Context: an optimization exercise on an open-source flow, tuned for small area and a short achievable clock period. The choices shown serve that exercise and are no tape-out recipe.
Where RTL was checked, it was by simulation tests only, not by an equivalence proof against the original.
Not every run is shown, and edits may drop behaviour that the tests do not exercise.
For runs 1 to 7, only the layout was checked, not whether the RTL still works.

## flow/design.v in outline (module list and top-level ports)
// module FA: 9 lines
// module HA: 8 lines
// module RADD: 6 lines
// module YADD: 8 lines
// module YSEL: 48 lines
// module XOR2M: 6 lines
// module INV: 5 lines
// module G_INV: 5 lines
// module G_XOR2: 6 lines
// module G_XNOR2: 6 lines
// module G_NAND2: 6 lines
// module G_NOR2: 6 lines
// module G_AOI21: 7 lines
// module G_OAI21: 7 lines
// module G_MUX2: 7 lines
// module G_MUX4: 10 lines
// module QCAND: 11 lines
// module FIR_transposed: 5348 lines
module FIR_transposed(clk, reset, noisy_signal, filtered_real);
  // ...
==> flow/run.sh <==
#!/bin/bash
# synth_recipe.tcl (not shown) runs the flow's synth.tcl, then flattens the netlist and writes it again
# the make line also repeats each setting of config.mk as NAME=value (left out here)
make -C /OpenROAD-flow-scripts/flow DESIGN_CONFIG=/design/flow/config.mk WORK_HOME=/design/flow/orfs CLKGATE_MAP_FILE= SYNTH_SCRIPT=/design/flow/synth_recipe.tcl finish
==> flow/config.mk <==
export PLATFORM = sky130hd
export DESIGN_NAME = FIR_transposed
export DESIGN_NICKNAME = FIR_transposed
export VERILOG_FILES = /design/flow/design.v
export SDC_FILE = /design/flow/constraint.sdc
export NUM_CORES = 8
export LEC_CHECK = 0
export ABC_CLOCK_PERIOD_IN_PS = 2000
export CAP_MARGIN = 20
export CORE_MARGIN = 2
export CORE_UTILIZATION = 40
export SETUP_SLACK_MARGIN = 5
export SLEW_MARGIN = 20
export SYNTH_HIERARCHICAL = 1
==> flow/constraint.sdc <==
create_clock -name core_clock -period 13.0 [get_ports {clk}]
set_input_delay 2.6000 -clock core_clock [delete_from_list [all_inputs] [get_ports {clk}]]
set_output_delay 2.6000 -clock core_clock [all_outputs]
set_load 0.01 [all_outputs]
### Cells by drive strength, run 1

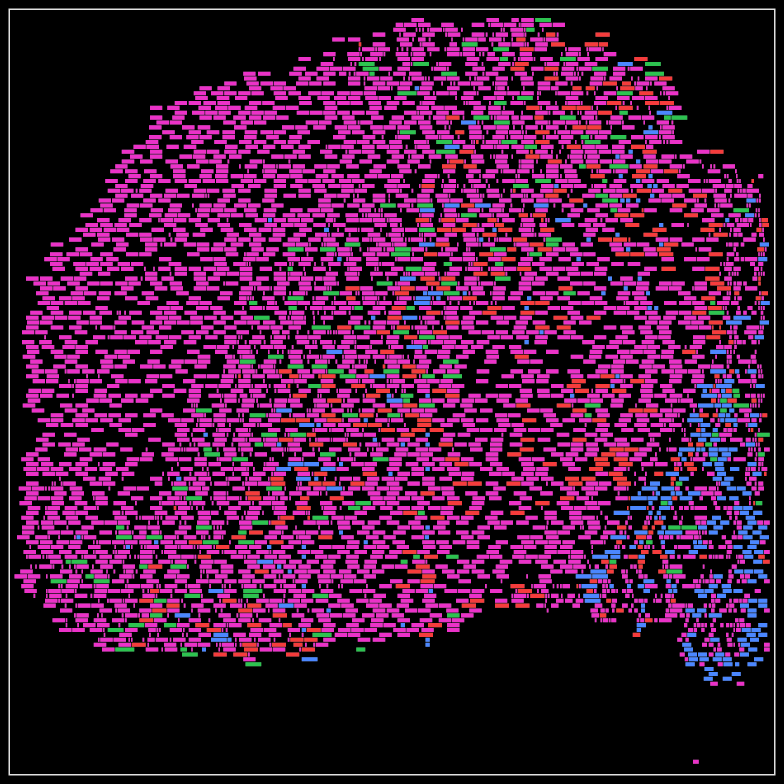
Key: red = drive 2 [cells 377, share 7.3%]; blue = drive 3 to 4 [cells 324, share 6.3%]; magenta = drive 1 or less [cells 4296, share 83%]; green = drive 6 and up [cells 164, share 3.2%]
bufs w/o clock: 176
design area: 79900 um2
area grow syn2layout: 12.3%

### I/O nets highlighted, run 1

Scale bar: 100 um.
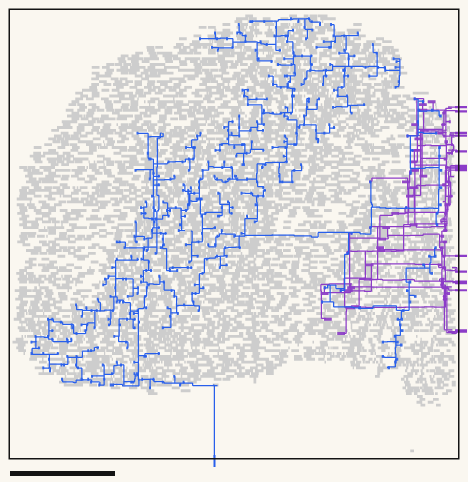
Key: purple = noisy_signal [bits 16, direction input, edge right, end cells 91, buffers 17, wire 2810 um]; blue = reset [bits 1, direction input, edge bottom, end cells 467, buffers 4, wire 5370 um]

### Critical path on the layout, run 1

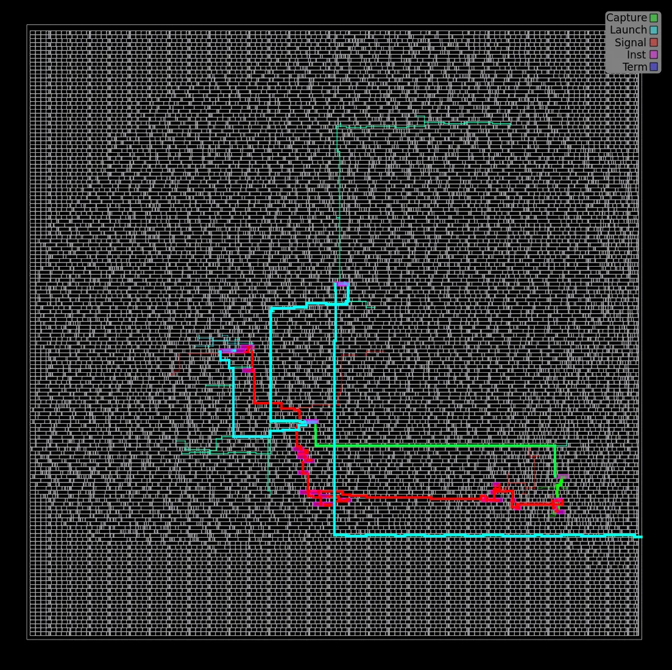
min Tclk post-route: 8.58 ns
final cell count without fillers: 7502
final core occ: 0.453
post-layout worst setup margin: 4.42 ns
Setup TNS Final: 0 ns

==> results.sh, run 1 <==
export IMPL_final_seq_area_um2=17400
export IMPL_viasPerCell=5.24
export IMPL_worstMarginPinSlew_ns=1.14
export IMPL_path_delay_family="adder cells"
export IMPL_core_um2=176000
export IMPL_cts_resized_gates=301
export IMPL_clkTransAtPathRegs_ns=0.06
export IMPL_clockRootBuffer="clkbuf_16"
export IMPL_design_seq_count=865
export IMPL_maxCapViolCount=0
export IMPL_htreeDepth=3
export IMPL_die_h_um=426
export IMPL_final_nets=7375
export IMPL_cts_tree="built"
export IMPL_crit_fanout=13
export IMPL_clock_sinks=865
export IMPL_largest_reg_flops=32
export IMPL_synth_seq_cells=865
export IMPL_crit_required_ns=13.65
export IMPL_seq_area_frac_synth=0.243
export IMPL_holdWs_ns=0.333
export IMPL_die_x_um=426
export IMPL_drive_gt1_frac=0.168
export IMPL_arrival_ns=9.23
export IMPL_ant_nets=0
export IMPL_setup_viol=0
export IMPL_multi_input_cells=3713
export IMPL_max_stage_delay_ns=0.74
export IMPL_ios=34
export IMPL_cp_end_kind="flip-flop"
export IMPL_nFillCells=15700
export IMPL_grt_max_degree=210
export IMPL_largestClassByArea="multi-input combinational cells"
export IMPL_drtPass1Iterations=5
export IMPL_synth_edff_count=0
export IMPL_inv_count=245
export IMPL_critPathLaunchType="flip-flop"
export IMPL_criticalPathCategory="flip-flop to flip-flop"
export IMPL_min_path_cells=1
export IMPL_grt_pass1_vias=44700
export IMPL_relSlewSlack=0.241
export IMPL_max_freq_mhz=117
export IMPL_clock_latency_ns=0.72
export IMPL_rrSetupSlack_ns=4.42
export IMPL_die_area_um2=181000
export IMPL_place_congestion=0.973
export IMPL_clk_share=0.0385
export IMPL_synth_area_per_cell_um2=14.4
export IMPL_initial_core_util=0.403
export IMPL_dp_hpwl_mm=193
export IMPL_finalCritPeriodShare=0.660
export IMPL_rsz0062_at_grt="true"
export IMPL_routed_wl_mm=228
export IMPL_ys_flop_type="dfxtp_1"
export IMPL_path_cells="ha_4, fa_2, fa_1, fa_1, fa_1, fa_1, fa_1, inv_1, fa_1, fa_1, fa_1, fa_1, fa_1, fa_1, inv_1, ha_1, ha_4, a211oi_2, o21bai_2, a211o_1, a211oi_2, o21ai_2, o211ai_1, and2_1"
export IMPL_placed_cell_area_um2=74300
export IMPL_syn_area_um2=71200
export IMPL_holdBufCountCts=0
export IMPL_post_cts_buffers=67
export IMPL_grtUsageTotal=0.260
export IMPL_cp_num_buf_inv=2
export IMPL_hold_viol_final=0
export IMPL_worst_clock_skew_ns=0.105
export IMPL_multi_input_area_share=0.674
export IMPL_sh_seq_area=0.218
export IMPL_grt_pass1_wl_mm=328
export IMPL_status="timing/DRC/antenna clean"
export IMPL_n_clock_buffer=125
export IMPL_path_depth=24
export IMPL_buffer_area_frac=0.0209
export IMPL_path_common_cell="fa_1"
export IMPL_rows=154
export IMPL_insertedDiodeCount=1
export IMPL_reg2reg_depth=24
export IMPL_overflow=0
export IMPL_final_max_slew_viol_count=0
export IMPL_hold_path_class="flip-flop to flip-flop"
export IMPL_drt_iter0_markers=3373
export IMPL_synth_cell_types=65
export IMPL_synth_async_reset_ratio=0
export IMPL_slowest_stage="fa_2"
export IMPL_nWellTaps=2340
export IMPL_vias=39300
export IMPL_syn_inst=4943
export IMPL_port_buffers=33
export IMPL_wl_per_cell_um=30.4
export IMPL_drc=0
export IMPL_antenna_found_initial=5
export IMPL_ctsLongestPathBuffers=3
export IMPL_multi_input_area_um2=53900
export IMPL_ys_warn_count=7
export IMPL_numCtsBuffers=91
[run 1: stage by stage]
step	cells	setup slack, ns	util
after floorplan	4955	4.79	-
after global placement	7212	3.64	0.421
after detailed placement	7212	3.60	0.421
after CTS	7441	4.42	0.447
after global routing	7501	4.24	0.453
final	7502	4.42	0.453
[run 1: routing by layer]
layer,part of all wire,vias to the layer above,track usage
met3,0.076,445,0.0553
met4,0.053,8,0.108
met5,0.00024,-,0
met1,0.41,21800,0.355
li1,-,15500,-
met2,0.46,1522,0.404
[run 1: cell usage in the layout (no fill, tap or decap), types with 13 or more instances in the layout]
master / instances
dfxtp_2: 35
conb_1: 13
clkdlybuf4s50_1: 15
a21oi_2: 14
buf_6: 20
clkbuf_1: 18
and2_1: 32
ha_1: 90
buf_12: 16
ha_2: 23
o21ai_1: 15
nand4_1: 26
clkbuf_8: 16
fa_1: 1878
dfxtp_1: 812
nand2_1: 493
ha_4: 39
clkbuf_16: 91
inv_1: 231
a21oi_1: 13
mux2_4: 112
dfxtp_4: 18
xor2_1: 48
xnor2_1: 58
nand3_1: 18
buf_4: 107
fa_2: 235
nor2_1: 452
[run 1: synth_stat cells, types with 8 or more instances]
master / number / area (um2)
fa_1: 2113 / 42300
dfxtp_1: 865 / 17300
nand2_1: 497 / 1870
nor2_1: 453 / 1700
inv_1: 244 / 916
ha_1: 152 / 1900
mux2_4: 112 / 1680
buf_2: 83 / 415
xnor2_1: 60 / 526
xor2_1: 48 / 420
and2_1: 36 / 225
buf_4: 28 / 210
a21oi_1: 27 / 135
nand4_1: 26 / 163
o21ai_1: 23 / 115
nand3_1: 22 / 110
clkbuf_1: 16 / 60.1
a21o_1: 11 / 82.6
nor4_1: 11 / 68.8
a21oi_2: 9 / 78.8
nor3_1: 9 / 45.0
and3_1: 8 / 50.1
[run 1: cells by family after synthesis]
kind of cell               count (synthesis)  share of synthesized area
buffers and inverters                    377                     0.0231
other                                      1                  0.0000527
xor gates and xnor gates                 108                     0.0133
muxes                                    116                     0.0242
DFF                                      865                      0.243
and+or+nand+nor                         1089                     0.0629
adders and majority gates               2265                      0.621
AOI/OAI and AO/OA                        122                     0.0120
### Local utilization, run 1

21 x 21 tiles, from dark blue (low) to red (high), 0 to 100% covered.
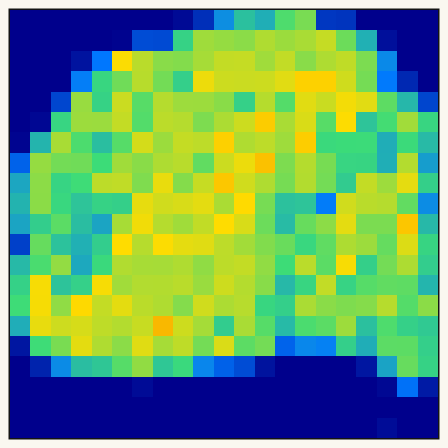

==> run 2, diff against run 1 <==
==> flow/flow/run.sh (new file) <==
#!/bin/bash
# Standard layout with a larger setup-repair margin.
bash standard.sh SETUP_SLACK_MARGIN=7 finish > standard.log 2>&1
==> flow/standard.sh (new file) <==
#!/bin/bash
# synth_recipe.tcl (not shown) runs the flow's synth.tcl, then flattens the netlist and writes it again
# the make line also repeats each setting of config.mk as NAME=value (left out here)
make -C /OpenROAD-flow-scripts/flow DESIGN_CONFIG=/design/flow/config.mk WORK_HOME=/design/flow/orfs CLKGATE_MAP_FILE= SYNTH_SCRIPT=/design/flow/synth_recipe.tcl "${@:-finish}"
removed: flow/run.sh
### Local utilization, run 2

21 x 21 tiles, from dark blue (low) to red (high), 0 to 100% covered.
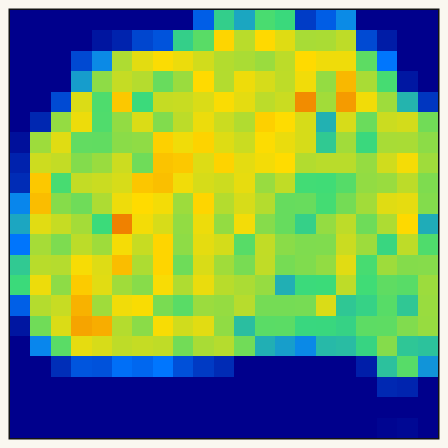
The mean over all tiles is 45%. The densest ninth of the die: middle. The fullest tile reaches 85%.

### I/O nets highlighted, run 2

Scale bar: 100 um.
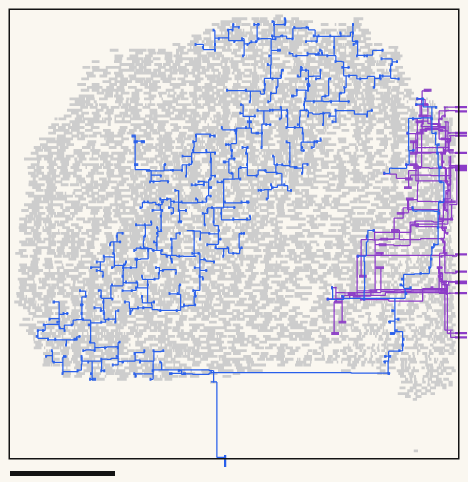
Key: purple = noisy_signal [bits 16, direction input, edge right, end cells 91, buffers 26, wire 2890 um]; blue = reset [bits 1, direction input, edge bottom, end cells 467, buffers 4, wire 5170 um]
# IOs: 34
Port Buf Inserts: 33

==> run 2 against run 1 <==
Against the previous run: cell count rose by 2.5%; first-iteration DRC count grew 7.4%; worst setup slack worse by 0.024 ns; critical path type unchanged; global-route usage is 0.25 points higher; flip-flop and latch count unchanged; clock-buffer cell count did not move; critical path depth stayed put; register-to-register slack got worse by 0.02 ns; critical endpoint is now R[27]$_SDFF_PN0_.
==> results.sh, run 2 <==
export IMPL_rows=154
export IMPL_vias=40300
export IMPL_place_congestion=0.978
export IMPL_crit_fanout=5
export IMPL_rsz0062_at_grt="true"
export IMPL_synthAdderAreaFrac=0.621
export IMPL_path_cells="ha_2, fa_2, fa_1, fa_1, fa_1, fa_2, fa_2, fa_1, fa_2, fa_2, fa_2, fa_1, fa_1, inv_1, ha_1, inv_2, ha_4, a21oi_4, o21ai_2, or3_4, a211oi_4, o21ai_1, o211a_1, and2_1"
export IMPL_ctsLongestPathBuffers=3
export IMPL_relSlewSlack=0.227
export IMPL_synth_xor_area_frac=0.0133
export IMPL_path_delay_family="adder cells"
export IMPL_path_depth=24
export IMPL_syn_inst=4943
export IMPL_htreeDepth=3
export IMPL_holdBufCountCts=0
export IMPL_drtPass1Iterations=5
export IMPL_clock_sinks=865
export IMPL_synth_edff_count=0
export IMPL_synth_area_per_cell_um2=14.4
export IMPL_hold_path_class="flip-flop to flip-flop"
export IMPL_routed_wl_mm=230
export IMPL_worstMarginPinSlew_ns=1.16
export IMPL_fin_util=0.474
export IMPL_synth_compound_area_frac=0.0120
export IMPL_finalCritPeriodShare=0.662
export IMPL_numCtsBuffers=90
export IMPL_cp_num_buf_inv=2
export IMPL_tns_ns=0
export IMPL_die_x_um=426
export IMPL_critPathLaunchType="flip-flop"
export IMPL_largest_reg_flops=32
export IMPL_max_freq_mhz=116
export IMPL_rrSetupSlack_ns=4.40
export IMPL_final_cell_area_um2=83700
export IMPL_netlist_top_cells_count="fa_1, dfxtp_1, nand2_1"
export IMPL_antenna_found_initial=5
export IMPL_syn_area_um2=71200
export IMPL_final_cell_mix="fa_1, dfxtp_1, fa_2, nand2_1, nor2_1"
export IMPL_drive_gt1_frac=0.284
export IMPL_yosys_cell_count_top_type="fa_1"
export IMPL_ys_warn_count=7
export IMPL_maxCapViolCount=0
export IMPL_seq_area_frac_synth=0.243
export IMPL_placed_cell_area_um2=74900
export IMPL_overflow=0
export IMPL_slowest_stage="fa_2"
export IMPL_max_stage_delay_ns=0.77
export IMPL_fin_crit_ns=8.60
export IMPL_netlist_area_leader_share=0.594
export IMPL_status="timing/DRC/antenna clean"
export IMPL_grt_pass1_vias=45900
export IMPL_grtUsageTotal=0.262
export IMPL_nFillCells=15300
export IMPL_wl_per_cell_um=29.9
export IMPL_synth_cell_types=65
export IMPL_synth_top_family_by_area="adder cells"
export IMPL_ys_flop_type="dfxtp_1"
export IMPL_arrival_ns=9.15
export IMPL_core_um2=176000
export IMPL_die_h_um=426
export IMPL_worst_slack_ns=4.40
export IMPL_synth_async_reset_ratio=0
export IMPL_cts_tree="built"
[run 2: cell counts after synthesis]
Identical to the previous run, type by type.
[run 2: kinds of logic after synthesis]
| family | after synthesis |
|---|---|
| and+or+nand+nor | 1089 |
| DFF | 865 |
| muxes | 116 |
| buffers and inverters | 377 |
| AOI/OAI and AO/OA | 122 |
| other | 1 |
| adders and majority gates | 2265 |
| xor gates and xnor gates | 108 |
[run 2: what timing repair did]
action,in CTS,in global routing
pin swaps,225,160
cloned,3,0
setup endpoints to repair,75,74
setup buffers,228,84
resized for setup,782,177
[run 2: worst reg2reg max path, stage by stage, from the launching register on]
cell      delay (ns)
dfxtp_2         0.35
ha_2            0.20
fa_2            0.77
fa_1            0.51
fa_1            0.45
fa_1            0.41
fa_2            0.55
fa_2            0.45
fa_1            0.45
fa_2            0.55
fa_2            0.46
fa_2            0.42
fa_1            0.50
fa_1            0.51
inv_1           0.04
ha_1            0.28
inv_2           0.05
ha_4            0.16
a21oi_4         0.16
o21ai_2         0.09
or3_4           0.40
a211oi_4        0.29
o21ai_1         0.13
o211a_1         0.14
and2_1          0.13
[run 2: routing by layer]
layer / share of wire / track usage
met1: 0.41 / 0.362
met2: 0.46 / 0.401
met3: 0.079 / 0.0559
met4: 0.055 / 0.117
met5: 0.00024 / 0
[run 2: cell type report]
cell class	instances	area [um2]	area share
Tap cell	2340	2930	0.0350
Multi-Input combinational cell	3713	55300	0.660
Clock inverter	38	539	0.00644
Sequential cell	865	17500	0.209
Inverter	245	938	0.0112
Timing Repair Buffer	361	3910	0.0467
Clock buffer	125	2610	0.0311
Antenna cell	2	5.00	0.0000598
### Logic cells by family, run 2

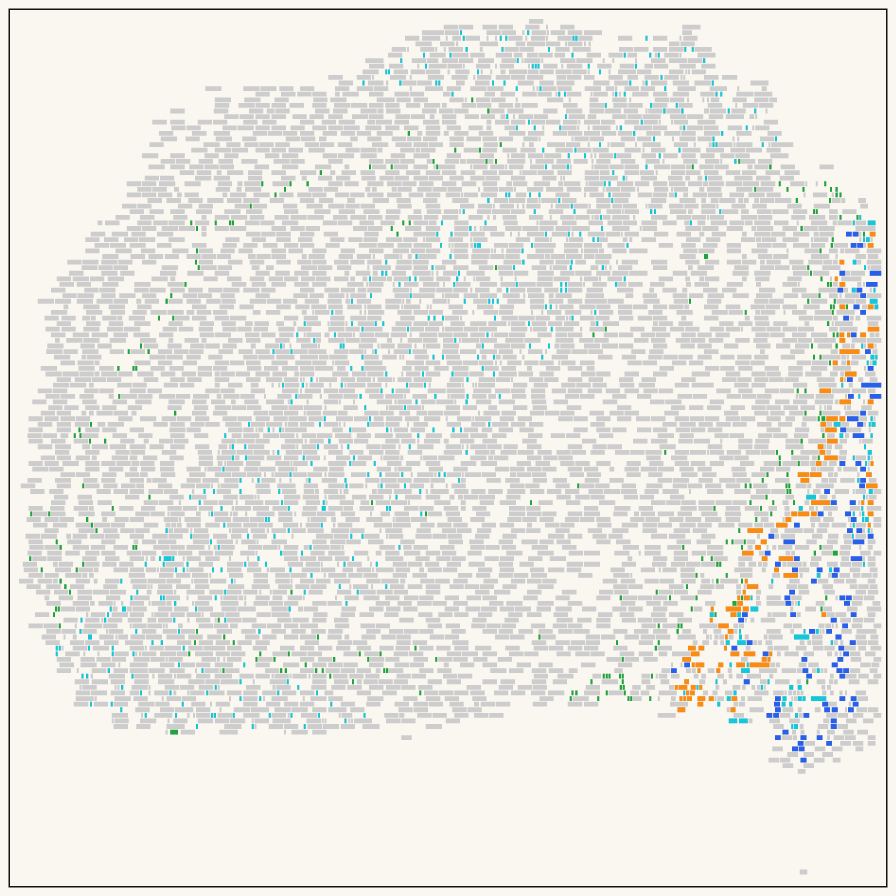

==> run 3: too many edits to list; what changed since run 2 <==
flow/design.v: 5509 -> 6262 lines; modules unchanged: 16
  RADD: edited, 6 -> 6 lines
  G_AND2: new, 6 lines
  G_OR2: new, 6 lines
  G_ANDN: new, 6 lines
  G_ORN: new, 6 lines
  G_AO21: new, 7 lines
  FIR_transposed: edited, 5348 -> 6070 lines
==> module G_ORN as of run 3 <==
module G_ORN(a, b, y);
  input a;
  input b;
  output y;
  assign y = a | ~b;
endmodule
==> module G_AND2 as of run 3 <==
module G_AND2(a, b, y);
  input a;
  input b;
  output y;
  assign y = a & b;
endmodule
==> module RADD as of run 3 <==
module RADD(a, b, r);
  input [31:0] a;
  input [31:0] b;
  output [31:0] r;
  assign r = a + b + 32'h00000000;
endmodule
==> module G_OR2 as of run 3 <==
module G_OR2(a, b, y);
  input a;
  input b;
  output y;
  assign y = a | b;
endmodule
==> module G_ANDN as of run 3 <==
module G_ANDN(a, b, y);
  input a;
  input b;
  output y;
  assign y = a & ~b;
endmodule
==> module G_AO21 as of run 3 <==
module G_AO21(a1, a2, b1, y);
  input a1;
  input a2;
  input b1;
  output y;
  assign y = (a1 & a2) | b1;
endmodule
==> flow/run.sh (new file) <==
#!/bin/bash
# synth_recipe.tcl (not shown) runs the flow's synth.tcl, then flattens the netlist and writes it again
# the make line also repeats each setting of config.mk as NAME=value (left out here)
make -C /OpenROAD-flow-scripts/flow DESIGN_CONFIG=/design/flow/config.mk WORK_HOME=/design/flow/orfs CLKGATE_MAP_FILE= SYNTH_SCRIPT=/design/flow/synth_recipe.tcl finish
--- a/flow/config.mk
+++ b/flow/config.mk
@@ -10,5 +10,5 @@
 export CORE_MARGIN = 2
 export CORE_UTILIZATION = 40
-export SETUP_SLACK_MARGIN = 5
+export SETUP_SLACK_MARGIN = 0
 export SLEW_MARGIN = 20
 export SYNTH_HIERARCHICAL = 1
removed: flow/flow/run.sh
removed: flow/standard.sh
### Logic cells by family, run 3

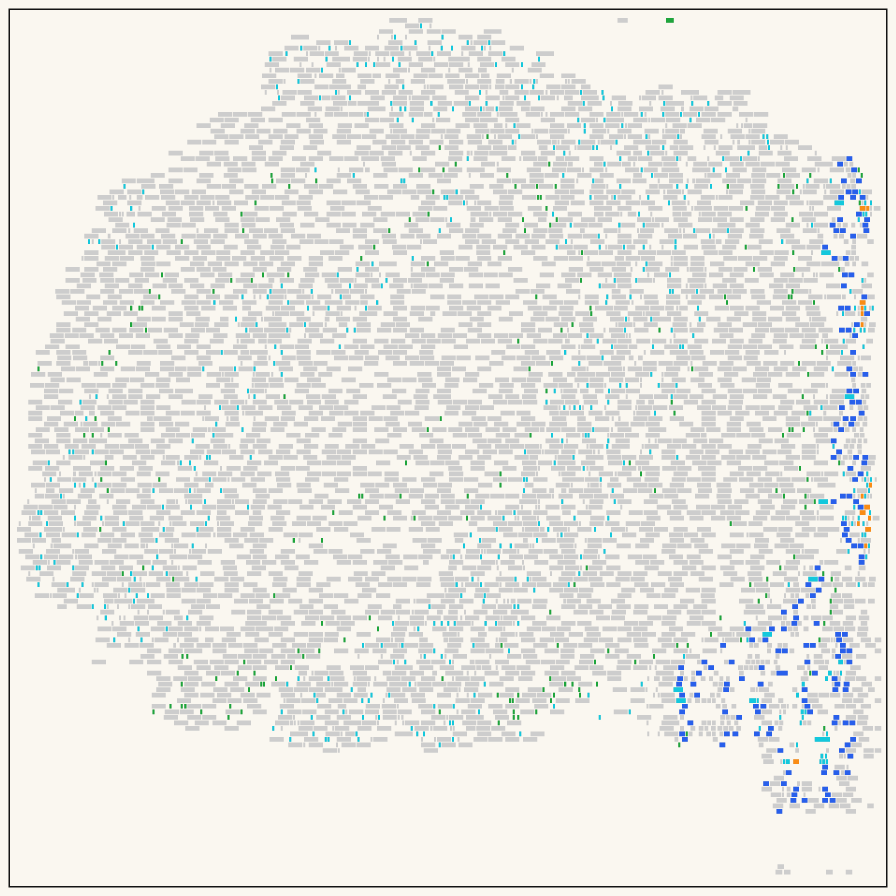
Key: blue = XOR/XNOR gates [cells 167]; orange = inverting AOI/OAI gates [cells 15, where right middle]; cyan = NOR gates [cells 500, where all over the die]; green = inverters [cells 220]

==> run 3 against run 2 <==
Against the previous run: still clean; utilization shrank 3.9 points; die area rose by 2.4%; sequential share of layout area is 2.7 points higher; cell area down 6.0%; clock skew shrank 0.0014 ns; clock-buffer cell count up 8; global-route usage shrank 2.5 points; wire length shrank 7.9%; synthesized cell count grew 1.8%; area after synthesis rose by 2.4%.
==> results.sh, run 3 <==
export IMPL_cts_resized_gates=0
export IMPL_final_nets=7315
export IMPL_overflow=0
export IMPL_seq_area_frac_synth=0.255
export IMPL_holdWs_ns=0.312
export IMPL_clkTransAtPathRegs_ns=0.06
export IMPL_viasPerCell=5.10
export IMPL_tns_ns=0
export IMPL_max_stage_delay_ns=0.74
export IMPL_final_common_cell="fa_1"
export IMPL_die_x_um=431
export IMPL_drive_gt1_frac=0.0631
export IMPL_insertedDiodeCount=0
export IMPL_critPathLaunchType="flip-flop"
export IMPL_hold_path_class="flip-flop to flip-flop"
export IMPL_crit_fanout=16
export IMPL_max_freq_mhz=109
export IMPL_rrSetupSlack_ns=5.86
export IMPL_rsz0062_at_grt="false"
export IMPL_syn_to_final_growth_pct=7.98
export IMPL_hold_viol_final=0
export IMPL_synth_seq_cells=929
export IMPL_criticalPathCategory="flip-flop to primary output"
export IMPL_synth_async_reset_ratio=0
export IMPL_clock_latency_ns=0.75
export IMPL_numCtsBuffers=96
export IMPL_synth_largest_area_cell="fa_1"
export IMPL_final_max_slew_viol_count=0
export IMPL_synth_area_leaders="fa_1, dfxtp_1, nand2_1"
export IMPL_htreeDepth=3
export IMPL_core_um2=181000
export IMPL_cp_end_kind="primary output"
export IMPL_ys_flop_type="dfxtp_1"
export IMPL_grt_max_degree=179
export IMPL_relSlewSlack=0.292
export IMPL_routed_wl_mm=212
export IMPL_reg2reg_depth=15
export IMPL_ant_nets=0
export IMPL_clock_sinks=929
export IMPL_netlist_area_leader_share=0.585
export IMPL_maxCapViolCount=0
export IMPL_crit_required_ns=10.40
export IMPL_min_path_cells=1
export IMPL_netlist_top_cells_count="fa_1, dfxtp_1, nand2_1"
export IMPL_setup_viol=0
export IMPL_vias=38400
export IMPL_path_delay_family="XOR/XNOR gates"
export IMPL_grtUsageTotal=0.238
export IMPL_status="timing/DRC/antenna clean"
export IMPL_port_buffers=33
export IMPL_grt_pass1_vias=44500
export IMPL_holdBufCountCts=0
export IMPL_cts_tree="built"
export IMPL_drtPass1Iterations=5
export IMPL_path_depth=17
export IMPL_antenna_found_initial=2
export IMPL_path_common_cell="a21o_1"
export IMPL_finalCritPeriodShare=0.705
export IMPL_cp_num_buf_inv=1
export IMPL_wl_per_cell_um=28.1
export IMPL_synth_edff_count=0
export IMPL_dp_hpwl_mm=183
export IMPL_die_h_um=431
export IMPL_fin_util=0.435
export IMPL_drc=0
export IMPL_syn_area_um2=72900
export IMPL_yosys_cell_count_top_type="fa_1"
export IMPL_post_cts_buffers=0
### I/O nets highlighted, run 3

Scale bar: 100 um.
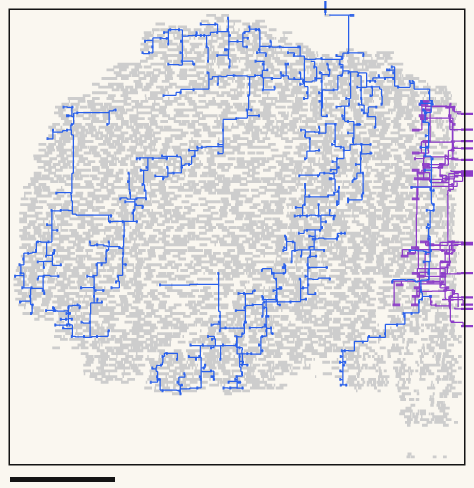
Key: blue = reset [bits 1, direction input, edge top, end cells 502, buffers 5, wire 5440 um]; purple = noisy_signal [bits 16, direction input, edge right, end cells 93, buffers 16, wire 1850 um]

## run 3: kinds of logic after synthesis
group                    Yosys count  synth area share
XOR/XNOR                         167            0.0201
AND/OR/NAND/NOR                 1175            0.0665
buffers and inverters            342            0.0257
AO/OA/AOI/OAI                     87           0.00876
multiplexers                     111            0.0229
adder cells (fa/ha/maj)         2223             0.601
flip-flops                       929             0.255
## run 3: worst register-to-register path: cells and delay by family (launching register included)
kind	cells	cell delay, ns
flops	1	0.62
simple gates	1	0.07
buf+inv	1	0.07
fa+ha+maj	13	6.23
## run 3: layout make-up
class	count	area, um2
inverter	220	833
clock buffer	133	2770
timing repair buffer	64	593
multi-input combinational	3763	52400
sequential	929	18600
fill	16300	102000
tap	2370	2970
clock inverter	41	510
## run 3: metal layers
layer | up-vias | GRT usage | part of all wire
met4 | 2 | 0.0777 | 0.037
met3 | 390 | 0.0596 | 0.076
met5 | - | 0.00781 | 0.00093
met2 | 1338 | 0.383 | 0.48
met1 | 21300 | 0.315 | 0.41
li1 | 15300 | - | -
## run 3: per-stage QoR
| step | setup WS (ns) | std cells | instance area (um2) |
|---|---|---|---|
| final | 3.84 | 7520 | 78700 |
| after global routing | 3.24 | 7520 | 78700 |
| after CTS | 3.70 | 7520 | 78700 |
| after detailed placement | 4.50 | 7346 | 75400 |
| after floorplan | 5.43 | 5034 | 72900 |
| after global placement | 4.57 | 7346 | 75400 |
### Cells by drive strength, run 3

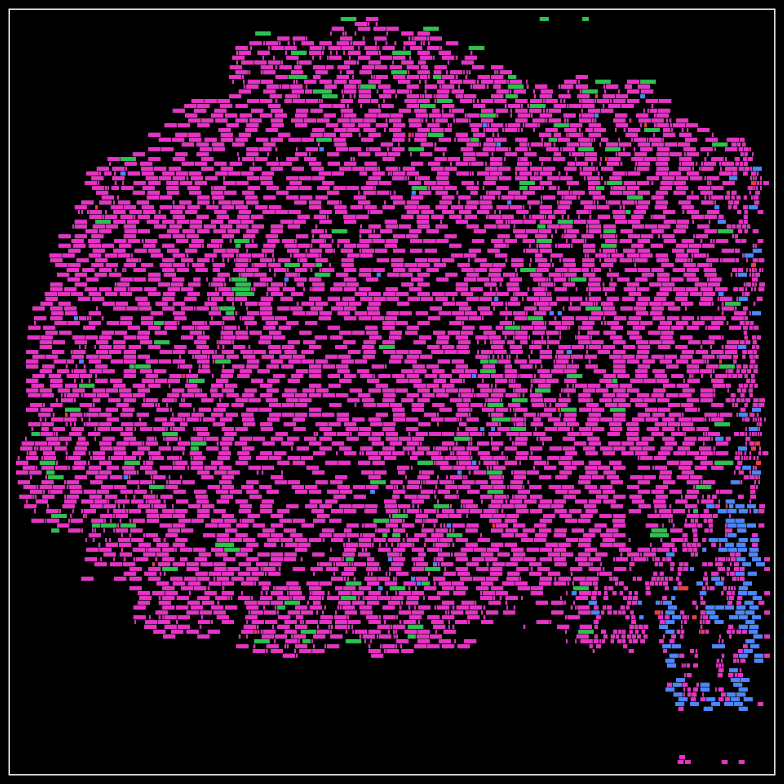

==> run 4, diff against run 3 <==
==> flow/flow/run.sh (new file) <==
#!/bin/bash
# Standard layout with a larger setup-repair margin.
bash standard.sh SETUP_SLACK_MARGIN=5.9 finish > standard.log 2>&1
==> flow/standard.sh (new file) <==
#!/bin/bash
# synth_recipe.tcl (not shown) runs the flow's synth.tcl, then flattens the netlist and writes it again
# the make line also repeats each setting of config.mk as NAME=value (left out here)
make -C /OpenROAD-flow-scripts/flow DESIGN_CONFIG=/design/flow/config.mk WORK_HOME=/design/flow/orfs CLKGATE_MAP_FILE= SYNTH_SCRIPT=/design/flow/synth_recipe.tcl "${@:-finish}"
--- a/flow/config.mk
+++ b/flow/config.mk
@@ -9,6 +9,6 @@
 export CAP_MARGIN = 20
 export CORE_MARGIN = 2
 export CORE_UTILIZATION = 40
-export SETUP_SLACK_MARGIN = 0
+export SETUP_SLACK_MARGIN = 5
 export SLEW_MARGIN = 20
 export SYNTH_HIERARCHICAL = 1
removed: flow/run.sh
### Cells by drive strength, run 4

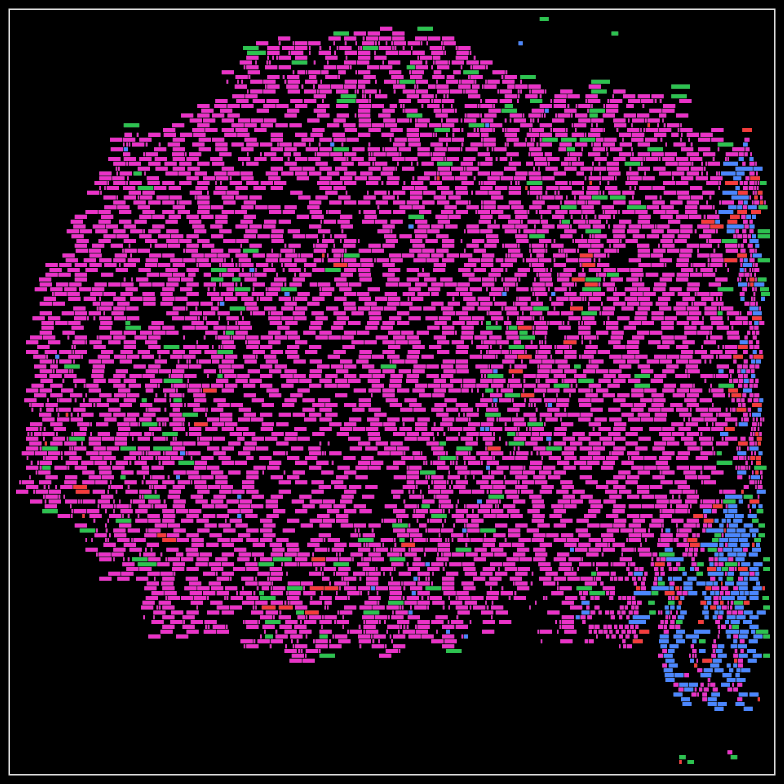
Key: blue = drive 3 to 4 [cells 277, share 5.3%]; green = drive 6 and up [cells 189, share 3.6%]; red = drive 2 [cells 99, share 1.9%]; magenta = drive 1 or less [cells 4673, share 89%]

### Local utilization, run 4

22 x 22 tiles, from dark blue (low) to red (high), 0 to 100% covered.
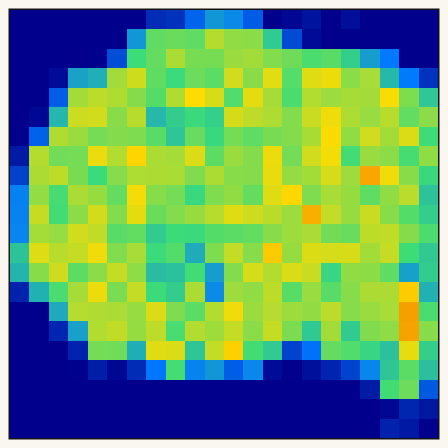
final core occ: 0.444
core area: 181000 um2

==> run 4 against run 3 <==
Against the previous run: non-clock buffer count increased by 82; worst setup slack improved by 1.4 ns; hold slack improved by 0.027 ns; clock-buffer cell count increased by 2; still clean; synthesized cell count unchanged; sequential share of layout area decreased by 0.46 points; via count increased by 1.5%; cell count increased by 1.2%; fmax increased by 19%; highest routed layer is now met4.
==> results.sh, run 4 <==
export IMPL_status="timing/DRC/antenna clean"
export IMPL_ys_warn_count=7
export IMPL_worst_slack_ns=5.29
export IMPL_htreeDepth=3
export IMPL_ctsLongestPathBuffers=3
export IMPL_vias=38900
export IMPL_synth_cell_types=37
export IMPL_syn_inst=5034
export IMPL_synth_edff_count=0
export IMPL_ant_nets=0
export IMPL_setup_viol=0
export IMPL_critPathLaunchType="flip-flop"
export IMPL_insertedDiodeCount=0
export IMPL_drt_iter0_markers=3144
export IMPL_drtPass1Iterations=5
export IMPL_final_common_cell="fa_1"
export IMPL_final_max_slew_viol_count=0
export IMPL_clockRootBuffer="clkbuf_16"
export IMPL_rrSetupSlack_ns=6.01
export IMPL_grt_pass1_wl_mm=312
export IMPL_synth_seq_cells=929
export IMPL_ios=34
export IMPL_rows=156
export IMPL_path_common_cell="buf_6"
export IMPL_dp_hpwl_mm=182
export IMPL_initial_core_util=0.403
export IMPL_viasPerCell=5.12
export IMPL_nFillCells=16200
export IMPL_cp_num_buf_inv=5
export IMPL_final_cell_mix="fa_1, dfxtp_1, nand2_1, nor2_1, inv_1"
export IMPL_hold_path_class="flip-flop to flip-flop"
export IMPL_routed_wl_mm=212
export IMPL_hold_viol_final=0
export IMPL_syn_area_um2=72900
export IMPL_cp_end_kind="primary output"
export IMPL_wl_per_cell_um=27.9
export IMPL_die_x_um=431
export IMPL_path_depth=19
export IMPL_netlist_top_cells_count="fa_1, dfxtp_1, nand2_1"
export IMPL_numCtsBuffers=98
export IMPL_final_seq_area_um2=18600
export IMPL_criticalPathCategory="flip-flop to primary output"
export IMPL_crit_fanout=6
export IMPL_path_delay_family="simple AND/OR/NAND/NOR gates"
export IMPL_finalCritPeriodShare=0.593
export IMPL_synth_area_leaders="fa_1, dfxtp_1, nand2_1"
export IMPL_slowest_stage="or4_4"
export IMPL_grtUsageTotal=0.238
export IMPL_ys_flop_type="dfxtp_1"
export IMPL_preCtsSetupSlack_ns=4.48
export IMPL_tns_ns=0
export IMPL_clkTransAtPathRegs_ns=0.07
export IMPL_arrival_ns=5.11
export IMPL_yosys_cell_count_top_type="fa_1"
export IMPL_min_path_cells=1
export IMPL_drive_gt1_frac=0.108
export IMPL_max_stage_delay_ns=0.48
export IMPL_antenna_found_initial=0
export IMPL_reg2reg_depth=15
export IMPL_grt_max_degree=171
export IMPL_overflow=0
export IMPL_port_buffers=33
export IMPL_relSlewSlack=0.354
export IMPL_die_h_um=431
export IMPL_clock_sinks=929
export IMPL_place_congestion=0.952
export IMPL_multi_input_area_um2=53200
export IMPL_synth_area_per_cell_um2=14.5
export IMPL_syn_to_final_growth_pct=10.3
export IMPL_maxCapViolCount=0
export IMPL_die_area_um2=186000
export IMPL_worstMarginPinSlew_ns=0.968
export IMPL_crit_required_ns=10.40
export IMPL_cts_tree="built"
export IMPL_seq_area_frac_synth=0.255
export IMPL_drc=0
export IMPL_fin_crit_ns=7.71
export IMPL_netlist_area_leader_share=0.585
export IMPL_synth_async_reset_ratio=0
export IMPL_synth_largest_area_cell="fa_1"
export IMPL_grt_pass1_vias=45000
export IMPL_rsz0062_at_grt="true"
export IMPL_final_nets=7399
export IMPL_max_freq_mhz=130
export IMPL_clock_latency_ns=0.75
export IMPL_worst_clock_skew_ns=0.0506
export IMPL_path_cells="xor2_4, and2_4, a21o_1, a21o_1, a21o_4, a21o_4, buf_6, a21o_1, xor2_1, buf_6, buf_12, or4_4, or3_4, buf_6, xnor2_2, mux2_4, mux2_4, mux2_4, buf_6"
-- run 4: cell types whose count changed in the layout (fill, tap and decap cells not counted), moves of 8 or more --
| cell | before | now |
|---|---|---|
| buf_4 | 29 | 92 |
| xor2_1 | 120 | 85 |
| clkdlybuf4s50_1 | 32 | 0 |
| buf_6 | 0 | 30 |
| xor2_2 | 1 | 26 |
| dfxtp_1 | 929 | 913 |
| fa_1 | 2128 | 2112 |
| fa_2 | 0 | 16 |
| nor2_1 | 481 | 468 |
| dfxtp_2 | 0 | 12 |
| xor2_4 | 0 | 10 |
| and2_1 | 81 | 73 |
-- run 4: metrics by stage --
step                      area (um2)  std cells  hold slack [ns]
after detailed placement       75400       7345            0.355
after floorplan                72900       5034            0.351
final                          80400       7608            0.339
after global placement         75400       7344            0.353
after CTS                      79700       7584            0.327
after global routing           80400       7608            0.346
-- run 4: cell type report --
type | instances | area share
clock buffers | 135 | 0.0350
repair buffers | 146 | 0.0170
well taps | 2370 | 0.0369
clock inverters | 45 | 0.00730
inverters | 220 | 0.0104
multi-input cells | 3763 | 0.662
flip-flops and latches | 929 | 0.232
-- run 4: timing repair --
item	CTS	global route
setup buffers	59	24
gates resized for setup	261	111
hold buffers	0	0
setup endpoints to repair	16	24
pin swaps	42	41
hold endpoints to repair	0	0
cloned	0	0
-- run 4: layer usage --
layer  up-vias  track usage  routed length [um]
met2      1397        0.379              100000
li1      15500            -                   -
met4         0       0.0888                9280
met3       407       0.0464               15200
met1     21600        0.324               87300
met5         -            0                   0
-- run 4: cell families (layout without fill, tap and decap cells) --
| logic type | after synthesis | count (layout) | synth area share |
|---|---|---|---|
| AOI/OAI and AO/OA | 87 | 87 | 0.00876 |
| muxes | 111 | 111 | 0.0229 |
| DFF | 929 | 929 | 0.255 |
| adders and majority gates | 2223 | 2223 | 0.601 |
| buffers and inverters | 342 | 546 | 0.0257 |
| and+or+nand+nor | 1175 | 1175 | 0.0665 |
| xor gates and xnor gates | 167 | 167 | 0.0201 |
### I/O nets highlighted, run 4

Scale bar: 100 um.
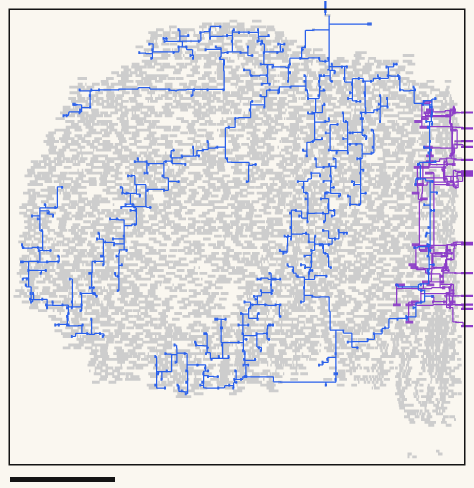

==> run 5, diff against run 4 <==
==> flow/flow/run.sh (replaced) <==
#!/bin/bash
# Standard layout with a larger setup-repair margin.
bash standard.sh SETUP_SLACK_MARGIN=6.3 finish > standard.log 2>&1
### I/O nets highlighted, run 5

Scale bar: 100 um.
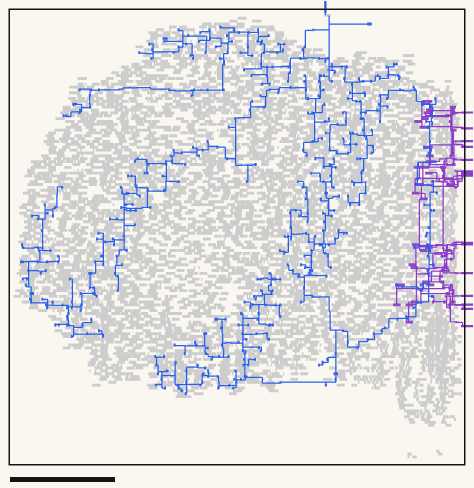
Key: blue = reset [bits 1, direction input, edge top, end cells 502, buffers 6, wire 5370 um]; purple = noisy_signal [bits 16, direction input, edge right, end cells 93, buffers 28, wire 1830 um]

==> run 5 against run 4 <==
Against the previous run: still clean on timing, DRC and antenna; cell area up 1.5%; first-iteration DRC count down 2.2%; global-route usage up 0.056 points; non-clock buffer count up 58; sequential share of layout area down 0.22 points; via count up 0.46%; hold slack worse by 0.0033 ns; largest cell class unchanged; highest routed layer unchanged.
==> results.sh, run 5 <==
export IMPL_htreeDepth=3
export IMPL_final_cell_mix="fa_1, dfxtp_1, nand2_1, nor2_1, inv_1"
export IMPL_drc=0
export IMPL_cp_end_kind="primary output"
export IMPL_worstMarginPinSlew_ns=0.962
export IMPL_synth_area_leaders="fa_1, dfxtp_1, nand2_1"
export IMPL_maxCapViolCount=0
export IMPL_path_common_cell="buf_6"
export IMPL_final_max_slew_viol_count=0
export IMPL_holdWs_ns=0.336
export IMPL_netlist_top_cells_count="fa_1, dfxtp_1, nand2_1"
export IMPL_drive_gt1_frac=0.161
export IMPL_relSlewSlack=0.358
export IMPL_cts_tree="built"
export IMPL_syn_inst=5034
export IMPL_route_met2_wl_mm=101
export IMPL_place_congestion=0.952
export IMPL_initial_core_util=0.403
export IMPL_grt_pass1_vias=45100
export IMPL_synth_async_reset_ratio=0
export IMPL_routed_wl_mm=213
export IMPL_max_stage_delay_ns=0.48
export IMPL_setup_viol=0
export IMPL_met1Wirelength_mm=87.1
export IMPL_final_nets=7457
export IMPL_port_buffers=33
export IMPL_antenna_found_initial=1
export IMPL_ctsLongestPathBuffers=3
export IMPL_stdcell_count=7667
export IMPL_placedCellCount=7345
export IMPL_grtUsageTotal=0.239
export IMPL_path_cells="xor2_4, and2_4, a21o_1, a21o_1, a21o_4, a21o_4, buf_6, a21o_1, xor2_1, buf_6, buf_12, or4_4, or3_4, buf_6, xnor2_2, mux2_4, mux2_4, mux2_4, buf_6"
export IMPL_dp_hpwl_mm=182
export IMPL_slowest_stage="or4_4"
export IMPL_vias=39100
export IMPL_fin_crit_ns=7.72
export IMPL_rsz0062_at_grt="true"
export IMPL_crit_required_ns=10.40
export IMPL_ant_nets=0
export IMPL_rows=156
export IMPL_min_path_cells=1
export IMPL_ios=34
export IMPL_arrival_ns=5.12
export IMPL_grt_max_degree=171
export IMPL_hold_viol_final=0
export IMPL_max_freq_mhz=130
export IMPL_wl_per_cell_um=27.8
export IMPL_clock_sinks=929
export IMPL_critPathLaunchType="flip-flop"
export IMPL_numCtsBuffers=98
export IMPL_hold_path_class="flip-flop to flip-flop"
export IMPL_worst_clock_skew_ns=0.0507
export IMPL_die_h_um=431
export IMPL_synth_seq_cells=929
export IMPL_synth_cell_types=37
export IMPL_clkTransAtPathRegs_ns=0.07
export IMPL_synth_edff_count=0
export IMPL_viasPerCell=5.10
export IMPL_rrSetupSlack_ns=6.35
export IMPL_reg2reg_depth=14
export IMPL_drt_iter0_markers=3075
export IMPL_ys_flop_type="dfxtp_1"
export IMPL_yosys_cell_count_top_type="fa_1"
export IMPL_tns_ns=0
export IMPL_syn_area_um2=72900
export IMPL_ys_warn_count=7
export IMPL_crit_fanout=6
export IMPL_syn_to_final_growth_pct=11.9
export IMPL_overflow=0
export IMPL_finalCritPeriodShare=0.594
export IMPL_met3_length_mm=15.8
export IMPL_highest_layer="met4"
export IMPL_status="timing/DRC/antenna clean"
export IMPL_clockRootBuffer="clkbuf_16"
export IMPL_die_area_um2=186000
export IMPL_grt_pass1_wl_mm=313
export IMPL_synth_largest_area_cell="fa_1"
export IMPL_die_x_um=431
export IMPL_criticalPathCategory="flip-flop to primary output"
export IMPL_drtPass1Iterations=7
### Local utilization, run 5

22 x 22 tiles, from dark blue (low) to red (high), 0 to 100% covered.
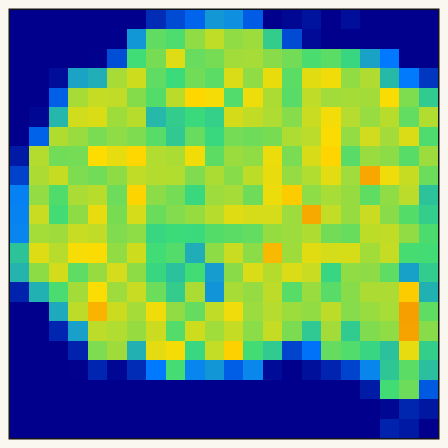
The mean over all tiles is 42%. The fullest tile reaches 82%. 2.7% of the tiles are over 75% full.

## run 5: cell type report
type,count,area (um2)
diodes,1,2.50
clock buffers,135,2810
clock inverters,45,587
fillers,16100,99400
inverters,220,837
multi-input cells,3763,53700
flip-flops and latches,929,18700
well taps,2370,2970
repair buffers,204,1970
## run 5: critical path, delay by kind of cell, from the launching register on
family | cells | cell delay (ns)
DFF | 1 | 0.37
AOI/OAI and AO/OA | 5 | 0.97
muxes | 3 | 0.81
and+or+nand+nor | 3 | 1.09
buffers and inverters | 5 | 0.65
xor gates and xnor gates | 3 | 0.46
## run 5: through the flow
| step | cell area (um2) | worst slack [ns] | util |
|---|---|---|---|
| final | 81600 | 5.28 | 0.451 |
| after floorplan | 72900 | 5.81 | - |
| after CTS | 80300 | 5.15 | 0.444 |
| after global routing | 81600 | 5.12 | 0.451 |
| after detailed placement | 75400 | 4.48 | 0.417 |
| after global placement | 75400 | 4.62 | 0.417 |
## run 5: what timing repair did
item,in CTS,in global routing
endpoints found under the hold margin,0,0
setup endpoints to repair,37,31
pin swaps,68,90
buffers inserted,87,54
gates resized for setup,414,216
hold buffers,0,0
## run 5: logic make-up (layout without fill, tap and decap cells)
family,after synthesis,in the layout,share of synthesized area
AOI/OAI and AO/OA,87,87,0.00876
xor gates and xnor gates,167,167,0.0201
adders and majority gates,2223,2223,0.601
buffers and inverters,342,604,0.0257
DFF,929,929,0.255
muxes,111,111,0.0229
other,0,1,0
and+or+nand+nor,1175,1175,0.0665
## run 5: metal layers
layer,GRT usage,vias up
li1,-,15600
met1,0.324,21700
met2,0.380,1399
met3,0.0488,401
met4,0.0865,0
met5,0,-
### Logic cells by family, run 5

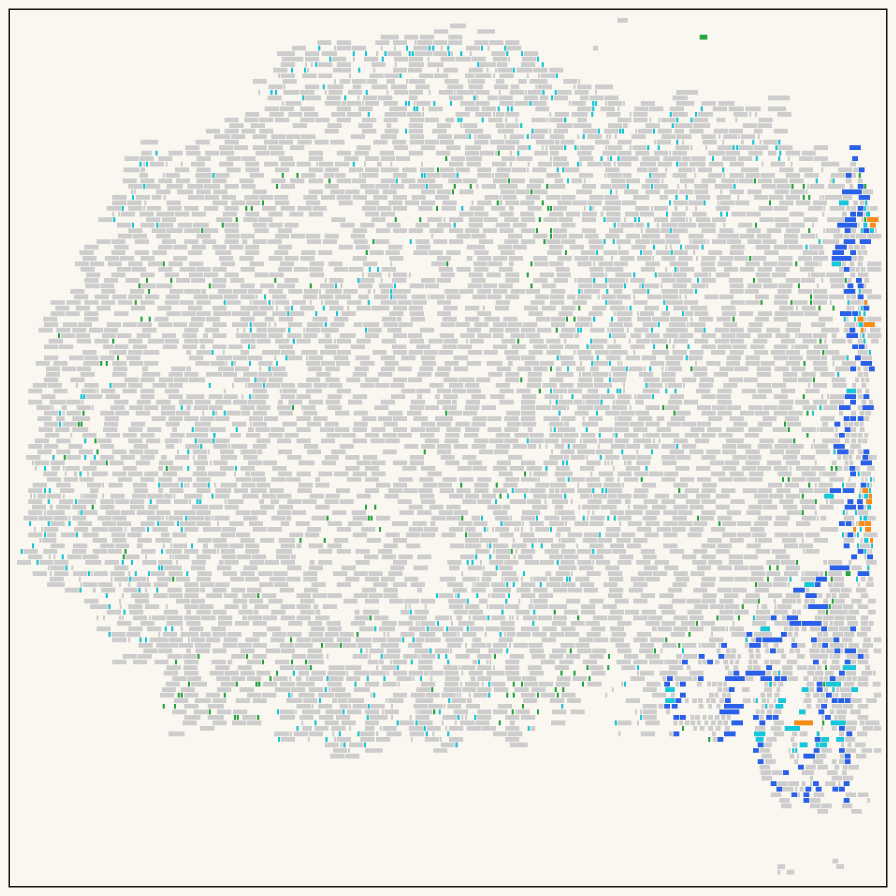

==> run 6: too many edits to list; what changed since run 5 <==
flow/design.v: 6262 -> 6743 lines; modules unchanged: 22
  G_MUX2I: new, 7 lines
  QCANDN: new, 13 lines
  QCANDR: new, 26 lines
  FIR_transposed: edited, 6070 -> 6505 lines
==> module G_MUX2I as of run 6 <==
module G_MUX2I(a0, a1, s, y);
  input a0;
  input a1;
  input s;
  output y;
  assign y = ~(s ? a1 : a0);
endmodule
==> module QCANDN as of run 6 <==
module QCANDN(rh, n0, np1, np2, nm1, nm2);
  input [15:0] rh;
  output [15:0] n0;
  output [15:0] np1;
  output [15:0] np2;
  output [15:0] nm1;
  output [15:0] nm2;
  assign n0 = ~rh;
  assign np1 = ~(rh + 16'd1);
  assign np2 = ~(rh + 16'd2);
  assign nm1 = ~(rh - 16'd1);
  assign nm2 = ~(rh - 16'd2);
endmodule
==> module QCANDR as of run 6 <==
module QCANDR(rh, n0, np1, np2, nm1, nm2);
  input [15:0] rh;
  output [15:0] n0;
  output [15:0] np1;
  output [15:0] np2;
  output [15:0] nm1;
  output [15:0] nm2;
  wire [15:0] a;    
  wire [15:0] z;    
  assign a[0] = 1'b1;
  assign z[0] = 1'b1;
  assign a[1] = 1'b1;
  assign z[1] = 1'b1;
  genvar i;
  generate
    for (i = 2; i < 16; i = i + 1) begin : g_chain
      assign a[i] = a[i-1] & rh[i-1];
      assign z[i] = z[i-1] & ~rh[i-1];
    end
  endgenerate
  assign n0 = ~rh;
  assign np1 = ~(rh ^ {a[15:1] & {15{rh[0]}}, 1'b1});
  assign np2 = ~(rh ^ {a[15:1], 1'b0});
  assign nm1 = ~(rh ^ {z[15:1] & {15{~rh[0]}}, 1'b1});
  assign nm2 = ~(rh ^ {z[15:1], 1'b0});
endmodule
==> flow/flow/run.sh (replaced) <==
#!/bin/bash
# Standard layout with a larger setup-repair margin.
bash standard.sh SETUP_SLACK_MARGIN=6.0 finish > standard.log 2>&1
--- a/flow/config.mk
+++ b/flow/config.mk
@@ -9,5 +9,7 @@
 export CAP_MARGIN = 20
 export CORE_MARGIN = 2
-export CORE_UTILIZATION = 40
+export CORE_UTILIZATION = 65
+export CTS_CLUSTER_DIAMETER = 100
+export CTS_CLUSTER_SIZE = 22
 export SETUP_SLACK_MARGIN = 5
 export SLEW_MARGIN = 20
### Logic cells by family, run 6

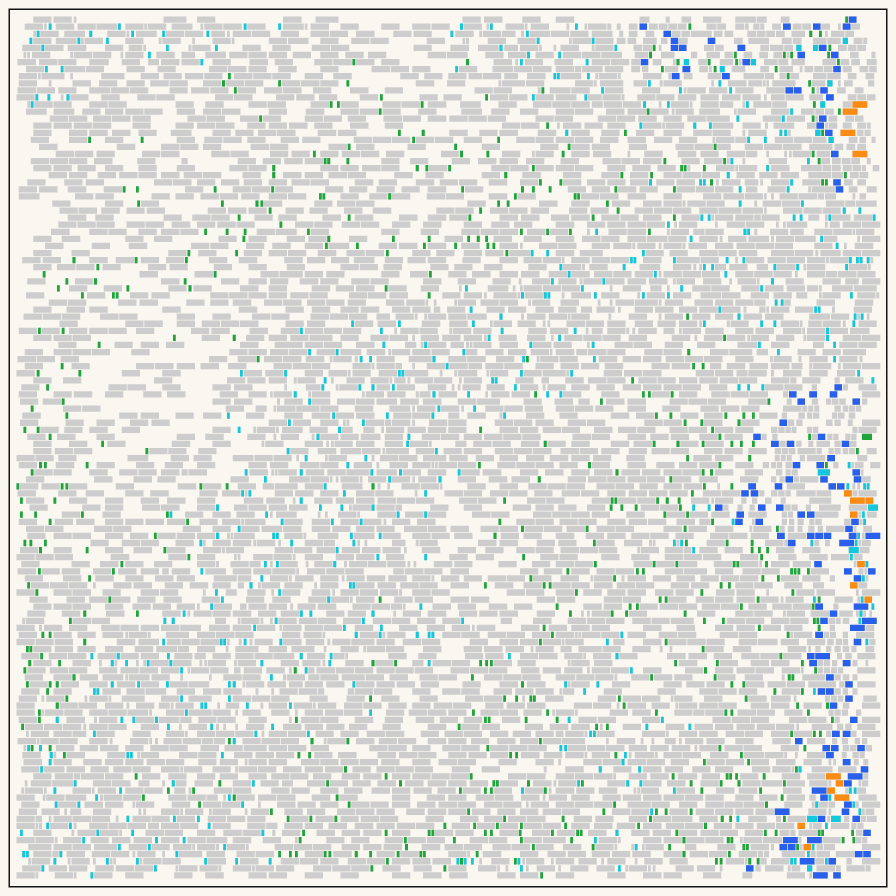
Key: cyan = NOR gates [cells 462, where all over the die]; green = inverters [cells 540, where all over the die]; orange = inverting AOI/OAI gates [cells 17]; blue = XOR/XNOR gates [cells 126, where a column on the right]

### Cells by drive strength, run 6

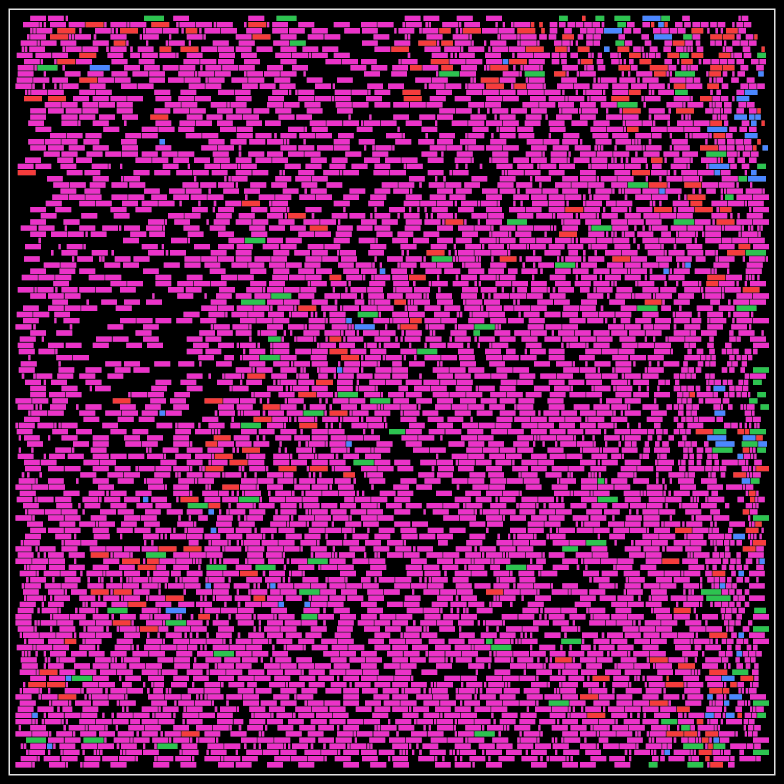
Key: green = drive 6 and up [cells 97, share 1.9%]; magenta = drive 1 or less [cells 4865, share 93%]; blue = drive 3 to 4 [cells 64, share 1.2%]; red = drive 2 [cells 204, share 3.9%]

==> run 6 against run 5 <==
Against the previous run: cell area shrank 7.1%; sequential share of layout area grew 1.4 points; synthesized cell count grew 3.1%; flip-flop and latch count shrank 10; critical path depth shrank 6; non-clock buffer count shrank 121; fmax grew 9.5%; hold slack gained 0.018 ns; via count grew 0.22%; clock-buffer cell count shrank 83; global-route usage grew 18 points; critical endpoint is now filtered_real[14]; largest cell class unchanged.
==> results.sh, run 6 <==
export IMPL_status="timing/DRC/antenna clean"
export IMPL_critPathLaunchType="primary input"
export IMPL_final_cell_mix="fa_1, dfxtp_1, inv_1, nand2_1, nor2_1"
export IMPL_port_buffers=33
export IMPL_ctsLongestPathBuffers=3
export IMPL_synth_compound_area_frac=0.00801
export IMPL_viasPerCell=5.83
export IMPL_hold_viol_final=0
export IMPL_place_congestion=1.05
export IMPL_ios=34
export IMPL_synth_area_leaders="fa_1, dfxtp_1, inv_1"
export IMPL_antenna_found_initial=2
export IMPL_synth_simple_area_share=0.0621
export IMPL_setup_viol=0
export IMPL_max_freq_mhz=142
export IMPL_synth_edff_count=0
export IMPL_numCtsBuffers=52
export IMPL_tns_ns=0
export IMPL_relSlewSlack=0.318
export IMPL_final_common_cell="fa_1"
export IMPL_grt_max_degree=203
export IMPL_initial_core_util=0.653
export IMPL_hold_path_class="flip-flop to flip-flop"
export IMPL_seq_area_frac_synth=0.255
export IMPL_slowest_stage="o21ai_4"
export IMPL_ant_nets=0
export IMPL_worstMarginPinSlew_ns=1.02
export IMPL_wl_per_cell_um=33.2
export IMPL_cp_end_kind="primary output"
export IMPL_worst_clock_skew_ns=0.0401
export IMPL_netlist_area_leader_share=0.577
export IMPL_clock_sinks=919
export IMPL_clockRootBuffer="clkbuf_16"
export IMPL_netlist_top_cells_count="fa_1, dfxtp_1, inv_1"
export IMPL_maxCapViolCount=0
export IMPL_grt_pass1_wl_mm=320
export IMPL_grt_pass1_vias=44900
export IMPL_crit_required_ns=10.40
export IMPL_core_um2=110000
export IMPL_syn_area_um2=72000
export IMPL_synth_cell_types=24
export IMPL_final_max_slew_viol_count=0
export IMPL_final_cell_area_um2=75800
export IMPL_drt_iter0_markers=3261
export IMPL_htreeDepth=2
export IMPL_die_h_um=337
export IMPL_min_path_cells=1
export IMPL_drtPass1Iterations=8
export IMPL_fin_crit_ns=7.05
export IMPL_final_nets=7439
export IMPL_ys_warn_count=7
export IMPL_clock_latency_ns=0.70
export IMPL_clkTransAtPathRegs_ns=0.09
export IMPL_syn_inst=5191
export IMPL_die_x_um=337
export IMPL_criticalPathCategory="primary input to primary output"
export IMPL_rows=122
export IMPL_ys_flop_type="dfxtp_1"
export IMPL_crit_fanout=4
export IMPL_overflow=0
export IMPL_dp_hpwl_mm=193
export IMPL_rsz0062_at_grt="true"
export IMPL_path_common_cell="buf_12"
export IMPL_vias=39200
export IMPL_reg2reg_depth=14
export IMPL_synthAdderAreaFrac=0.599
export IMPL_synth_top_family_by_area="adder cells"
export IMPL_arrival_ns=4.45
export IMPL_finalCritPeriodShare=0.542
export IMPL_largest_reg_flops=32
export IMPL_drc=0
export IMPL_use_met1=0.517
export IMPL_placed_cell_area_um2=73200
export IMPL_synth_area_per_cell_um2=13.9
export IMPL_synth_seq_cells=919
export IMPL_rrSetupSlack_ns=6.06
export IMPL_muxShareOfSynthArea=0.0154
export IMPL_die_area_um2=114000
export IMPL_cts_tree="built"
export IMPL_drive_gt1_frac=0.0698
export IMPL_use_met3=0.102
export IMPL_grtUsageTotal=0.420
export IMPL_routed_wl_mm=223
export IMPL_synth_xor_area_frac=0.0153
export IMPL_grt_use_met2=0.668
export IMPL_syn_to_final_growth_pct=5.20
export IMPL_busiest_layer="met2"
export IMPL_max_stage_delay_ns=0.23
export IMPL_yosys_cell_count_top_type="fa_1"
export IMPL_holdBufCountCts=0
export IMPL_synth_async_reset_ratio=0
export IMPL_path_cells="buf_12, xor2_2, xnor2_1, nor2_1, a21oi_2, o21ai_4, a21oi_4, buf_12, o21ai_4, buf_6, buf_12, mux2i_1, buf_2"
export IMPL_synth_largest_area_cell="fa_1"
[run 6: cell types whose count changed in the layout (fill, tap and decap cells not counted), moves of 48 or more]
cell / delta
mux2i_1: +107
clkbuf_16: -48
mux2_4: -111
buf_4: -98
inv_1: +321
fa_2: -68
[run 6: worst max-delay path: cells and delay by family]
family | cells | cell delay (ns)
AO/OA/AOI/OAI | 4 | 0.54
XOR/XNOR | 2 | 0.32
AND/OR/NAND/NOR | 1 | 0.15
multiplexers | 1 | 0.16
buffers and inverters | 5 | 0.65
[run 6: layout make-up]
type	count	area, um2
sequential	919	18400
multi-input combinational	3623	51100
antenna	1	2.50
tap	1488	1860
clock buffer	52	1300
timing repair buffer	83	817
fill	7849	34600
clock inverter	13	214
inverter	540	2030
[run 6: kinds of logic after synthesis]
group                      after synthesis
adders and majority gates             2202
and+or+nand+nor                       1105
DFF                                    919
buffers and inverters                  650
xor gates and xnor gates               126
muxes                                  111
AOI/OAI and AO/OA                       78
[run 6: what timing repair did]
action | 4_1_cts | 5_1_grt
setup endpoints to repair | 46 | 41
gates cloned | 0 | 1
pin swaps | 34 | 32
resized for setup | 277 | 139
hold endpoints to repair | 0 | 0
setup buffers | 20 | 9
[run 6: metrics by stage]
stage                util  cells  setup WS, ns  hold WS [ns]
detailed placement  0.663   6623          4.30         0.356
CTS                 0.682   6708          5.98         0.358
finish              0.687   6719          5.95         0.353
global placement    0.663   6623          4.33         0.353
global route        0.687   6718          5.84         0.372
floorplan               -   5191          6.32         0.351
[run 6: metal layers]
layer  wire length (um)  up-vias
met4              19300        0
met3              19600      653
met5                  0        -
met1              77100    21300
met2             107000     1863
li1                   -    15400
### I/O nets highlighted, run 6

Scale bar: 100 um.
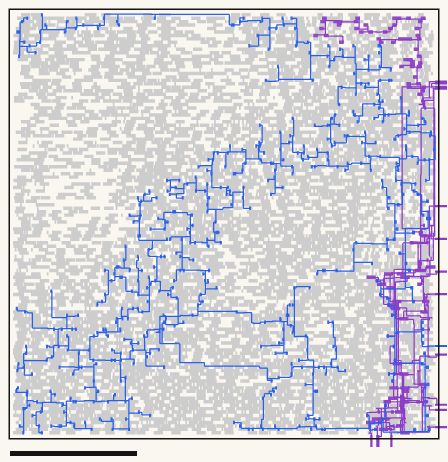

## Run 7: large edit since run 6, in outline
flow/design.v: 6743 -> 6660 lines; modules unchanged: 25
  FA1: new, 8 lines
  FIR_transposed: edited, 6505 -> 6414 lines
==> module FA1 as of run 7 <==
module FA1(a, b, s, co);
  input a;
  input b;
  output s;
  output co;
  assign s = ~(a ^ b);
  assign co = a | b;
endmodule
==> flow/flow/run.sh (replaced) <==
#!/bin/bash
# Standard layout with a larger setup-repair margin.
bash standard.sh SETUP_SLACK_MARGIN=5.95 finish > standard.log 2>&1
### I/O nets highlighted, run 7

Scale bar: 100 um.
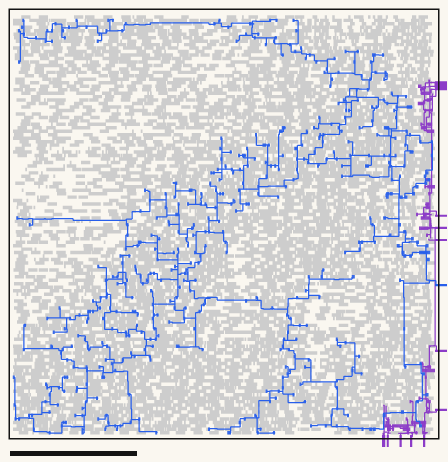
Key: purple = noisy_signal [bits 16, direction input, edge 10 right, 6 bottom, end cells 62, buffers 16, wire 906 um]; blue = reset [bits 1, direction input, edge right, end cells 493, buffers 5, wire 5120 um]

==> run 7 against run 6 <==
Against the previous run: fmax is 0.70% higher; die area down 0.60%.
==> results.sh, run 7 <==
export IMPL_status="timing/DRC/antenna clean"
export IMPL_syn_to_final_growth_pct=5.51
export IMPL_initial_core_util=0.657
export IMPL_rows=121
export IMPL_viasPerCell=5.92
export IMPL_vias=39300
export IMPL_die_area_um2=113000
export IMPL_grt_pass1_wl_mm=324
export IMPL_max_freq_mhz=143
export IMPL_htreeDepth=2
export IMPL_clkTransAtPathRegs_ns=0.09
export IMPL_drc=0
export IMPL_placed_cell_area_um2=73100
export IMPL_path_delay_family="buffers and inverters"
export IMPL_synth_seq_cells=919
export IMPL_ant_nets=0
export IMPL_antenna_found_initial=3
export IMPL_syn_area_um2=71600
export IMPL_synth_largest_area_cell="fa_1"
export IMPL_drt_iter0_markers=3429
export IMPL_clock_sinks=919
export IMPL_hold_viol_final=0
export IMPL_path_cells="buf_6, xor2_2, xnor2_1, nand2_1, a21oi_2, o21ai_4, a21oi_4, buf_12, o21ai_4, buf_6, mux2i_1, buf_2"
export IMPL_die_h_um=336
export IMPL_ctsLongestPathBuffers=3
export IMPL_crit_fanout=7
export IMPL_grt_pass1_vias=45500
export IMPL_fin_crit_ns=7.00
export IMPL_final_nets=7437
export IMPL_core_um2=109000
export IMPL_synth_area_leaders="fa_1, dfxtp_1, inv_1"
export IMPL_setup_viol=0
export IMPL_holdBufCountCts=0
export IMPL_final_max_slew_viol_count=0
export IMPL_ys_warn_count=7
export IMPL_clockRootBuffer="clkbuf_16"
export IMPL_slowest_stage="xnor2_1"
export IMPL_grt_max_degree=177
export IMPL_placedCellCount=6543
export IMPL_routed_wl_mm=224
export IMPL_rrSetupSlack_ns=6.00
export IMPL_drtPass1Iterations=5
export IMPL_overflow=0
export IMPL_grtUsageTotal=0.425
export IMPL_tns_ns=0
export IMPL_port_buffers=33
export IMPL_clock_latency_ns=0.73
export IMPL_numCtsBuffers=55
export IMPL_min_path_cells=1
export IMPL_syn_inst=5186
export IMPL_worst_clock_skew_ns=0.0574
export IMPL_crit_required_ns=10.40
export IMPL_dp_hpwl_mm=194
export IMPL_largest_reg_flops=32
export IMPL_arrival_ns=4.40
export IMPL_place_congestion=1.05
export IMPL_drive_gt1_frac=0.0617
export IMPL_synth_cell_types=23
export IMPL_netlist_top_cells_count="fa_1, dfxtp_1, inv_1"
export IMPL_cts_tree="built"
export IMPL_netlist_area_leader_share=0.578
export IMPL_path_depth=12
export IMPL_criticalPathCategory="primary input to primary output"
export IMPL_ys_flop_type="dfxtp_1"
export IMPL_seq_area_frac_synth=0.257
export IMPL_die_x_um=336
export IMPL_synth_async_reset_ratio=0
export IMPL_finalCritPeriodShare=0.538
export IMPL_max_stage_delay_ns=0.23
export IMPL_yosys_cell_count_top_type="fa_1"
export IMPL_final_common_cell="fa_1"
export IMPL_critPathLaunchType="primary input"
export IMPL_synth_area_per_cell_um2=13.8
export IMPL_maxCapViolCount=0
export IMPL_cp_num_buf_inv=4
export IMPL_worstMarginPinSlew_ns=1.03
export IMPL_nFillCells=7676
export IMPL_reg2reg_depth=16
export IMPL_cp_end_kind="primary output"
export IMPL_final_cell_mix="fa_1, dfxtp_1, inv_1, nand2_1, nor2_1"
export IMPL_final_cell_area_um2=75500
export IMPL_wl_per_cell_um=33.7
export IMPL_relSlewSlack=0.312
export IMPL_ios=34
export IMPL_hold_path_class="flip-flop to flip-flop"
export IMPL_stdcell_count=6635
export IMPL_synth_edff_count=0
export IMPL_rsz0062_at_grt="true"
### Cells by drive strength, run 7

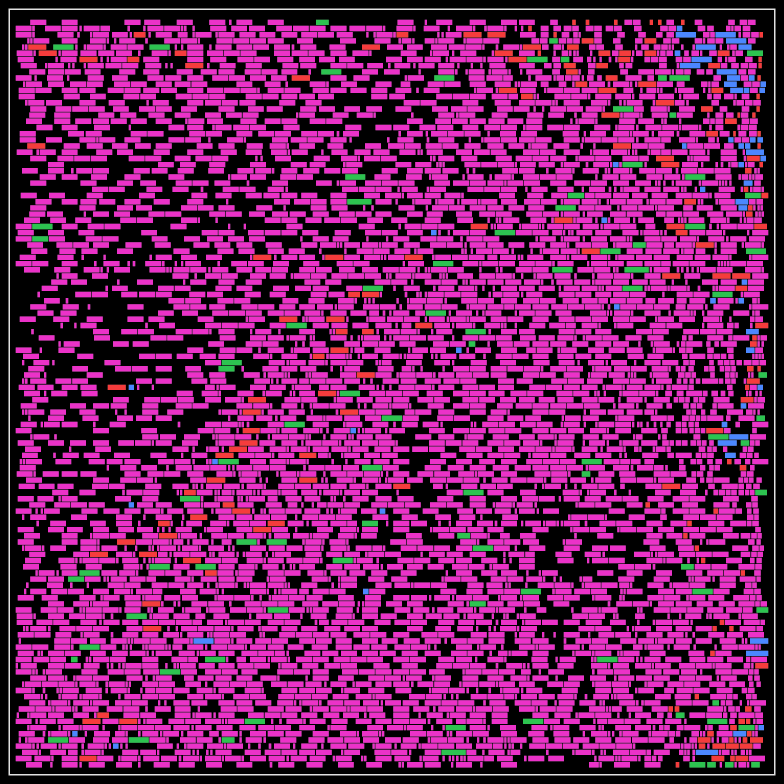
Key: magenta = drive 1 or less [cells 4898, share 94%]; green = drive 6 and up [cells 90, share 1.7%]; blue = drive 3 to 4 [cells 60, share 1.1%]; red = drive 2 [cells 172, share 3.3%]

==> run 7: changes by cell type after synthesis, moves of 15 or more <==
cell      change
buf_6        -43
buf_2        +46
buf_4        +23
ha_1         +23
nand2_1      -20
or2_2        +15
clkbuf_8     -28
==> run 7: layer usage <==
| layer | vias to the layer above | GRT usage | wire length (um) |
|---|---|---|---|
| met5 | - | 0 | 10 |
| met4 | 2 | 0.288 | 19600 |
| met3 | 664 | 0.102 | 18800 |
| met2 | 1827 | 0.680 | 108000 |
| met1 | 21400 | 0.520 | 77400 |
| li1 | 15400 | - | - |
==> run 7: repair_timing <==
action | CTS | global route
endpoints found under the hold margin | 0 | 0
setup buffers | 14 | 3
setup endpoints to repair | 25 | 40
resized for setup | 213 | 127
pin swaps | 27 | 37
==> run 7: layout make-up <==
class,count,area [um2],area share
multi-input combinational,3616,51000,0.675
sequential,919,18400,0.244
antenna,1,2.50,0.0000331
timing repair buffer,70,584,0.00773
tap,1414,1770,0.0234
clock inverter,18,318,0.00421
clock buffer,56,1380,0.0183
inverter,541,2040,0.0271
==> run 7: worst register-to-register path: cells and delay by family, from the launching register on <==
kind	cells	cell delay (ns)
adders and majority gates	12	6.13
buffers and inverters	3	0.26
DFF	1	0.37
and+or+nand+nor	1	0.09
==> run 7: metrics by stage <==
stage                     hold slack, ns  worst slack [ns]  utilization
after floorplan                    0.351              5.96            -
after global placement             0.353              4.46        0.671
after detailed placement           0.355              4.47        0.671
after global routing               0.355              5.87        0.693
final                              0.359              6.00        0.693
after CTS                          0.359              5.95        0.689
==> run 7: kinds of logic after synthesis <==
logic type,after synthesis,share of synthesized area
compound gates,82,0.00847
xor+xnor,115,0.0141
mux,111,0.0155
other cells,1,0.0000524
simple gates,1091,0.0621
buf+inv,651,0.0390
fa+ha+maj,2216,0.604
flops,919,0.257
### Logic cells by family, run 7

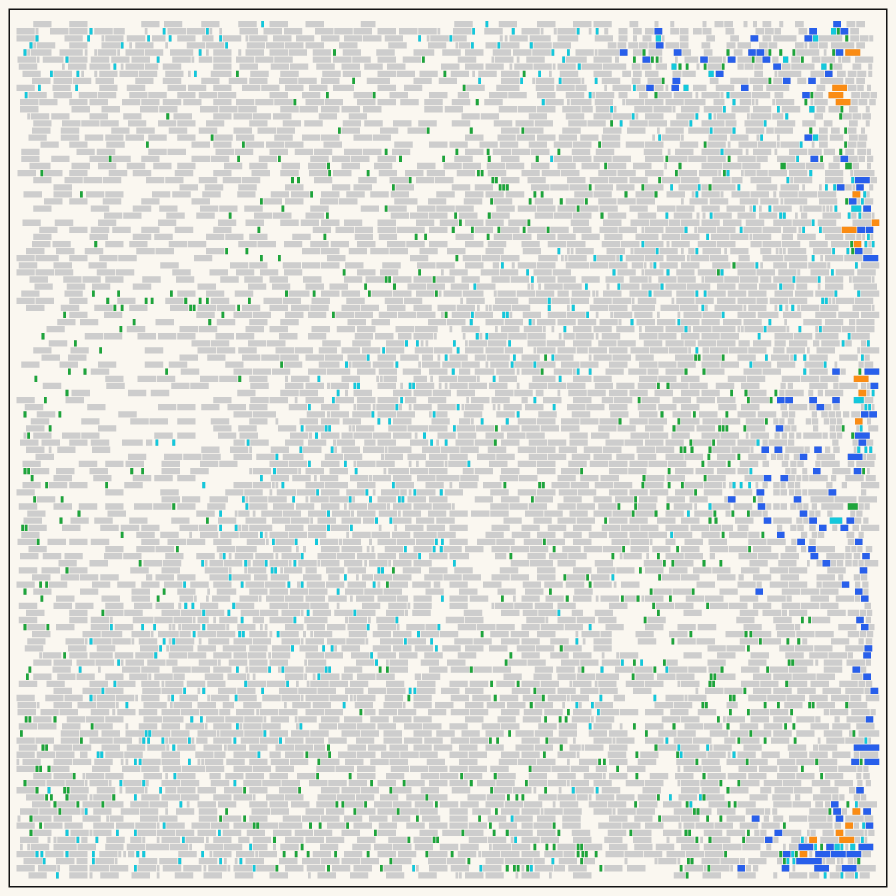

--- run 8: outline of the changes from run 7 ---
flow/design.v: 6660 -> 6066 lines; modules unchanged: 22
  FIR_transposed: edited, 6414 -> 5874 lines
  removed: FA1, G_MUX2I, QCANDN, QCANDR
==> flow/flow/run.sh (replaced) <==
#!/bin/bash
# Standard layout with a larger setup-repair margin.
bash standard.sh SETUP_SLACK_MARGIN=7 finish > standard.log 2>&1
--- a/flow/config.mk
+++ b/flow/config.mk
@@ -9,7 +9,5 @@
 export CAP_MARGIN = 20
 export CORE_MARGIN = 2
-export CORE_UTILIZATION = 65
-export CTS_CLUSTER_DIAMETER = 100
-export CTS_CLUSTER_SIZE = 22
+export CORE_UTILIZATION = 40
 export SETUP_SLACK_MARGIN = 5
 export SLEW_MARGIN = 20
### Logic cells by family, run 8

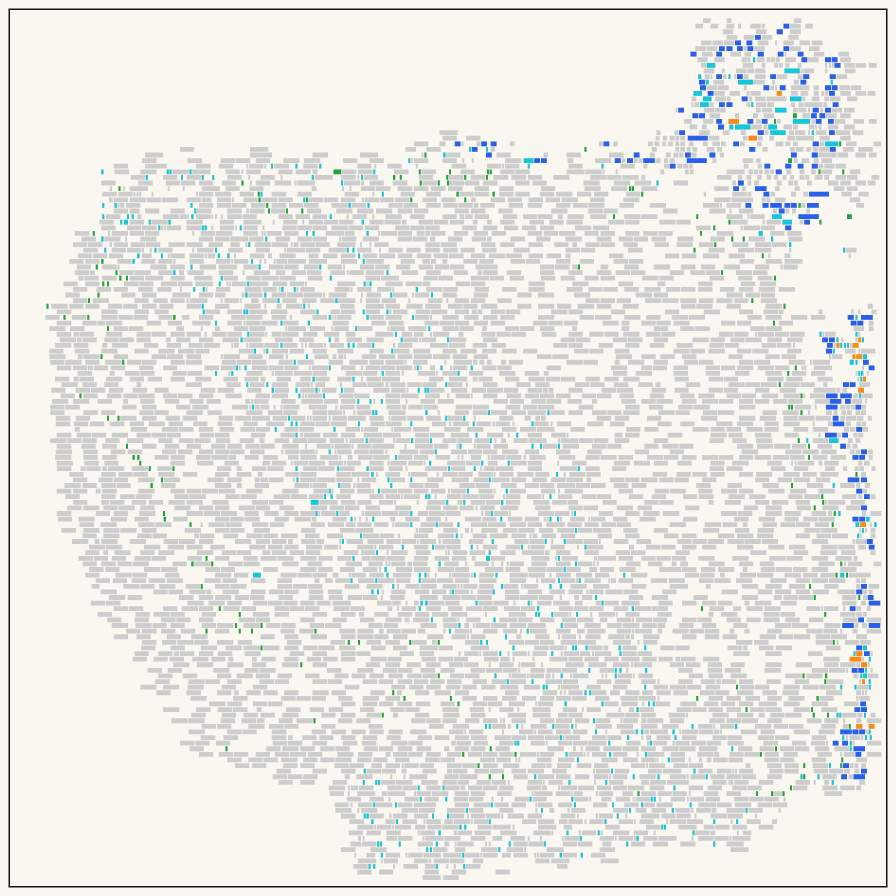
Key: cyan = NOR gates [cells 484, where all over the die]; blue = XOR/XNOR gates [cells 158, where a column on the right]; green = inverters [cells 167, where all over the die]; orange = inverting AOI/OAI gates [cells 17]

==> run 8 against run 7 <==
Against the previous run: still clean; cell count is 14% higher; fmax is 4.0% lower; first-iteration DRC count is 8.6% lower; largest cell class unchanged.
==> results.sh, run 8 <==
export IMPL_status="timing/DRC/antenna clean"
export IMPL_synth_edff_count=0
export IMPL_overflow=0
export IMPL_crit_required_ns=10.40
export IMPL_worst_clock_skew_ns=0.0575
export IMPL_reg2reg_depth=16
export IMPL_final_max_slew_viol_count=0
export IMPL_die_area_um2=181000
export IMPL_tns_ns=0
export IMPL_worstMarginPinSlew_ns=1.02
export IMPL_grt_pass1_vias=45700
export IMPL_hold_path_class="flip-flop to flip-flop"
export IMPL_cp_end_kind="primary output"
export IMPL_antenna_found_initial=2
export IMPL_criticalPathCategory="primary input to primary output"
export IMPL_die_x_um=425
export IMPL_final_seq_area_um2=17900
export IMPL_multi_input_area_um2=54800
export IMPL_hold_viol_final=0
export IMPL_min_path_cells=1
export IMPL_netlist_area_leader_share=0.595
export IMPL_synth_cell_types=39
export IMPL_setup_viol=0
export IMPL_drive_gt1_frac=0.316
export IMPL_final_common_cell="fa_1"
export IMPL_syn_inst=4848
export IMPL_max_freq_mhz=137
export IMPL_drc=0
export IMPL_arrival_ns=4.69
export IMPL_final_cell_mix="fa_1, dfxtp_1, fa_2, nand2_1, nor2_1"
export IMPL_ctsLongestPathBuffers=3
export IMPL_clkTransAtPathRegs_ns=0.06
export IMPL_grt_pass1_wl_mm=333
export IMPL_rrSetupSlack_ns=5.98
export IMPL_syn_to_final_growth_pct=16.9
export IMPL_rsz0062_at_grt="true"
export IMPL_synth_seq_cells=884
export IMPL_numCtsBuffers=92
export IMPL_drt_iter0_markers=3135
export IMPL_viasPerCell=5.17
export IMPL_holdBufCountCts=0
export IMPL_clockRootBuffer="clkbuf_16"
export IMPL_syn_area_um2=71000
export IMPL_ant_nets=0
export IMPL_initial_core_util=0.403
export IMPL_vias=39200
export IMPL_relSlewSlack=0.322
export IMPL_die_h_um=425
export IMPL_synth_area_per_cell_um2=14.6
export IMPL_stdcell_count=7570
export IMPL_port_buffers=33
export IMPL_routed_wl_mm=229
export IMPL_ys_warn_count=7
export IMPL_clock_latency_ns=0.72
export IMPL_finalCritPeriodShare=0.561
export IMPL_cts_tree="built"
export IMPL_place_congestion=0.978
export IMPL_nFillCells=15200
export IMPL_ys_flop_type="dfxtp_1"
export IMPL_synth_largest_area_cell="fa_1"
export IMPL_wl_per_cell_um=30.3
export IMPL_htreeDepth=3
export IMPL_netlist_top_cells_count="fa_1, dfxtp_1, nand2_1"
export IMPL_clock_sinks=884
export IMPL_grt_max_degree=184
export IMPL_rows=154
export IMPL_maxCapViolCount=0
export IMPL_dp_hpwl_mm=192
export IMPL_critPathLaunchType="primary input"
export IMPL_ios=34
export IMPL_synth_area_leaders="fa_1, dfxtp_1, nand2_1"
export IMPL_drtPass1Iterations=5
export IMPL_synth_async_reset_ratio=0
export IMPL_seq_area_frac_synth=0.249
export IMPL_yosys_cell_count_top_type="fa_1"
export IMPL_placedCellCount=7131
export IMPL_final_nets=7377
export IMPL_fin_crit_ns=7.29
export IMPL_core_um2=176000
export IMPL_grtUsageTotal=0.264
export IMPL_crit_fanout=8
export IMPL_largest_reg_flops=31
### Local utilization, run 8

21 x 21 tiles, from dark blue (low) to red (high), 0 to 100% covered.
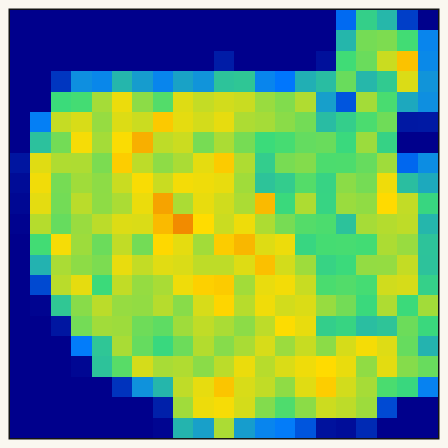
The emptiest ninth of the die: bottom left. 22% of the tiles are nearly empty. The densest ninth of the die: middle.

-- run 8: changes by cell type after synthesis, sizes merged, moves of 10 or more --
cell   delta
inv     -374
xor2     +42
fa       +46
nand3    +14
nand4    +17
dfxtp    -35
mux2i   -111
nor4     +10
ha       -59
or2      -12
and2     -19
mux2    +111
nor2     +19
-- run 8: stage by stage --
step	utilization	setup WS (ns)	hold WS [ns]	area, um2
after floorplan	-	5.81	0.351	72400
after global placement	0.425	4.49	0.353	74900
after detailed placement	0.425	4.45	0.355	74900
after CTS	0.463	5.66	0.358	81600
after global routing	0.471	5.56	0.371	83000
final	0.471	5.71	0.367	83000
-- run 8: timing repair --
item                       4_1_cts  5_1_grt
setup buffers                  186       81
pin swaps                      315      191
resized for setup              713      184
setup endpoints to repair       80       77
gates cloned                     3        1
-- run 8: area by class of cell --
class / instances / share of cell area
diodes: 1 / 0.0000302
clock buffers: 128 / 0.0324
clock inverters: 39 / 0.00690
inverters: 167 / 0.00775
multi-input cells: 3677 / 0.661
flip-flops and latches: 884 / 0.216
well taps: 2340 / 0.0353
repair buffers: 334 / 0.0415
-- run 8: metal layers --
layer | wire length [um] | global-route usage
met1 | 95600 | 0.368
met2 | 105000 | 0.407
met3 | 17300 | 0.0525
met4 | 11500 | 0.109
met5 | 13 | 0
-- run 8: cells by family (layout without fill, tap and decap cells) --
family | after synthesis | in the layout | share of synthesized area
compound gates | 79 | 80 | 0.00814
mux | 111 | 111 | 0.0235
fa+ha+maj | 2203 | 2203 | 0.611
xor+xnor | 158 | 158 | 0.0195
simple gates | 1124 | 1124 | 0.0655
flops | 884 | 884 | 0.249
other cells | 1 | 2 | 0.0000528
buf+inv | 288 | 668 | 0.0228
-- run 8: critical path: stages --
cell and delay (ns):
buf_12 0.11, xor2_2 0.17, xor2_1 0.17, nor2_1 0.19, nor2_1 0.08, a21oi_2 0.21, o21ai_4 0.13, a21oi_2 0.20
buf_12 0.15, buf_16 0.13, buf_4 0.11, mux2_4 0.29, buf_6 0.12
### Critical path on the layout, run 8

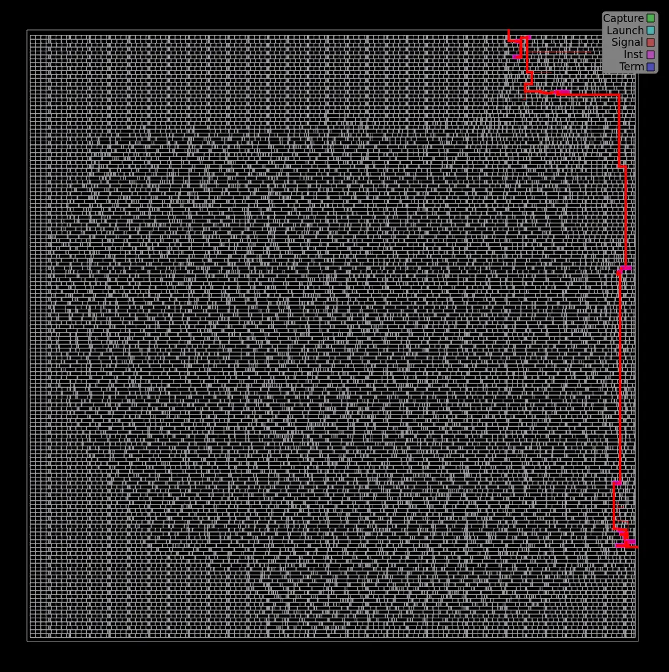

==> run 9, diff against run 8 <==
==> flow/run.sh (new file) <==
#!/bin/bash
# synth_recipe.tcl (not shown) runs the flow's synth.tcl, then flattens the netlist and writes it again
# the make line also repeats each setting of config.mk as NAME=value (left out here)
make -C /OpenROAD-flow-scripts/flow DESIGN_CONFIG=/design/flow/config.mk WORK_HOME=/design/flow/orfs CLKGATE_MAP_FILE= SYNTH_SCRIPT=/design/flow/synth_recipe.tcl finish
removed: flow/flow/run.sh
removed: flow/standard.sh
### Critical path on the layout, run 9

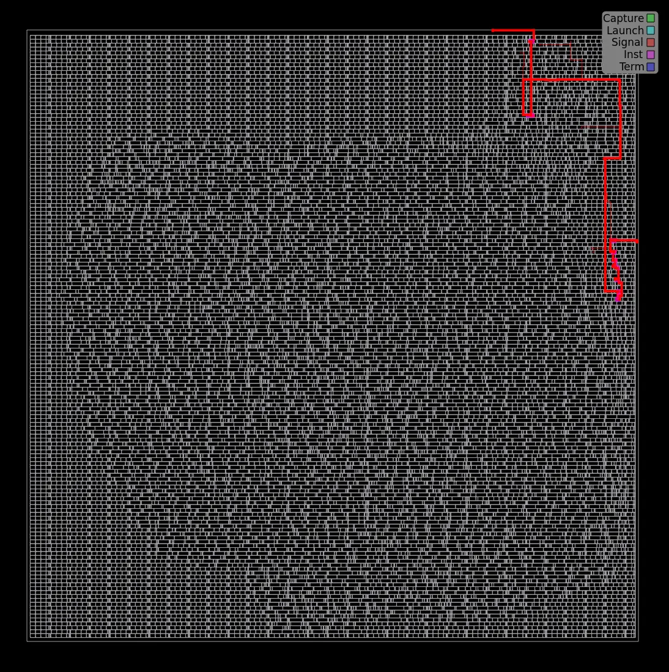
post-layout worst setup margin: 5.15 ns
min Tclk post-route: 7.85 ns
final core occ: 0.438
final cell count without fillers: 7323

==> run 9 against run 8 <==
Against the previous run: critical path type unchanged; cell count shrank 3.3%; fmax shrank 7.1%; sequential share of layout area grew 1.3 points; wire length shrank 3.9%; hold slack lost 0.072 ns.
==> results.sh, run 9 <==
export IMPL_hold_path_class="flip-flop to flip-flop"
export IMPL_clockRootBuffer="clkbuf_16"
export IMPL_ys_flop_type="dfxtp_1"
export IMPL_final_cell_area_um2=77300
export IMPL_rsz0062_at_grt="true"
export IMPL_crit_fanout=16
export IMPL_drtPass1Iterations=5
export IMPL_cts_tree="built"
export IMPL_viasPerCell=5.20
export IMPL_clock_sinks=884
export IMPL_rrSetupSlack_ns=5.37
export IMPL_worstMarginPinSlew_ns=1.01
export IMPL_cp_end_kind="primary output"
export IMPL_synth_async_reset_ratio=0
export IMPL_synth_cell_types=39
export IMPL_setup_viol=0
export IMPL_clkTransAtPathRegs_ns=0.07
export IMPL_worst_clock_skew_ns=0.0817
export IMPL_die_h_um=425
export IMPL_tns_ns=0
export IMPL_yosys_cell_count_top_type="fa_1"
export IMPL_status="timing/DRC/antenna clean"
export IMPL_syn_area_um2=71000
export IMPL_grt_max_degree=124
export IMPL_insertedDiodeCount=0
export IMPL_grtUsageTotal=0.256
export IMPL_drive_gt1_frac=0.0755
export IMPL_crit_required_ns=10.40
export IMPL_drt_iter0_markers=3581
export IMPL_placedCellCount=7135
export IMPL_clock_latency_ns=0.73
export IMPL_final_seq_area_um2=17700
export IMPL_criticalPathCategory="primary input to primary output"
export IMPL_core_um2=176000
export IMPL_seq_area_frac_synth=0.249
export IMPL_final_cell_mix="fa_1, dfxtp_1, nand2_1, nor2_1, inv_1"
export IMPL_reg2reg_depth=16
export IMPL_ys_warn_count=7
export IMPL_grt_pass1_vias=44600
export IMPL_placed_cell_area_um2=73600
export IMPL_numCtsBuffers=93
export IMPL_finalCritPeriodShare=0.604
export IMPL_netlist_area_leader_share=0.595
export IMPL_synth_largest_area_cell="fa_1"
export IMPL_syn_to_final_growth_pct=8.85
export IMPL_htreeDepth=3
export IMPL_synth_seq_cells=884
export IMPL_max_freq_mhz=127
export IMPL_final_nets=7124
export IMPL_holdBufCountCts=0
export IMPL_grt_pass1_wl_mm=323
export IMPL_nFillCells=15800
export IMPL_initial_core_util=0.403
export IMPL_die_area_um2=181000
export IMPL_drc=0
export IMPL_dp_hpwl_mm=188
export IMPL_syn_inst=4848
export IMPL_place_congestion=0.984
export IMPL_largest_reg_flops=31
export IMPL_maxCapViolCount=0
export IMPL_wl_per_cell_um=30.1
export IMPL_vias=38100
export IMPL_arrival_ns=5.25
export IMPL_multi_input_area_um2=51900
export IMPL_ant_nets=0
export IMPL_netlist_top_cells_count="fa_1, dfxtp_1, nand2_1"
export IMPL_hold_viol_final=0
export IMPL_critPathLaunchType="primary input"
export IMPL_routed_wl_mm=220
export IMPL_port_buffers=33
export IMPL_overflow=0
export IMPL_relSlewSlack=0.327
export IMPL_antenna_found_initial=5
export IMPL_synth_edff_count=0
export IMPL_die_x_um=425
export IMPL_rows=154
export IMPL_synth_area_leaders="fa_1, dfxtp_1, nand2_1"
export IMPL_ios=34
export IMPL_final_max_slew_viol_count=0
export IMPL_ctsLongestPathBuffers=3
export IMPL_synth_area_per_cell_um2=14.6
export IMPL_min_path_cells=1
### Logic cells by family, run 9

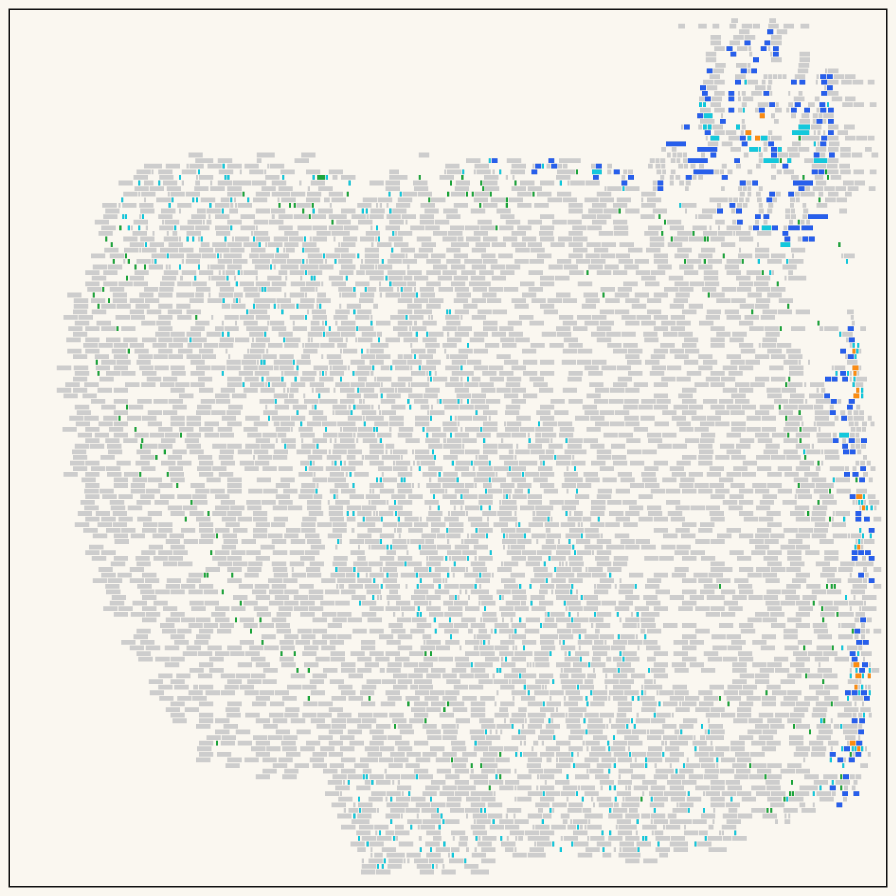
multi-input logic portion of the cell area: 0.671
commonest non-fill, non-tap cell in the layout: fa_1

run 9: repair_timing:
item	4_1_cts	5_1_grt
resized for setup	50	28
setup endpoints to repair	16	16
pin swaps	2	2
endpoints found under the hold margin	0	0
setup buffers	9	4
run 9: final cells by class:
class,instances,area share
tap,2340,0.0379
sequential,884,0.229
multi-input combinational,3676,0.671
clock buffer,121,0.0337
clock inverter,54,0.0104
timing repair buffer,81,0.00944
inverter,167,0.00821
run 9: kinds of logic (layout without fill, tap and decap cells):
| kind of cell | after synthesis | count (layout) | share of synthesized area |
|---|---|---|---|
| adders and majority gates | 2203 | 2203 | 0.611 |
| and+or+nand+nor | 1124 | 1124 | 0.0655 |
| DFF | 884 | 884 | 0.249 |
| buffers and inverters | 288 | 423 | 0.0228 |
| xor gates and xnor gates | 158 | 158 | 0.0195 |
| muxes | 111 | 111 | 0.0235 |
| AOI/OAI and AO/OA | 79 | 79 | 0.00814 |
| other | 1 | 1 | 0.0000528 |
run 9: critical path, stage by stage:
cell             delay, ns
clkdlybuf4s50_1       0.61
xor2_1                0.21
xor2_1                0.10
nor2_1                0.15
nor2_1                0.08
a21oi_2               0.14
o21ai_1               0.08
a21oi_2               0.12
buf_6                 0.26
mux2_4                0.34
clkdlybuf4s50_1       0.49
run 9: per-stage QoR:
step | util | hold WS (ns) | setup WS (ns)
after CTS | 0.438 | 0.285 | 5.01
after global routing | 0.438 | 0.319 | 4.94
after global placement | 0.417 | 0.353 | 4.50
after floorplan | - | 0.351 | 5.43
final | 0.438 | 0.295 | 5.15
after detailed placement | 0.417 | 0.355 | 4.50
run 9: per-layer routing:
layer / track usage / share of wire / up-vias
met1: 0.361 / 0.43 / 21200
met3: 0.0504 / 0.073 / 466
met5: 0 / 0.00016 / -
li1: - / - / 14900
met4: 0.112 / 0.055 / 6
met2: 0.385 / 0.44 / 1551
### Cells by drive strength, run 9

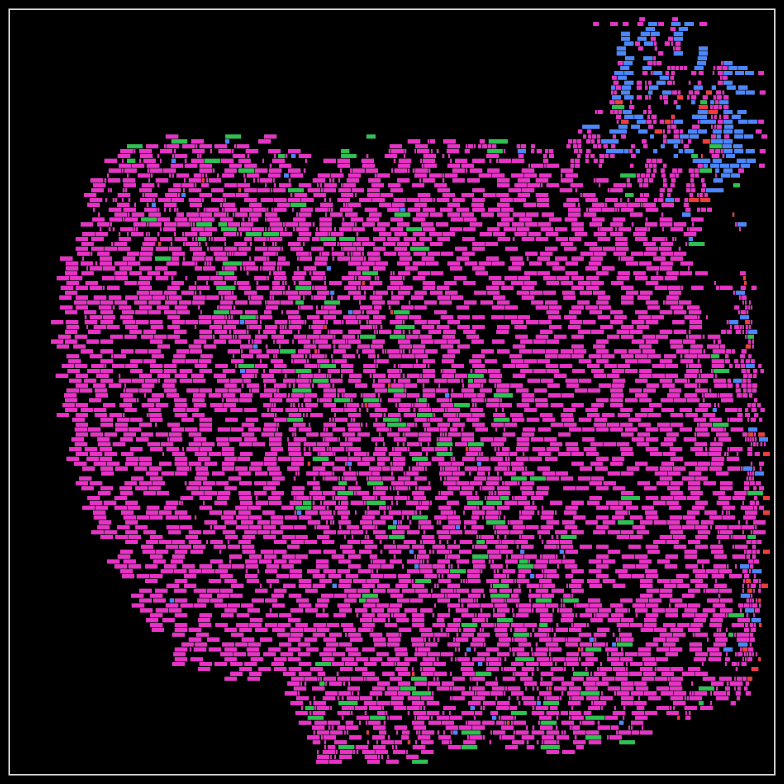

==> run 10, diff against run 9 <==
--- a/flow/config.mk
+++ b/flow/config.mk
@@ -9,6 +9,6 @@
 export CAP_MARGIN = 20
 export CORE_MARGIN = 2
 export CORE_UTILIZATION = 40
-export SETUP_SLACK_MARGIN = 5
+export SETUP_SLACK_MARGIN = 0
 export SLEW_MARGIN = 20
 export SYNTH_HIERARCHICAL = 1
### Cells by drive strength, run 10

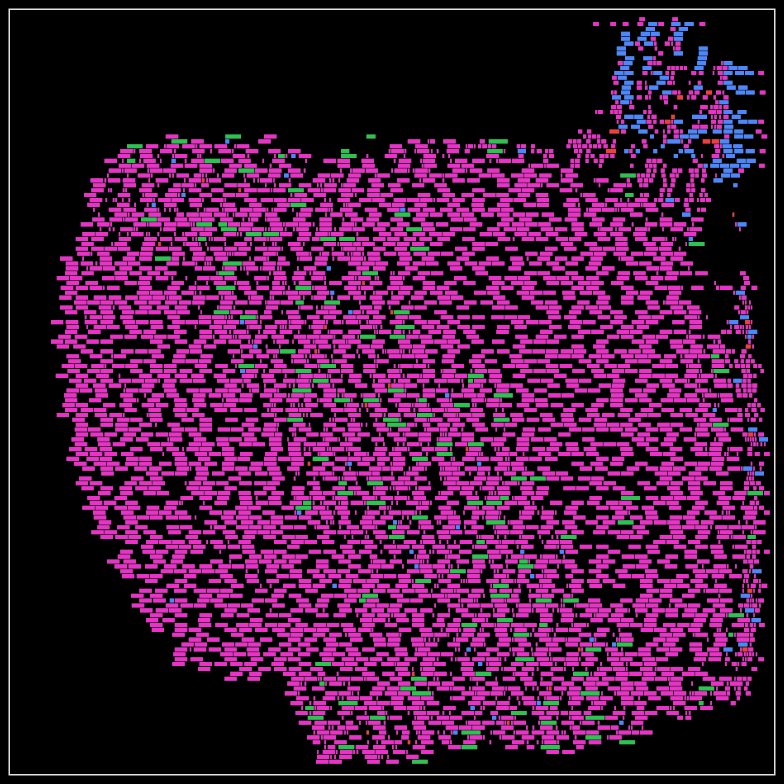
Key: blue = drive 3 to 4 [cells 165, share 3.3%]; magenta = drive 1 or less [cells 4638, share 93%]; green = drive 6 and up [cells 136, share 2.7%]; red = drive 2 [cells 31, share 0.62%]

==> run 10 against run 9 <==
Against the previous run: utilization fell by 0.18 points; critical path depth up 5; area after synthesis unchanged; cell area fell by 0.41%; synthesized cell count unchanged; via count about the same; worst setup slack lost 1.2 ns; first-iteration DRC count increased by 1.6%; clock-buffer cell count unchanged; global-route usage about the same; critical path type is now flip-flop to primary output; highest routed layer unchanged.
==> results.sh, run 10 <==
export IMPL_status="timing/DRC/antenna clean"
export IMPL_final_seq_area_um2=17700
export IMPL_worst_slack_ns=3.91
export IMPL_cp_num_buf_inv=1
export IMPL_finalCritPeriodShare=0.699
export IMPL_critPathLaunchType="flip-flop"
export IMPL_netlist_top_cells_count="fa_1, dfxtp_1, nand2_1"
export IMPL_grt_max_degree=124
export IMPL_hold_path_class="flip-flop to flip-flop"
export IMPL_ys_flop_type="dfxtp_1"
export IMPL_synth_area_leaders="fa_1, dfxtp_1, nand2_1"
export IMPL_path_common_cell="a21o_1"
export IMPL_crit_required_ns=10.40
export IMPL_cts_tree="built"
export IMPL_antenna_found_initial=4
export IMPL_ctsLongestPathBuffers=3
export IMPL_place_congestion=0.984
export IMPL_clockRootBuffer="clkbuf_16"
export IMPL_grtUsageTotal=0.256
export IMPL_die_area_um2=181000
export IMPL_reg2reg_depth=17
export IMPL_setup_viol=0
export IMPL_die_h_um=425
export IMPL_post_cts_buffers=0
export IMPL_synth_edff_count=0
export IMPL_multi_input_area_um2=51700
export IMPL_drtPass1Iterations=5
export IMPL_insertedDiodeCount=0
export IMPL_final_nets=7111
export IMPL_worst_clock_skew_ns=0.0798
export IMPL_preCtsSetupSlack_ns=4.50
export IMPL_rows=154
export IMPL_ios=34
export IMPL_clock_latency_ns=0.73
export IMPL_clock_sinks=884
export IMPL_port_buffers=33
export IMPL_vias=38200
export IMPL_drt_iter0_markers=3637
export IMPL_syn_to_final_growth_pct=8.40
export IMPL_max_stage_delay_ns=0.78
export IMPL_synth_seq_cells=884
export IMPL_final_max_slew_viol_count=0
export IMPL_synth_largest_area_cell="fa_1"
export IMPL_fin_crit_ns=9.09
export IMPL_criticalPathCategory="flip-flop to primary output"
export IMPL_max_freq_mhz=110
export IMPL_final_common_cell="fa_1"
export IMPL_cp_end_kind="primary output"
export IMPL_worstMarginPinSlew_ns=1.03
export IMPL_wl_per_cell_um=30.1
export IMPL_clkTransAtPathRegs_ns=0.07
export IMPL_overflow=0
export IMPL_final_cell_mix="fa_1, dfxtp_1, nand2_1, nor2_1, inv_1"
export IMPL_core_um2=176000
export IMPL_relSlewSlack=0.312
export IMPL_crit_fanout=16
export IMPL_drc=0
export IMPL_syn_inst=4848
export IMPL_grt_pass1_wl_mm=323
export IMPL_slowest_stage="xor2_1"
export IMPL_path_cells="and2_1, xor2_1, and2_1, a21o_1, a21o_1, a21o_1, a21o_1, xor2_1, ha_1, nand4_1, nor4_1, xor2_1, mux2_4, mux2_4, mux2_4, clkdlybuf4s50_1"
export IMPL_synth_async_reset_ratio=0
export IMPL_seq_area_frac_synth=0.249
export IMPL_tns_ns=0
### Local utilization, run 10

21 x 21 tiles, from dark blue (low) to red (high), 0 to 100% covered.
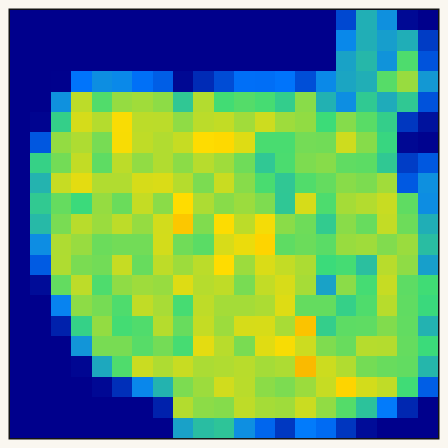
1.8% of the tiles are over 75% full. The densest ninth of the die: middle. 23% of the tiles are nearly empty. The emptiest ninth of the die: bottom left. The mean over all tiles is 41%.

## run 10: changes by cell type in the layout (fill, tap and decap cells not counted), sizes merged
cell / delta
dlymetal6s2s: -2
clkdlybuf4s50: +17
dlygate4sd2: -2
buf: -13
clkbuf: -6
clkdlybuf4s15: -7
## run 10: logic make-up after synthesis
kind of cell    Yosys count  share of synthesized area
simple gates           1124                     0.0655
buf+inv                 288                     0.0228
xor+xnor                158                     0.0195
mux                     111                     0.0235
fa+ha+maj              2203                      0.611
compound gates           79                    0.00814
flops                   884                      0.249
other cells               1                  0.0000528
## run 10: cell type report
type,count,area share
Clock buffer,121,0.0338
Clock inverter,54,0.0104
Inverter,167,0.00824
Multi-Input combinational cell,3676,0.672
Sequential cell,884,0.230
Tap cell,2340,0.0380
Timing Repair Buffer,68,0.00777
## run 10: worst reg2reg max path, cell delays in order, from the launching register on
cell,delay [ns]
dfxtp_1,0.39
ha_1,0.27
fa_1,0.41
fa_1,1.11
fa_1,0.58
fa_1,0.41
fa_1,0.43
fa_1,0.46
fa_1,0.52
inv_1,0.07
fa_1,0.51
fa_1,0.41
fa_1,0.40
inv_1,0.08
fa_1,0.42
fa_1,0.40
fa_1,0.55
nand2_1,0.07
## run 10: routing by layer
metal	global-route usage	vias up	wire length, um
met2	0.385	1614	97600
met1	0.360	21200	92900
met4	0.111	4	12000
met5	0	-	22
met3	0.0521	495	17500
li1	-	14900	-
## run 10: per-stage QoR
| stage | hold WS (ns) | instance area [um2] | utilization | cells |
|---|---|---|---|---|
| 2_1_floorplan | 0.351 | 71000 | - | 4848 |
| 3_3_place_gp | 0.353 | 73600 | 0.417 | 7135 |
| 3_5_place_dp | 0.355 | 73600 | 0.417 | 7135 |
| 4_1_cts | 0.285 | 77000 | 0.437 | 7310 |
| 5_1_grt | 0.322 | 77000 | 0.437 | 7310 |
| 6_report | 0.293 | 77000 | 0.437 | 7310 |
### Critical path on the layout, run 10

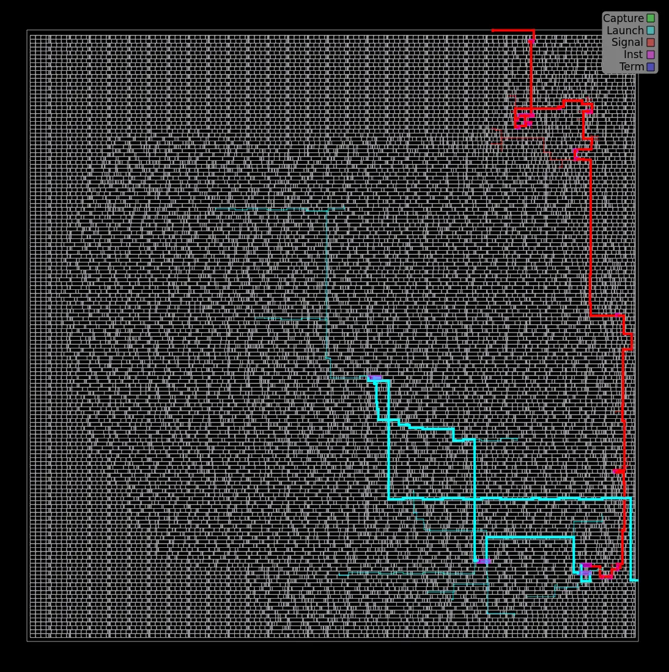

==> run 11, diff against run 10 <==
==> flow/flow/run.sh (new file) <==
#!/bin/bash
# Standard layout with a larger setup-repair margin and power (size) recovery.
bash standard.sh SETUP_SLACK_MARGIN=7 RECOVER_POWER=100 finish > standard.log 2>&1
==> flow/standard.sh (new file) <==
#!/bin/bash
# synth_recipe.tcl (not shown) runs the flow's synth.tcl, then flattens the netlist and writes it again
# the make line also repeats each setting of config.mk as NAME=value (left out here)
make -C /OpenROAD-flow-scripts/flow DESIGN_CONFIG=/design/flow/config.mk WORK_HOME=/design/flow/orfs CLKGATE_MAP_FILE= SYNTH_SCRIPT=/design/flow/synth_recipe.tcl "${@:-finish}"
--- a/flow/config.mk
+++ b/flow/config.mk
@@ -9,6 +9,6 @@
 export CAP_MARGIN = 20
 export CORE_MARGIN = 2
 export CORE_UTILIZATION = 40
-export SETUP_SLACK_MARGIN = 0
+export SETUP_SLACK_MARGIN = 5
 export SLEW_MARGIN = 20
 export SYNTH_HIERARCHICAL = 1
removed: flow/run.sh
### Critical path on the layout, run 11

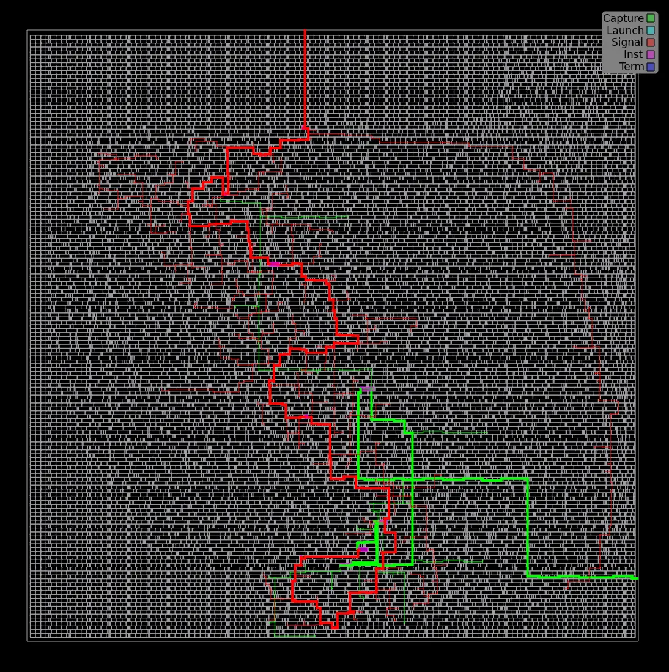
min Tclk post-route: 8.99 ns
post-layout worst setup margin: 4.01 ns
final cell count without fillers: 7570
final core occ: 0.469

==> run 11 against run 10 <==
Against the previous run: flip-flop and latch count unchanged; now fails the layout checks on max-capacitance violations, max-slew violations; hold slack better by 0.076 ns; cell area up 7.4%; via count up 2.5%; cell count up 3.6%; non-clock buffer count up 266; critical path type is now primary input to flip-flop; highest routed layer unchanged; fmax up 1.1%.
==> results.sh, run 11 <==
export IMPL_status="complete, but fails checks"
export IMPL_so_faults="max-capacitance violations, max-slew violations"
export IMPL_drt_iter0_markers=3141
export IMPL_largest_reg_flops=31
export IMPL_synth_largest_area_cell="fa_1"
export IMPL_numCtsBuffers=92
export IMPL_final_max_slew_viol_count=372
export IMPL_syn_to_final_growth_pct=16.5
export IMPL_drive_gt1_frac=0.303
export IMPL_netlist_area_leader_share=0.595
export IMPL_worst_clock_skew_ns=0.0594
export IMPL_clock_latency_ns=0.72
export IMPL_grt_max_degree=184
export IMPL_synth_area_per_cell_um2=14.6
export IMPL_syn_inst=4848
export IMPL_clock_sinks=884
export IMPL_drtPass1Iterations=8
export IMPL_min_path_cells=1
export IMPL_synth_edff_count=0
export IMPL_ant_nets=0
export IMPL_criticalPathCategory="primary input to flip-flop"
export IMPL_initial_core_util=0.403
export IMPL_hold_viol_final=0
export IMPL_seq_area_frac_synth=0.249
export IMPL_port_buffers=33
export IMPL_slowest_stage="clkbuf_1"
export IMPL_grt_pass1_vias=45700
export IMPL_ctsLongestPathBuffers=3
export IMPL_final_nets=7377
export IMPL_cts_tree="built"
export IMPL_maxCapViolCount=5
export IMPL_htreeDepth=3
export IMPL_path_delay_family="buffers and inverters"
export IMPL_final_common_cell="fa_1"
export IMPL_highest_layer="met5"
export IMPL_ios=34
export IMPL_dp_hpwl_mm=192
export IMPL_setup_viol=0
export IMPL_cp_num_buf_inv=4
export IMPL_place_congestion=0.978
export IMPL_crit_fanout=183
export IMPL_relSlewSlack=-1.78
export IMPL_wl_per_cell_um=30.2
export IMPL_die_x_um=425
export IMPL_max_freq_mhz=111
export IMPL_placedCellCount=7131
export IMPL_max_stage_delay_ns=2.64
export IMPL_clkTransAtPathRegs_ns=0.06
export IMPL_path_cells="clkbuf_1, clkbuf_1, buf_12, buf_4, nand2_1"
export IMPL_arrival_ns=9.51
export IMPL_path_depth=5
export IMPL_worstMarginPinSlew_ns=4.16
export IMPL_ys_flop_type="dfxtp_1"
export IMPL_cp_end_kind="flip-flop"
export IMPL_clockRootBuffer="clkbuf_16"
export IMPL_finalCritPeriodShare=0.692
export IMPL_reg2reg_depth=16
export IMPL_yosys_cell_count_top_type="fa_1"
export IMPL_met3_length_mm=17.0
export IMPL_rsz0062_at_grt="true"
export IMPL_synth_seq_cells=884
export IMPL_rrSetupSlack_ns=5.32
export IMPL_met1Wirelength_mm=95.6
export IMPL_synth_area_leaders="fa_1, dfxtp_1, nand2_1"
export IMPL_nFillCells=15200
export IMPL_crit_required_ns=13.52
### Logic cells by family, run 11

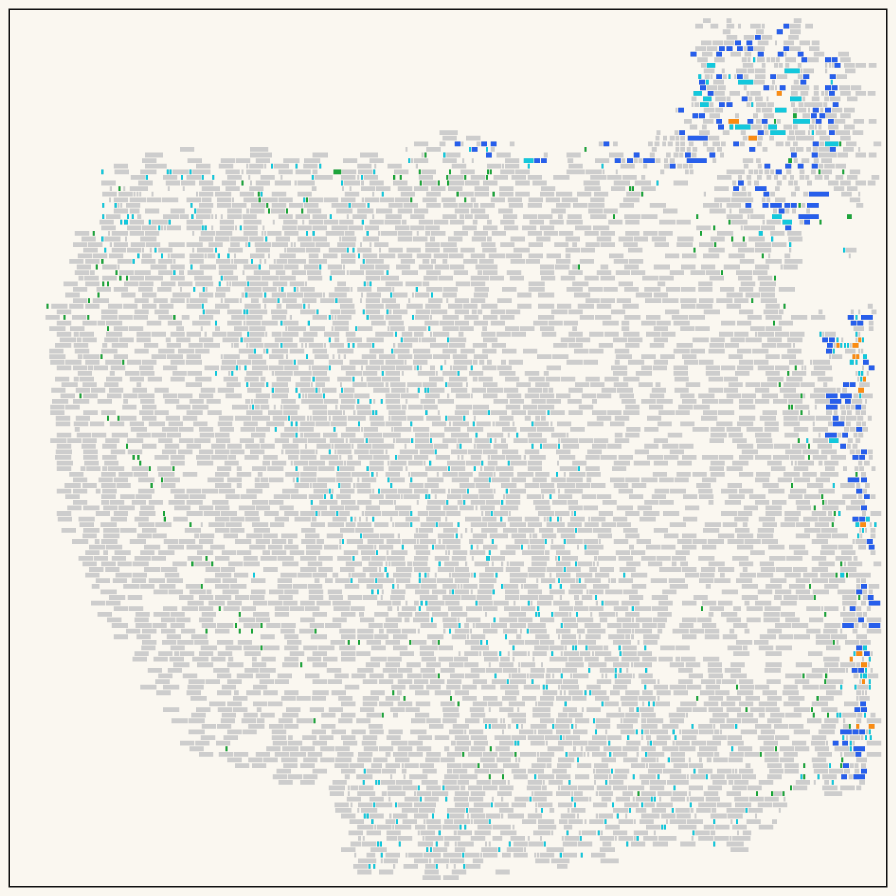
Key: blue = XOR/XNOR gates [cells 158, where a column on the right]; orange = inverting AOI/OAI gates [cells 17]; cyan = NOR gates [cells 484, where all over the die]; green = inverters [cells 167, where all over the die]

==> run 11: area by class of cell <==
| class | instances | area (um2) | area share |
|---|---|---|---|
| timing repair buffer | 334 | 3340 | 0.0404 |
| antenna | 1 | 2.50 | 0.0000303 |
| inverter | 167 | 643 | 0.00778 |
| clock inverter | 39 | 573 | 0.00693 |
| clock buffer | 128 | 2690 | 0.0325 |
| multi-input combinational | 3677 | 54700 | 0.661 |
| sequential | 884 | 17900 | 0.216 |
| tap | 2340 | 2930 | 0.0354 |
==> run 11: through the flow <==
step / utilization / setup WS (ns) / area, um2
after floorplan: - / 5.81 / 72400
after global placement: 0.425 / 4.49 / 74900
after detailed placement: 0.425 / 4.45 / 74900
after CTS: 0.463 / 5.66 / 81600
after global routing: 0.469 / 3.53 / 82700
final: 0.469 / 4.01 / 82700
==> run 11: worst reg2reg max path, stage by stage (launching register included) <==
cell             delay (ns)
dfxtp_1                0.36
ha_1                   0.22
fa_1                   0.78
clkdlybuf4s25_1        0.35
clkdlybuf4s25_1        0.28
clkbuf_1               0.26
fa_1                   0.49
fa_2                   0.55
fa_2                   0.44
fa_1                   0.54
fa_2                   0.62
fa_2                   0.45
fa_1                   0.48
fa_2                   0.60
fa_2                   0.45
fa_2                   0.54
nand2_1                0.05
==> run 11: layer usage <==
metal  global-route usage  vias to the layer above
met5                    0                        -
li1                     -                    15400
met4                0.109                        2
met2                0.407                     1560
met1                0.368                    21700
met3               0.0525                      424
==> run 11: cell families (layout without fill, tap and decap cells) <==
family | after synthesis | after routing | synth area share
XOR/XNOR | 158 | 158 | 0.0195
AO/OA/AOI/OAI | 79 | 80 | 0.00814
flip-flops | 884 | 884 | 0.249
multiplexers | 111 | 111 | 0.0235
buffers and inverters | 288 | 668 | 0.0228
adder cells (fa/ha/maj) | 2203 | 2203 | 0.611
AND/OR/NAND/NOR | 1124 | 1124 | 0.0655
other | 1 | 2 | 0.0000528
==> run 11: timing repair <==
action	in CTS	in global routing
setup endpoints to repair	80	77
cloned	3	1
gates resized for setup	713	184
buffers inserted	186	81
pin swaps	315	191
endpoints found under the hold margin	0	0

==> static timing again, ports no longer ideal <==
How much do the figures lean on ideal ports? The routed layouts below were timed once more, with nothing changed but the port constraints. Step 1 (the two cells are an assumption about what drives the block):
set clk [get_ports {clk}]
set_driving_cell -lib_cell sky130_fd_sc_hd__clkbuf_16 $clk
set_driving_cell -lib_cell sky130_fd_sc_hd__buf_2 [delete_from_list [all_inputs] $clk]
Step 2 adds t to the input delays and takes it off the output delays; t is the mean of the earliest and latest rising clock arrival at the registers after step 1. Input paths then give back, and output paths get back, about the clock's delay inside the block. Three values: no drivers, after step 1, after step 2; two values: the first two.
| run | t (ns) | setup WS [ns] | hold slack, ns | cell pins on the clock port's net |
|---|---|---|---|---|
| run 1 | 0.752 | 4.421 / 4.421 / 4.302 | 0.333 / 0.333 / 0.333 | 1 |
| run 2 | 0.751 | 4.397 / 4.397 / 4.397 | 0.333 / 0.333 / 0.333 | 1 |
| run 3 | 0.802 | 3.838 / 3.753 / 4.555 | 0.312 / 0.312 / 0.312 | 1 |
| run 4 | 0.809 | 5.285 / 5.201 / 5.694 | 0.339 / 0.339 / 0.339 | 1 |
| run 5 | 0.805 | 5.284 / 5.200 / 5.700 | 0.336 / 0.336 / 0.336 | 1 |
| run 6 | 0.754 | 5.952 / 5.906 / 5.873 | 0.353 / 0.353 / 0.353 | 1 |
| run 7 | 0.780 | 6.001 / 5.955 / 5.690 | 0.359 / 0.359 / 0.359 | 1 |
| run 8 | 0.770 | 5.712 / 5.661 / 5.661 | 0.367 / 0.367 / 0.367 | 1 |
| run 9 | 0.768 | 5.154 / 5.110 / 5.123 | 0.295 / 0.295 / 0.295 | 1 |
| run 10 | 0.770 | 3.908 / 3.829 / 4.555 | 0.293 / 0.293 / 0.293 | 1 |
| run 11 | 0.769 | 4.010 / 4.011 / 3.242 | 0.369 / 0.369 / 0.369 | 1 |
For run 11, which loses most, drivers alone change the setup slack by +0.001 ns; drivers and shift together by -0.768 ns.
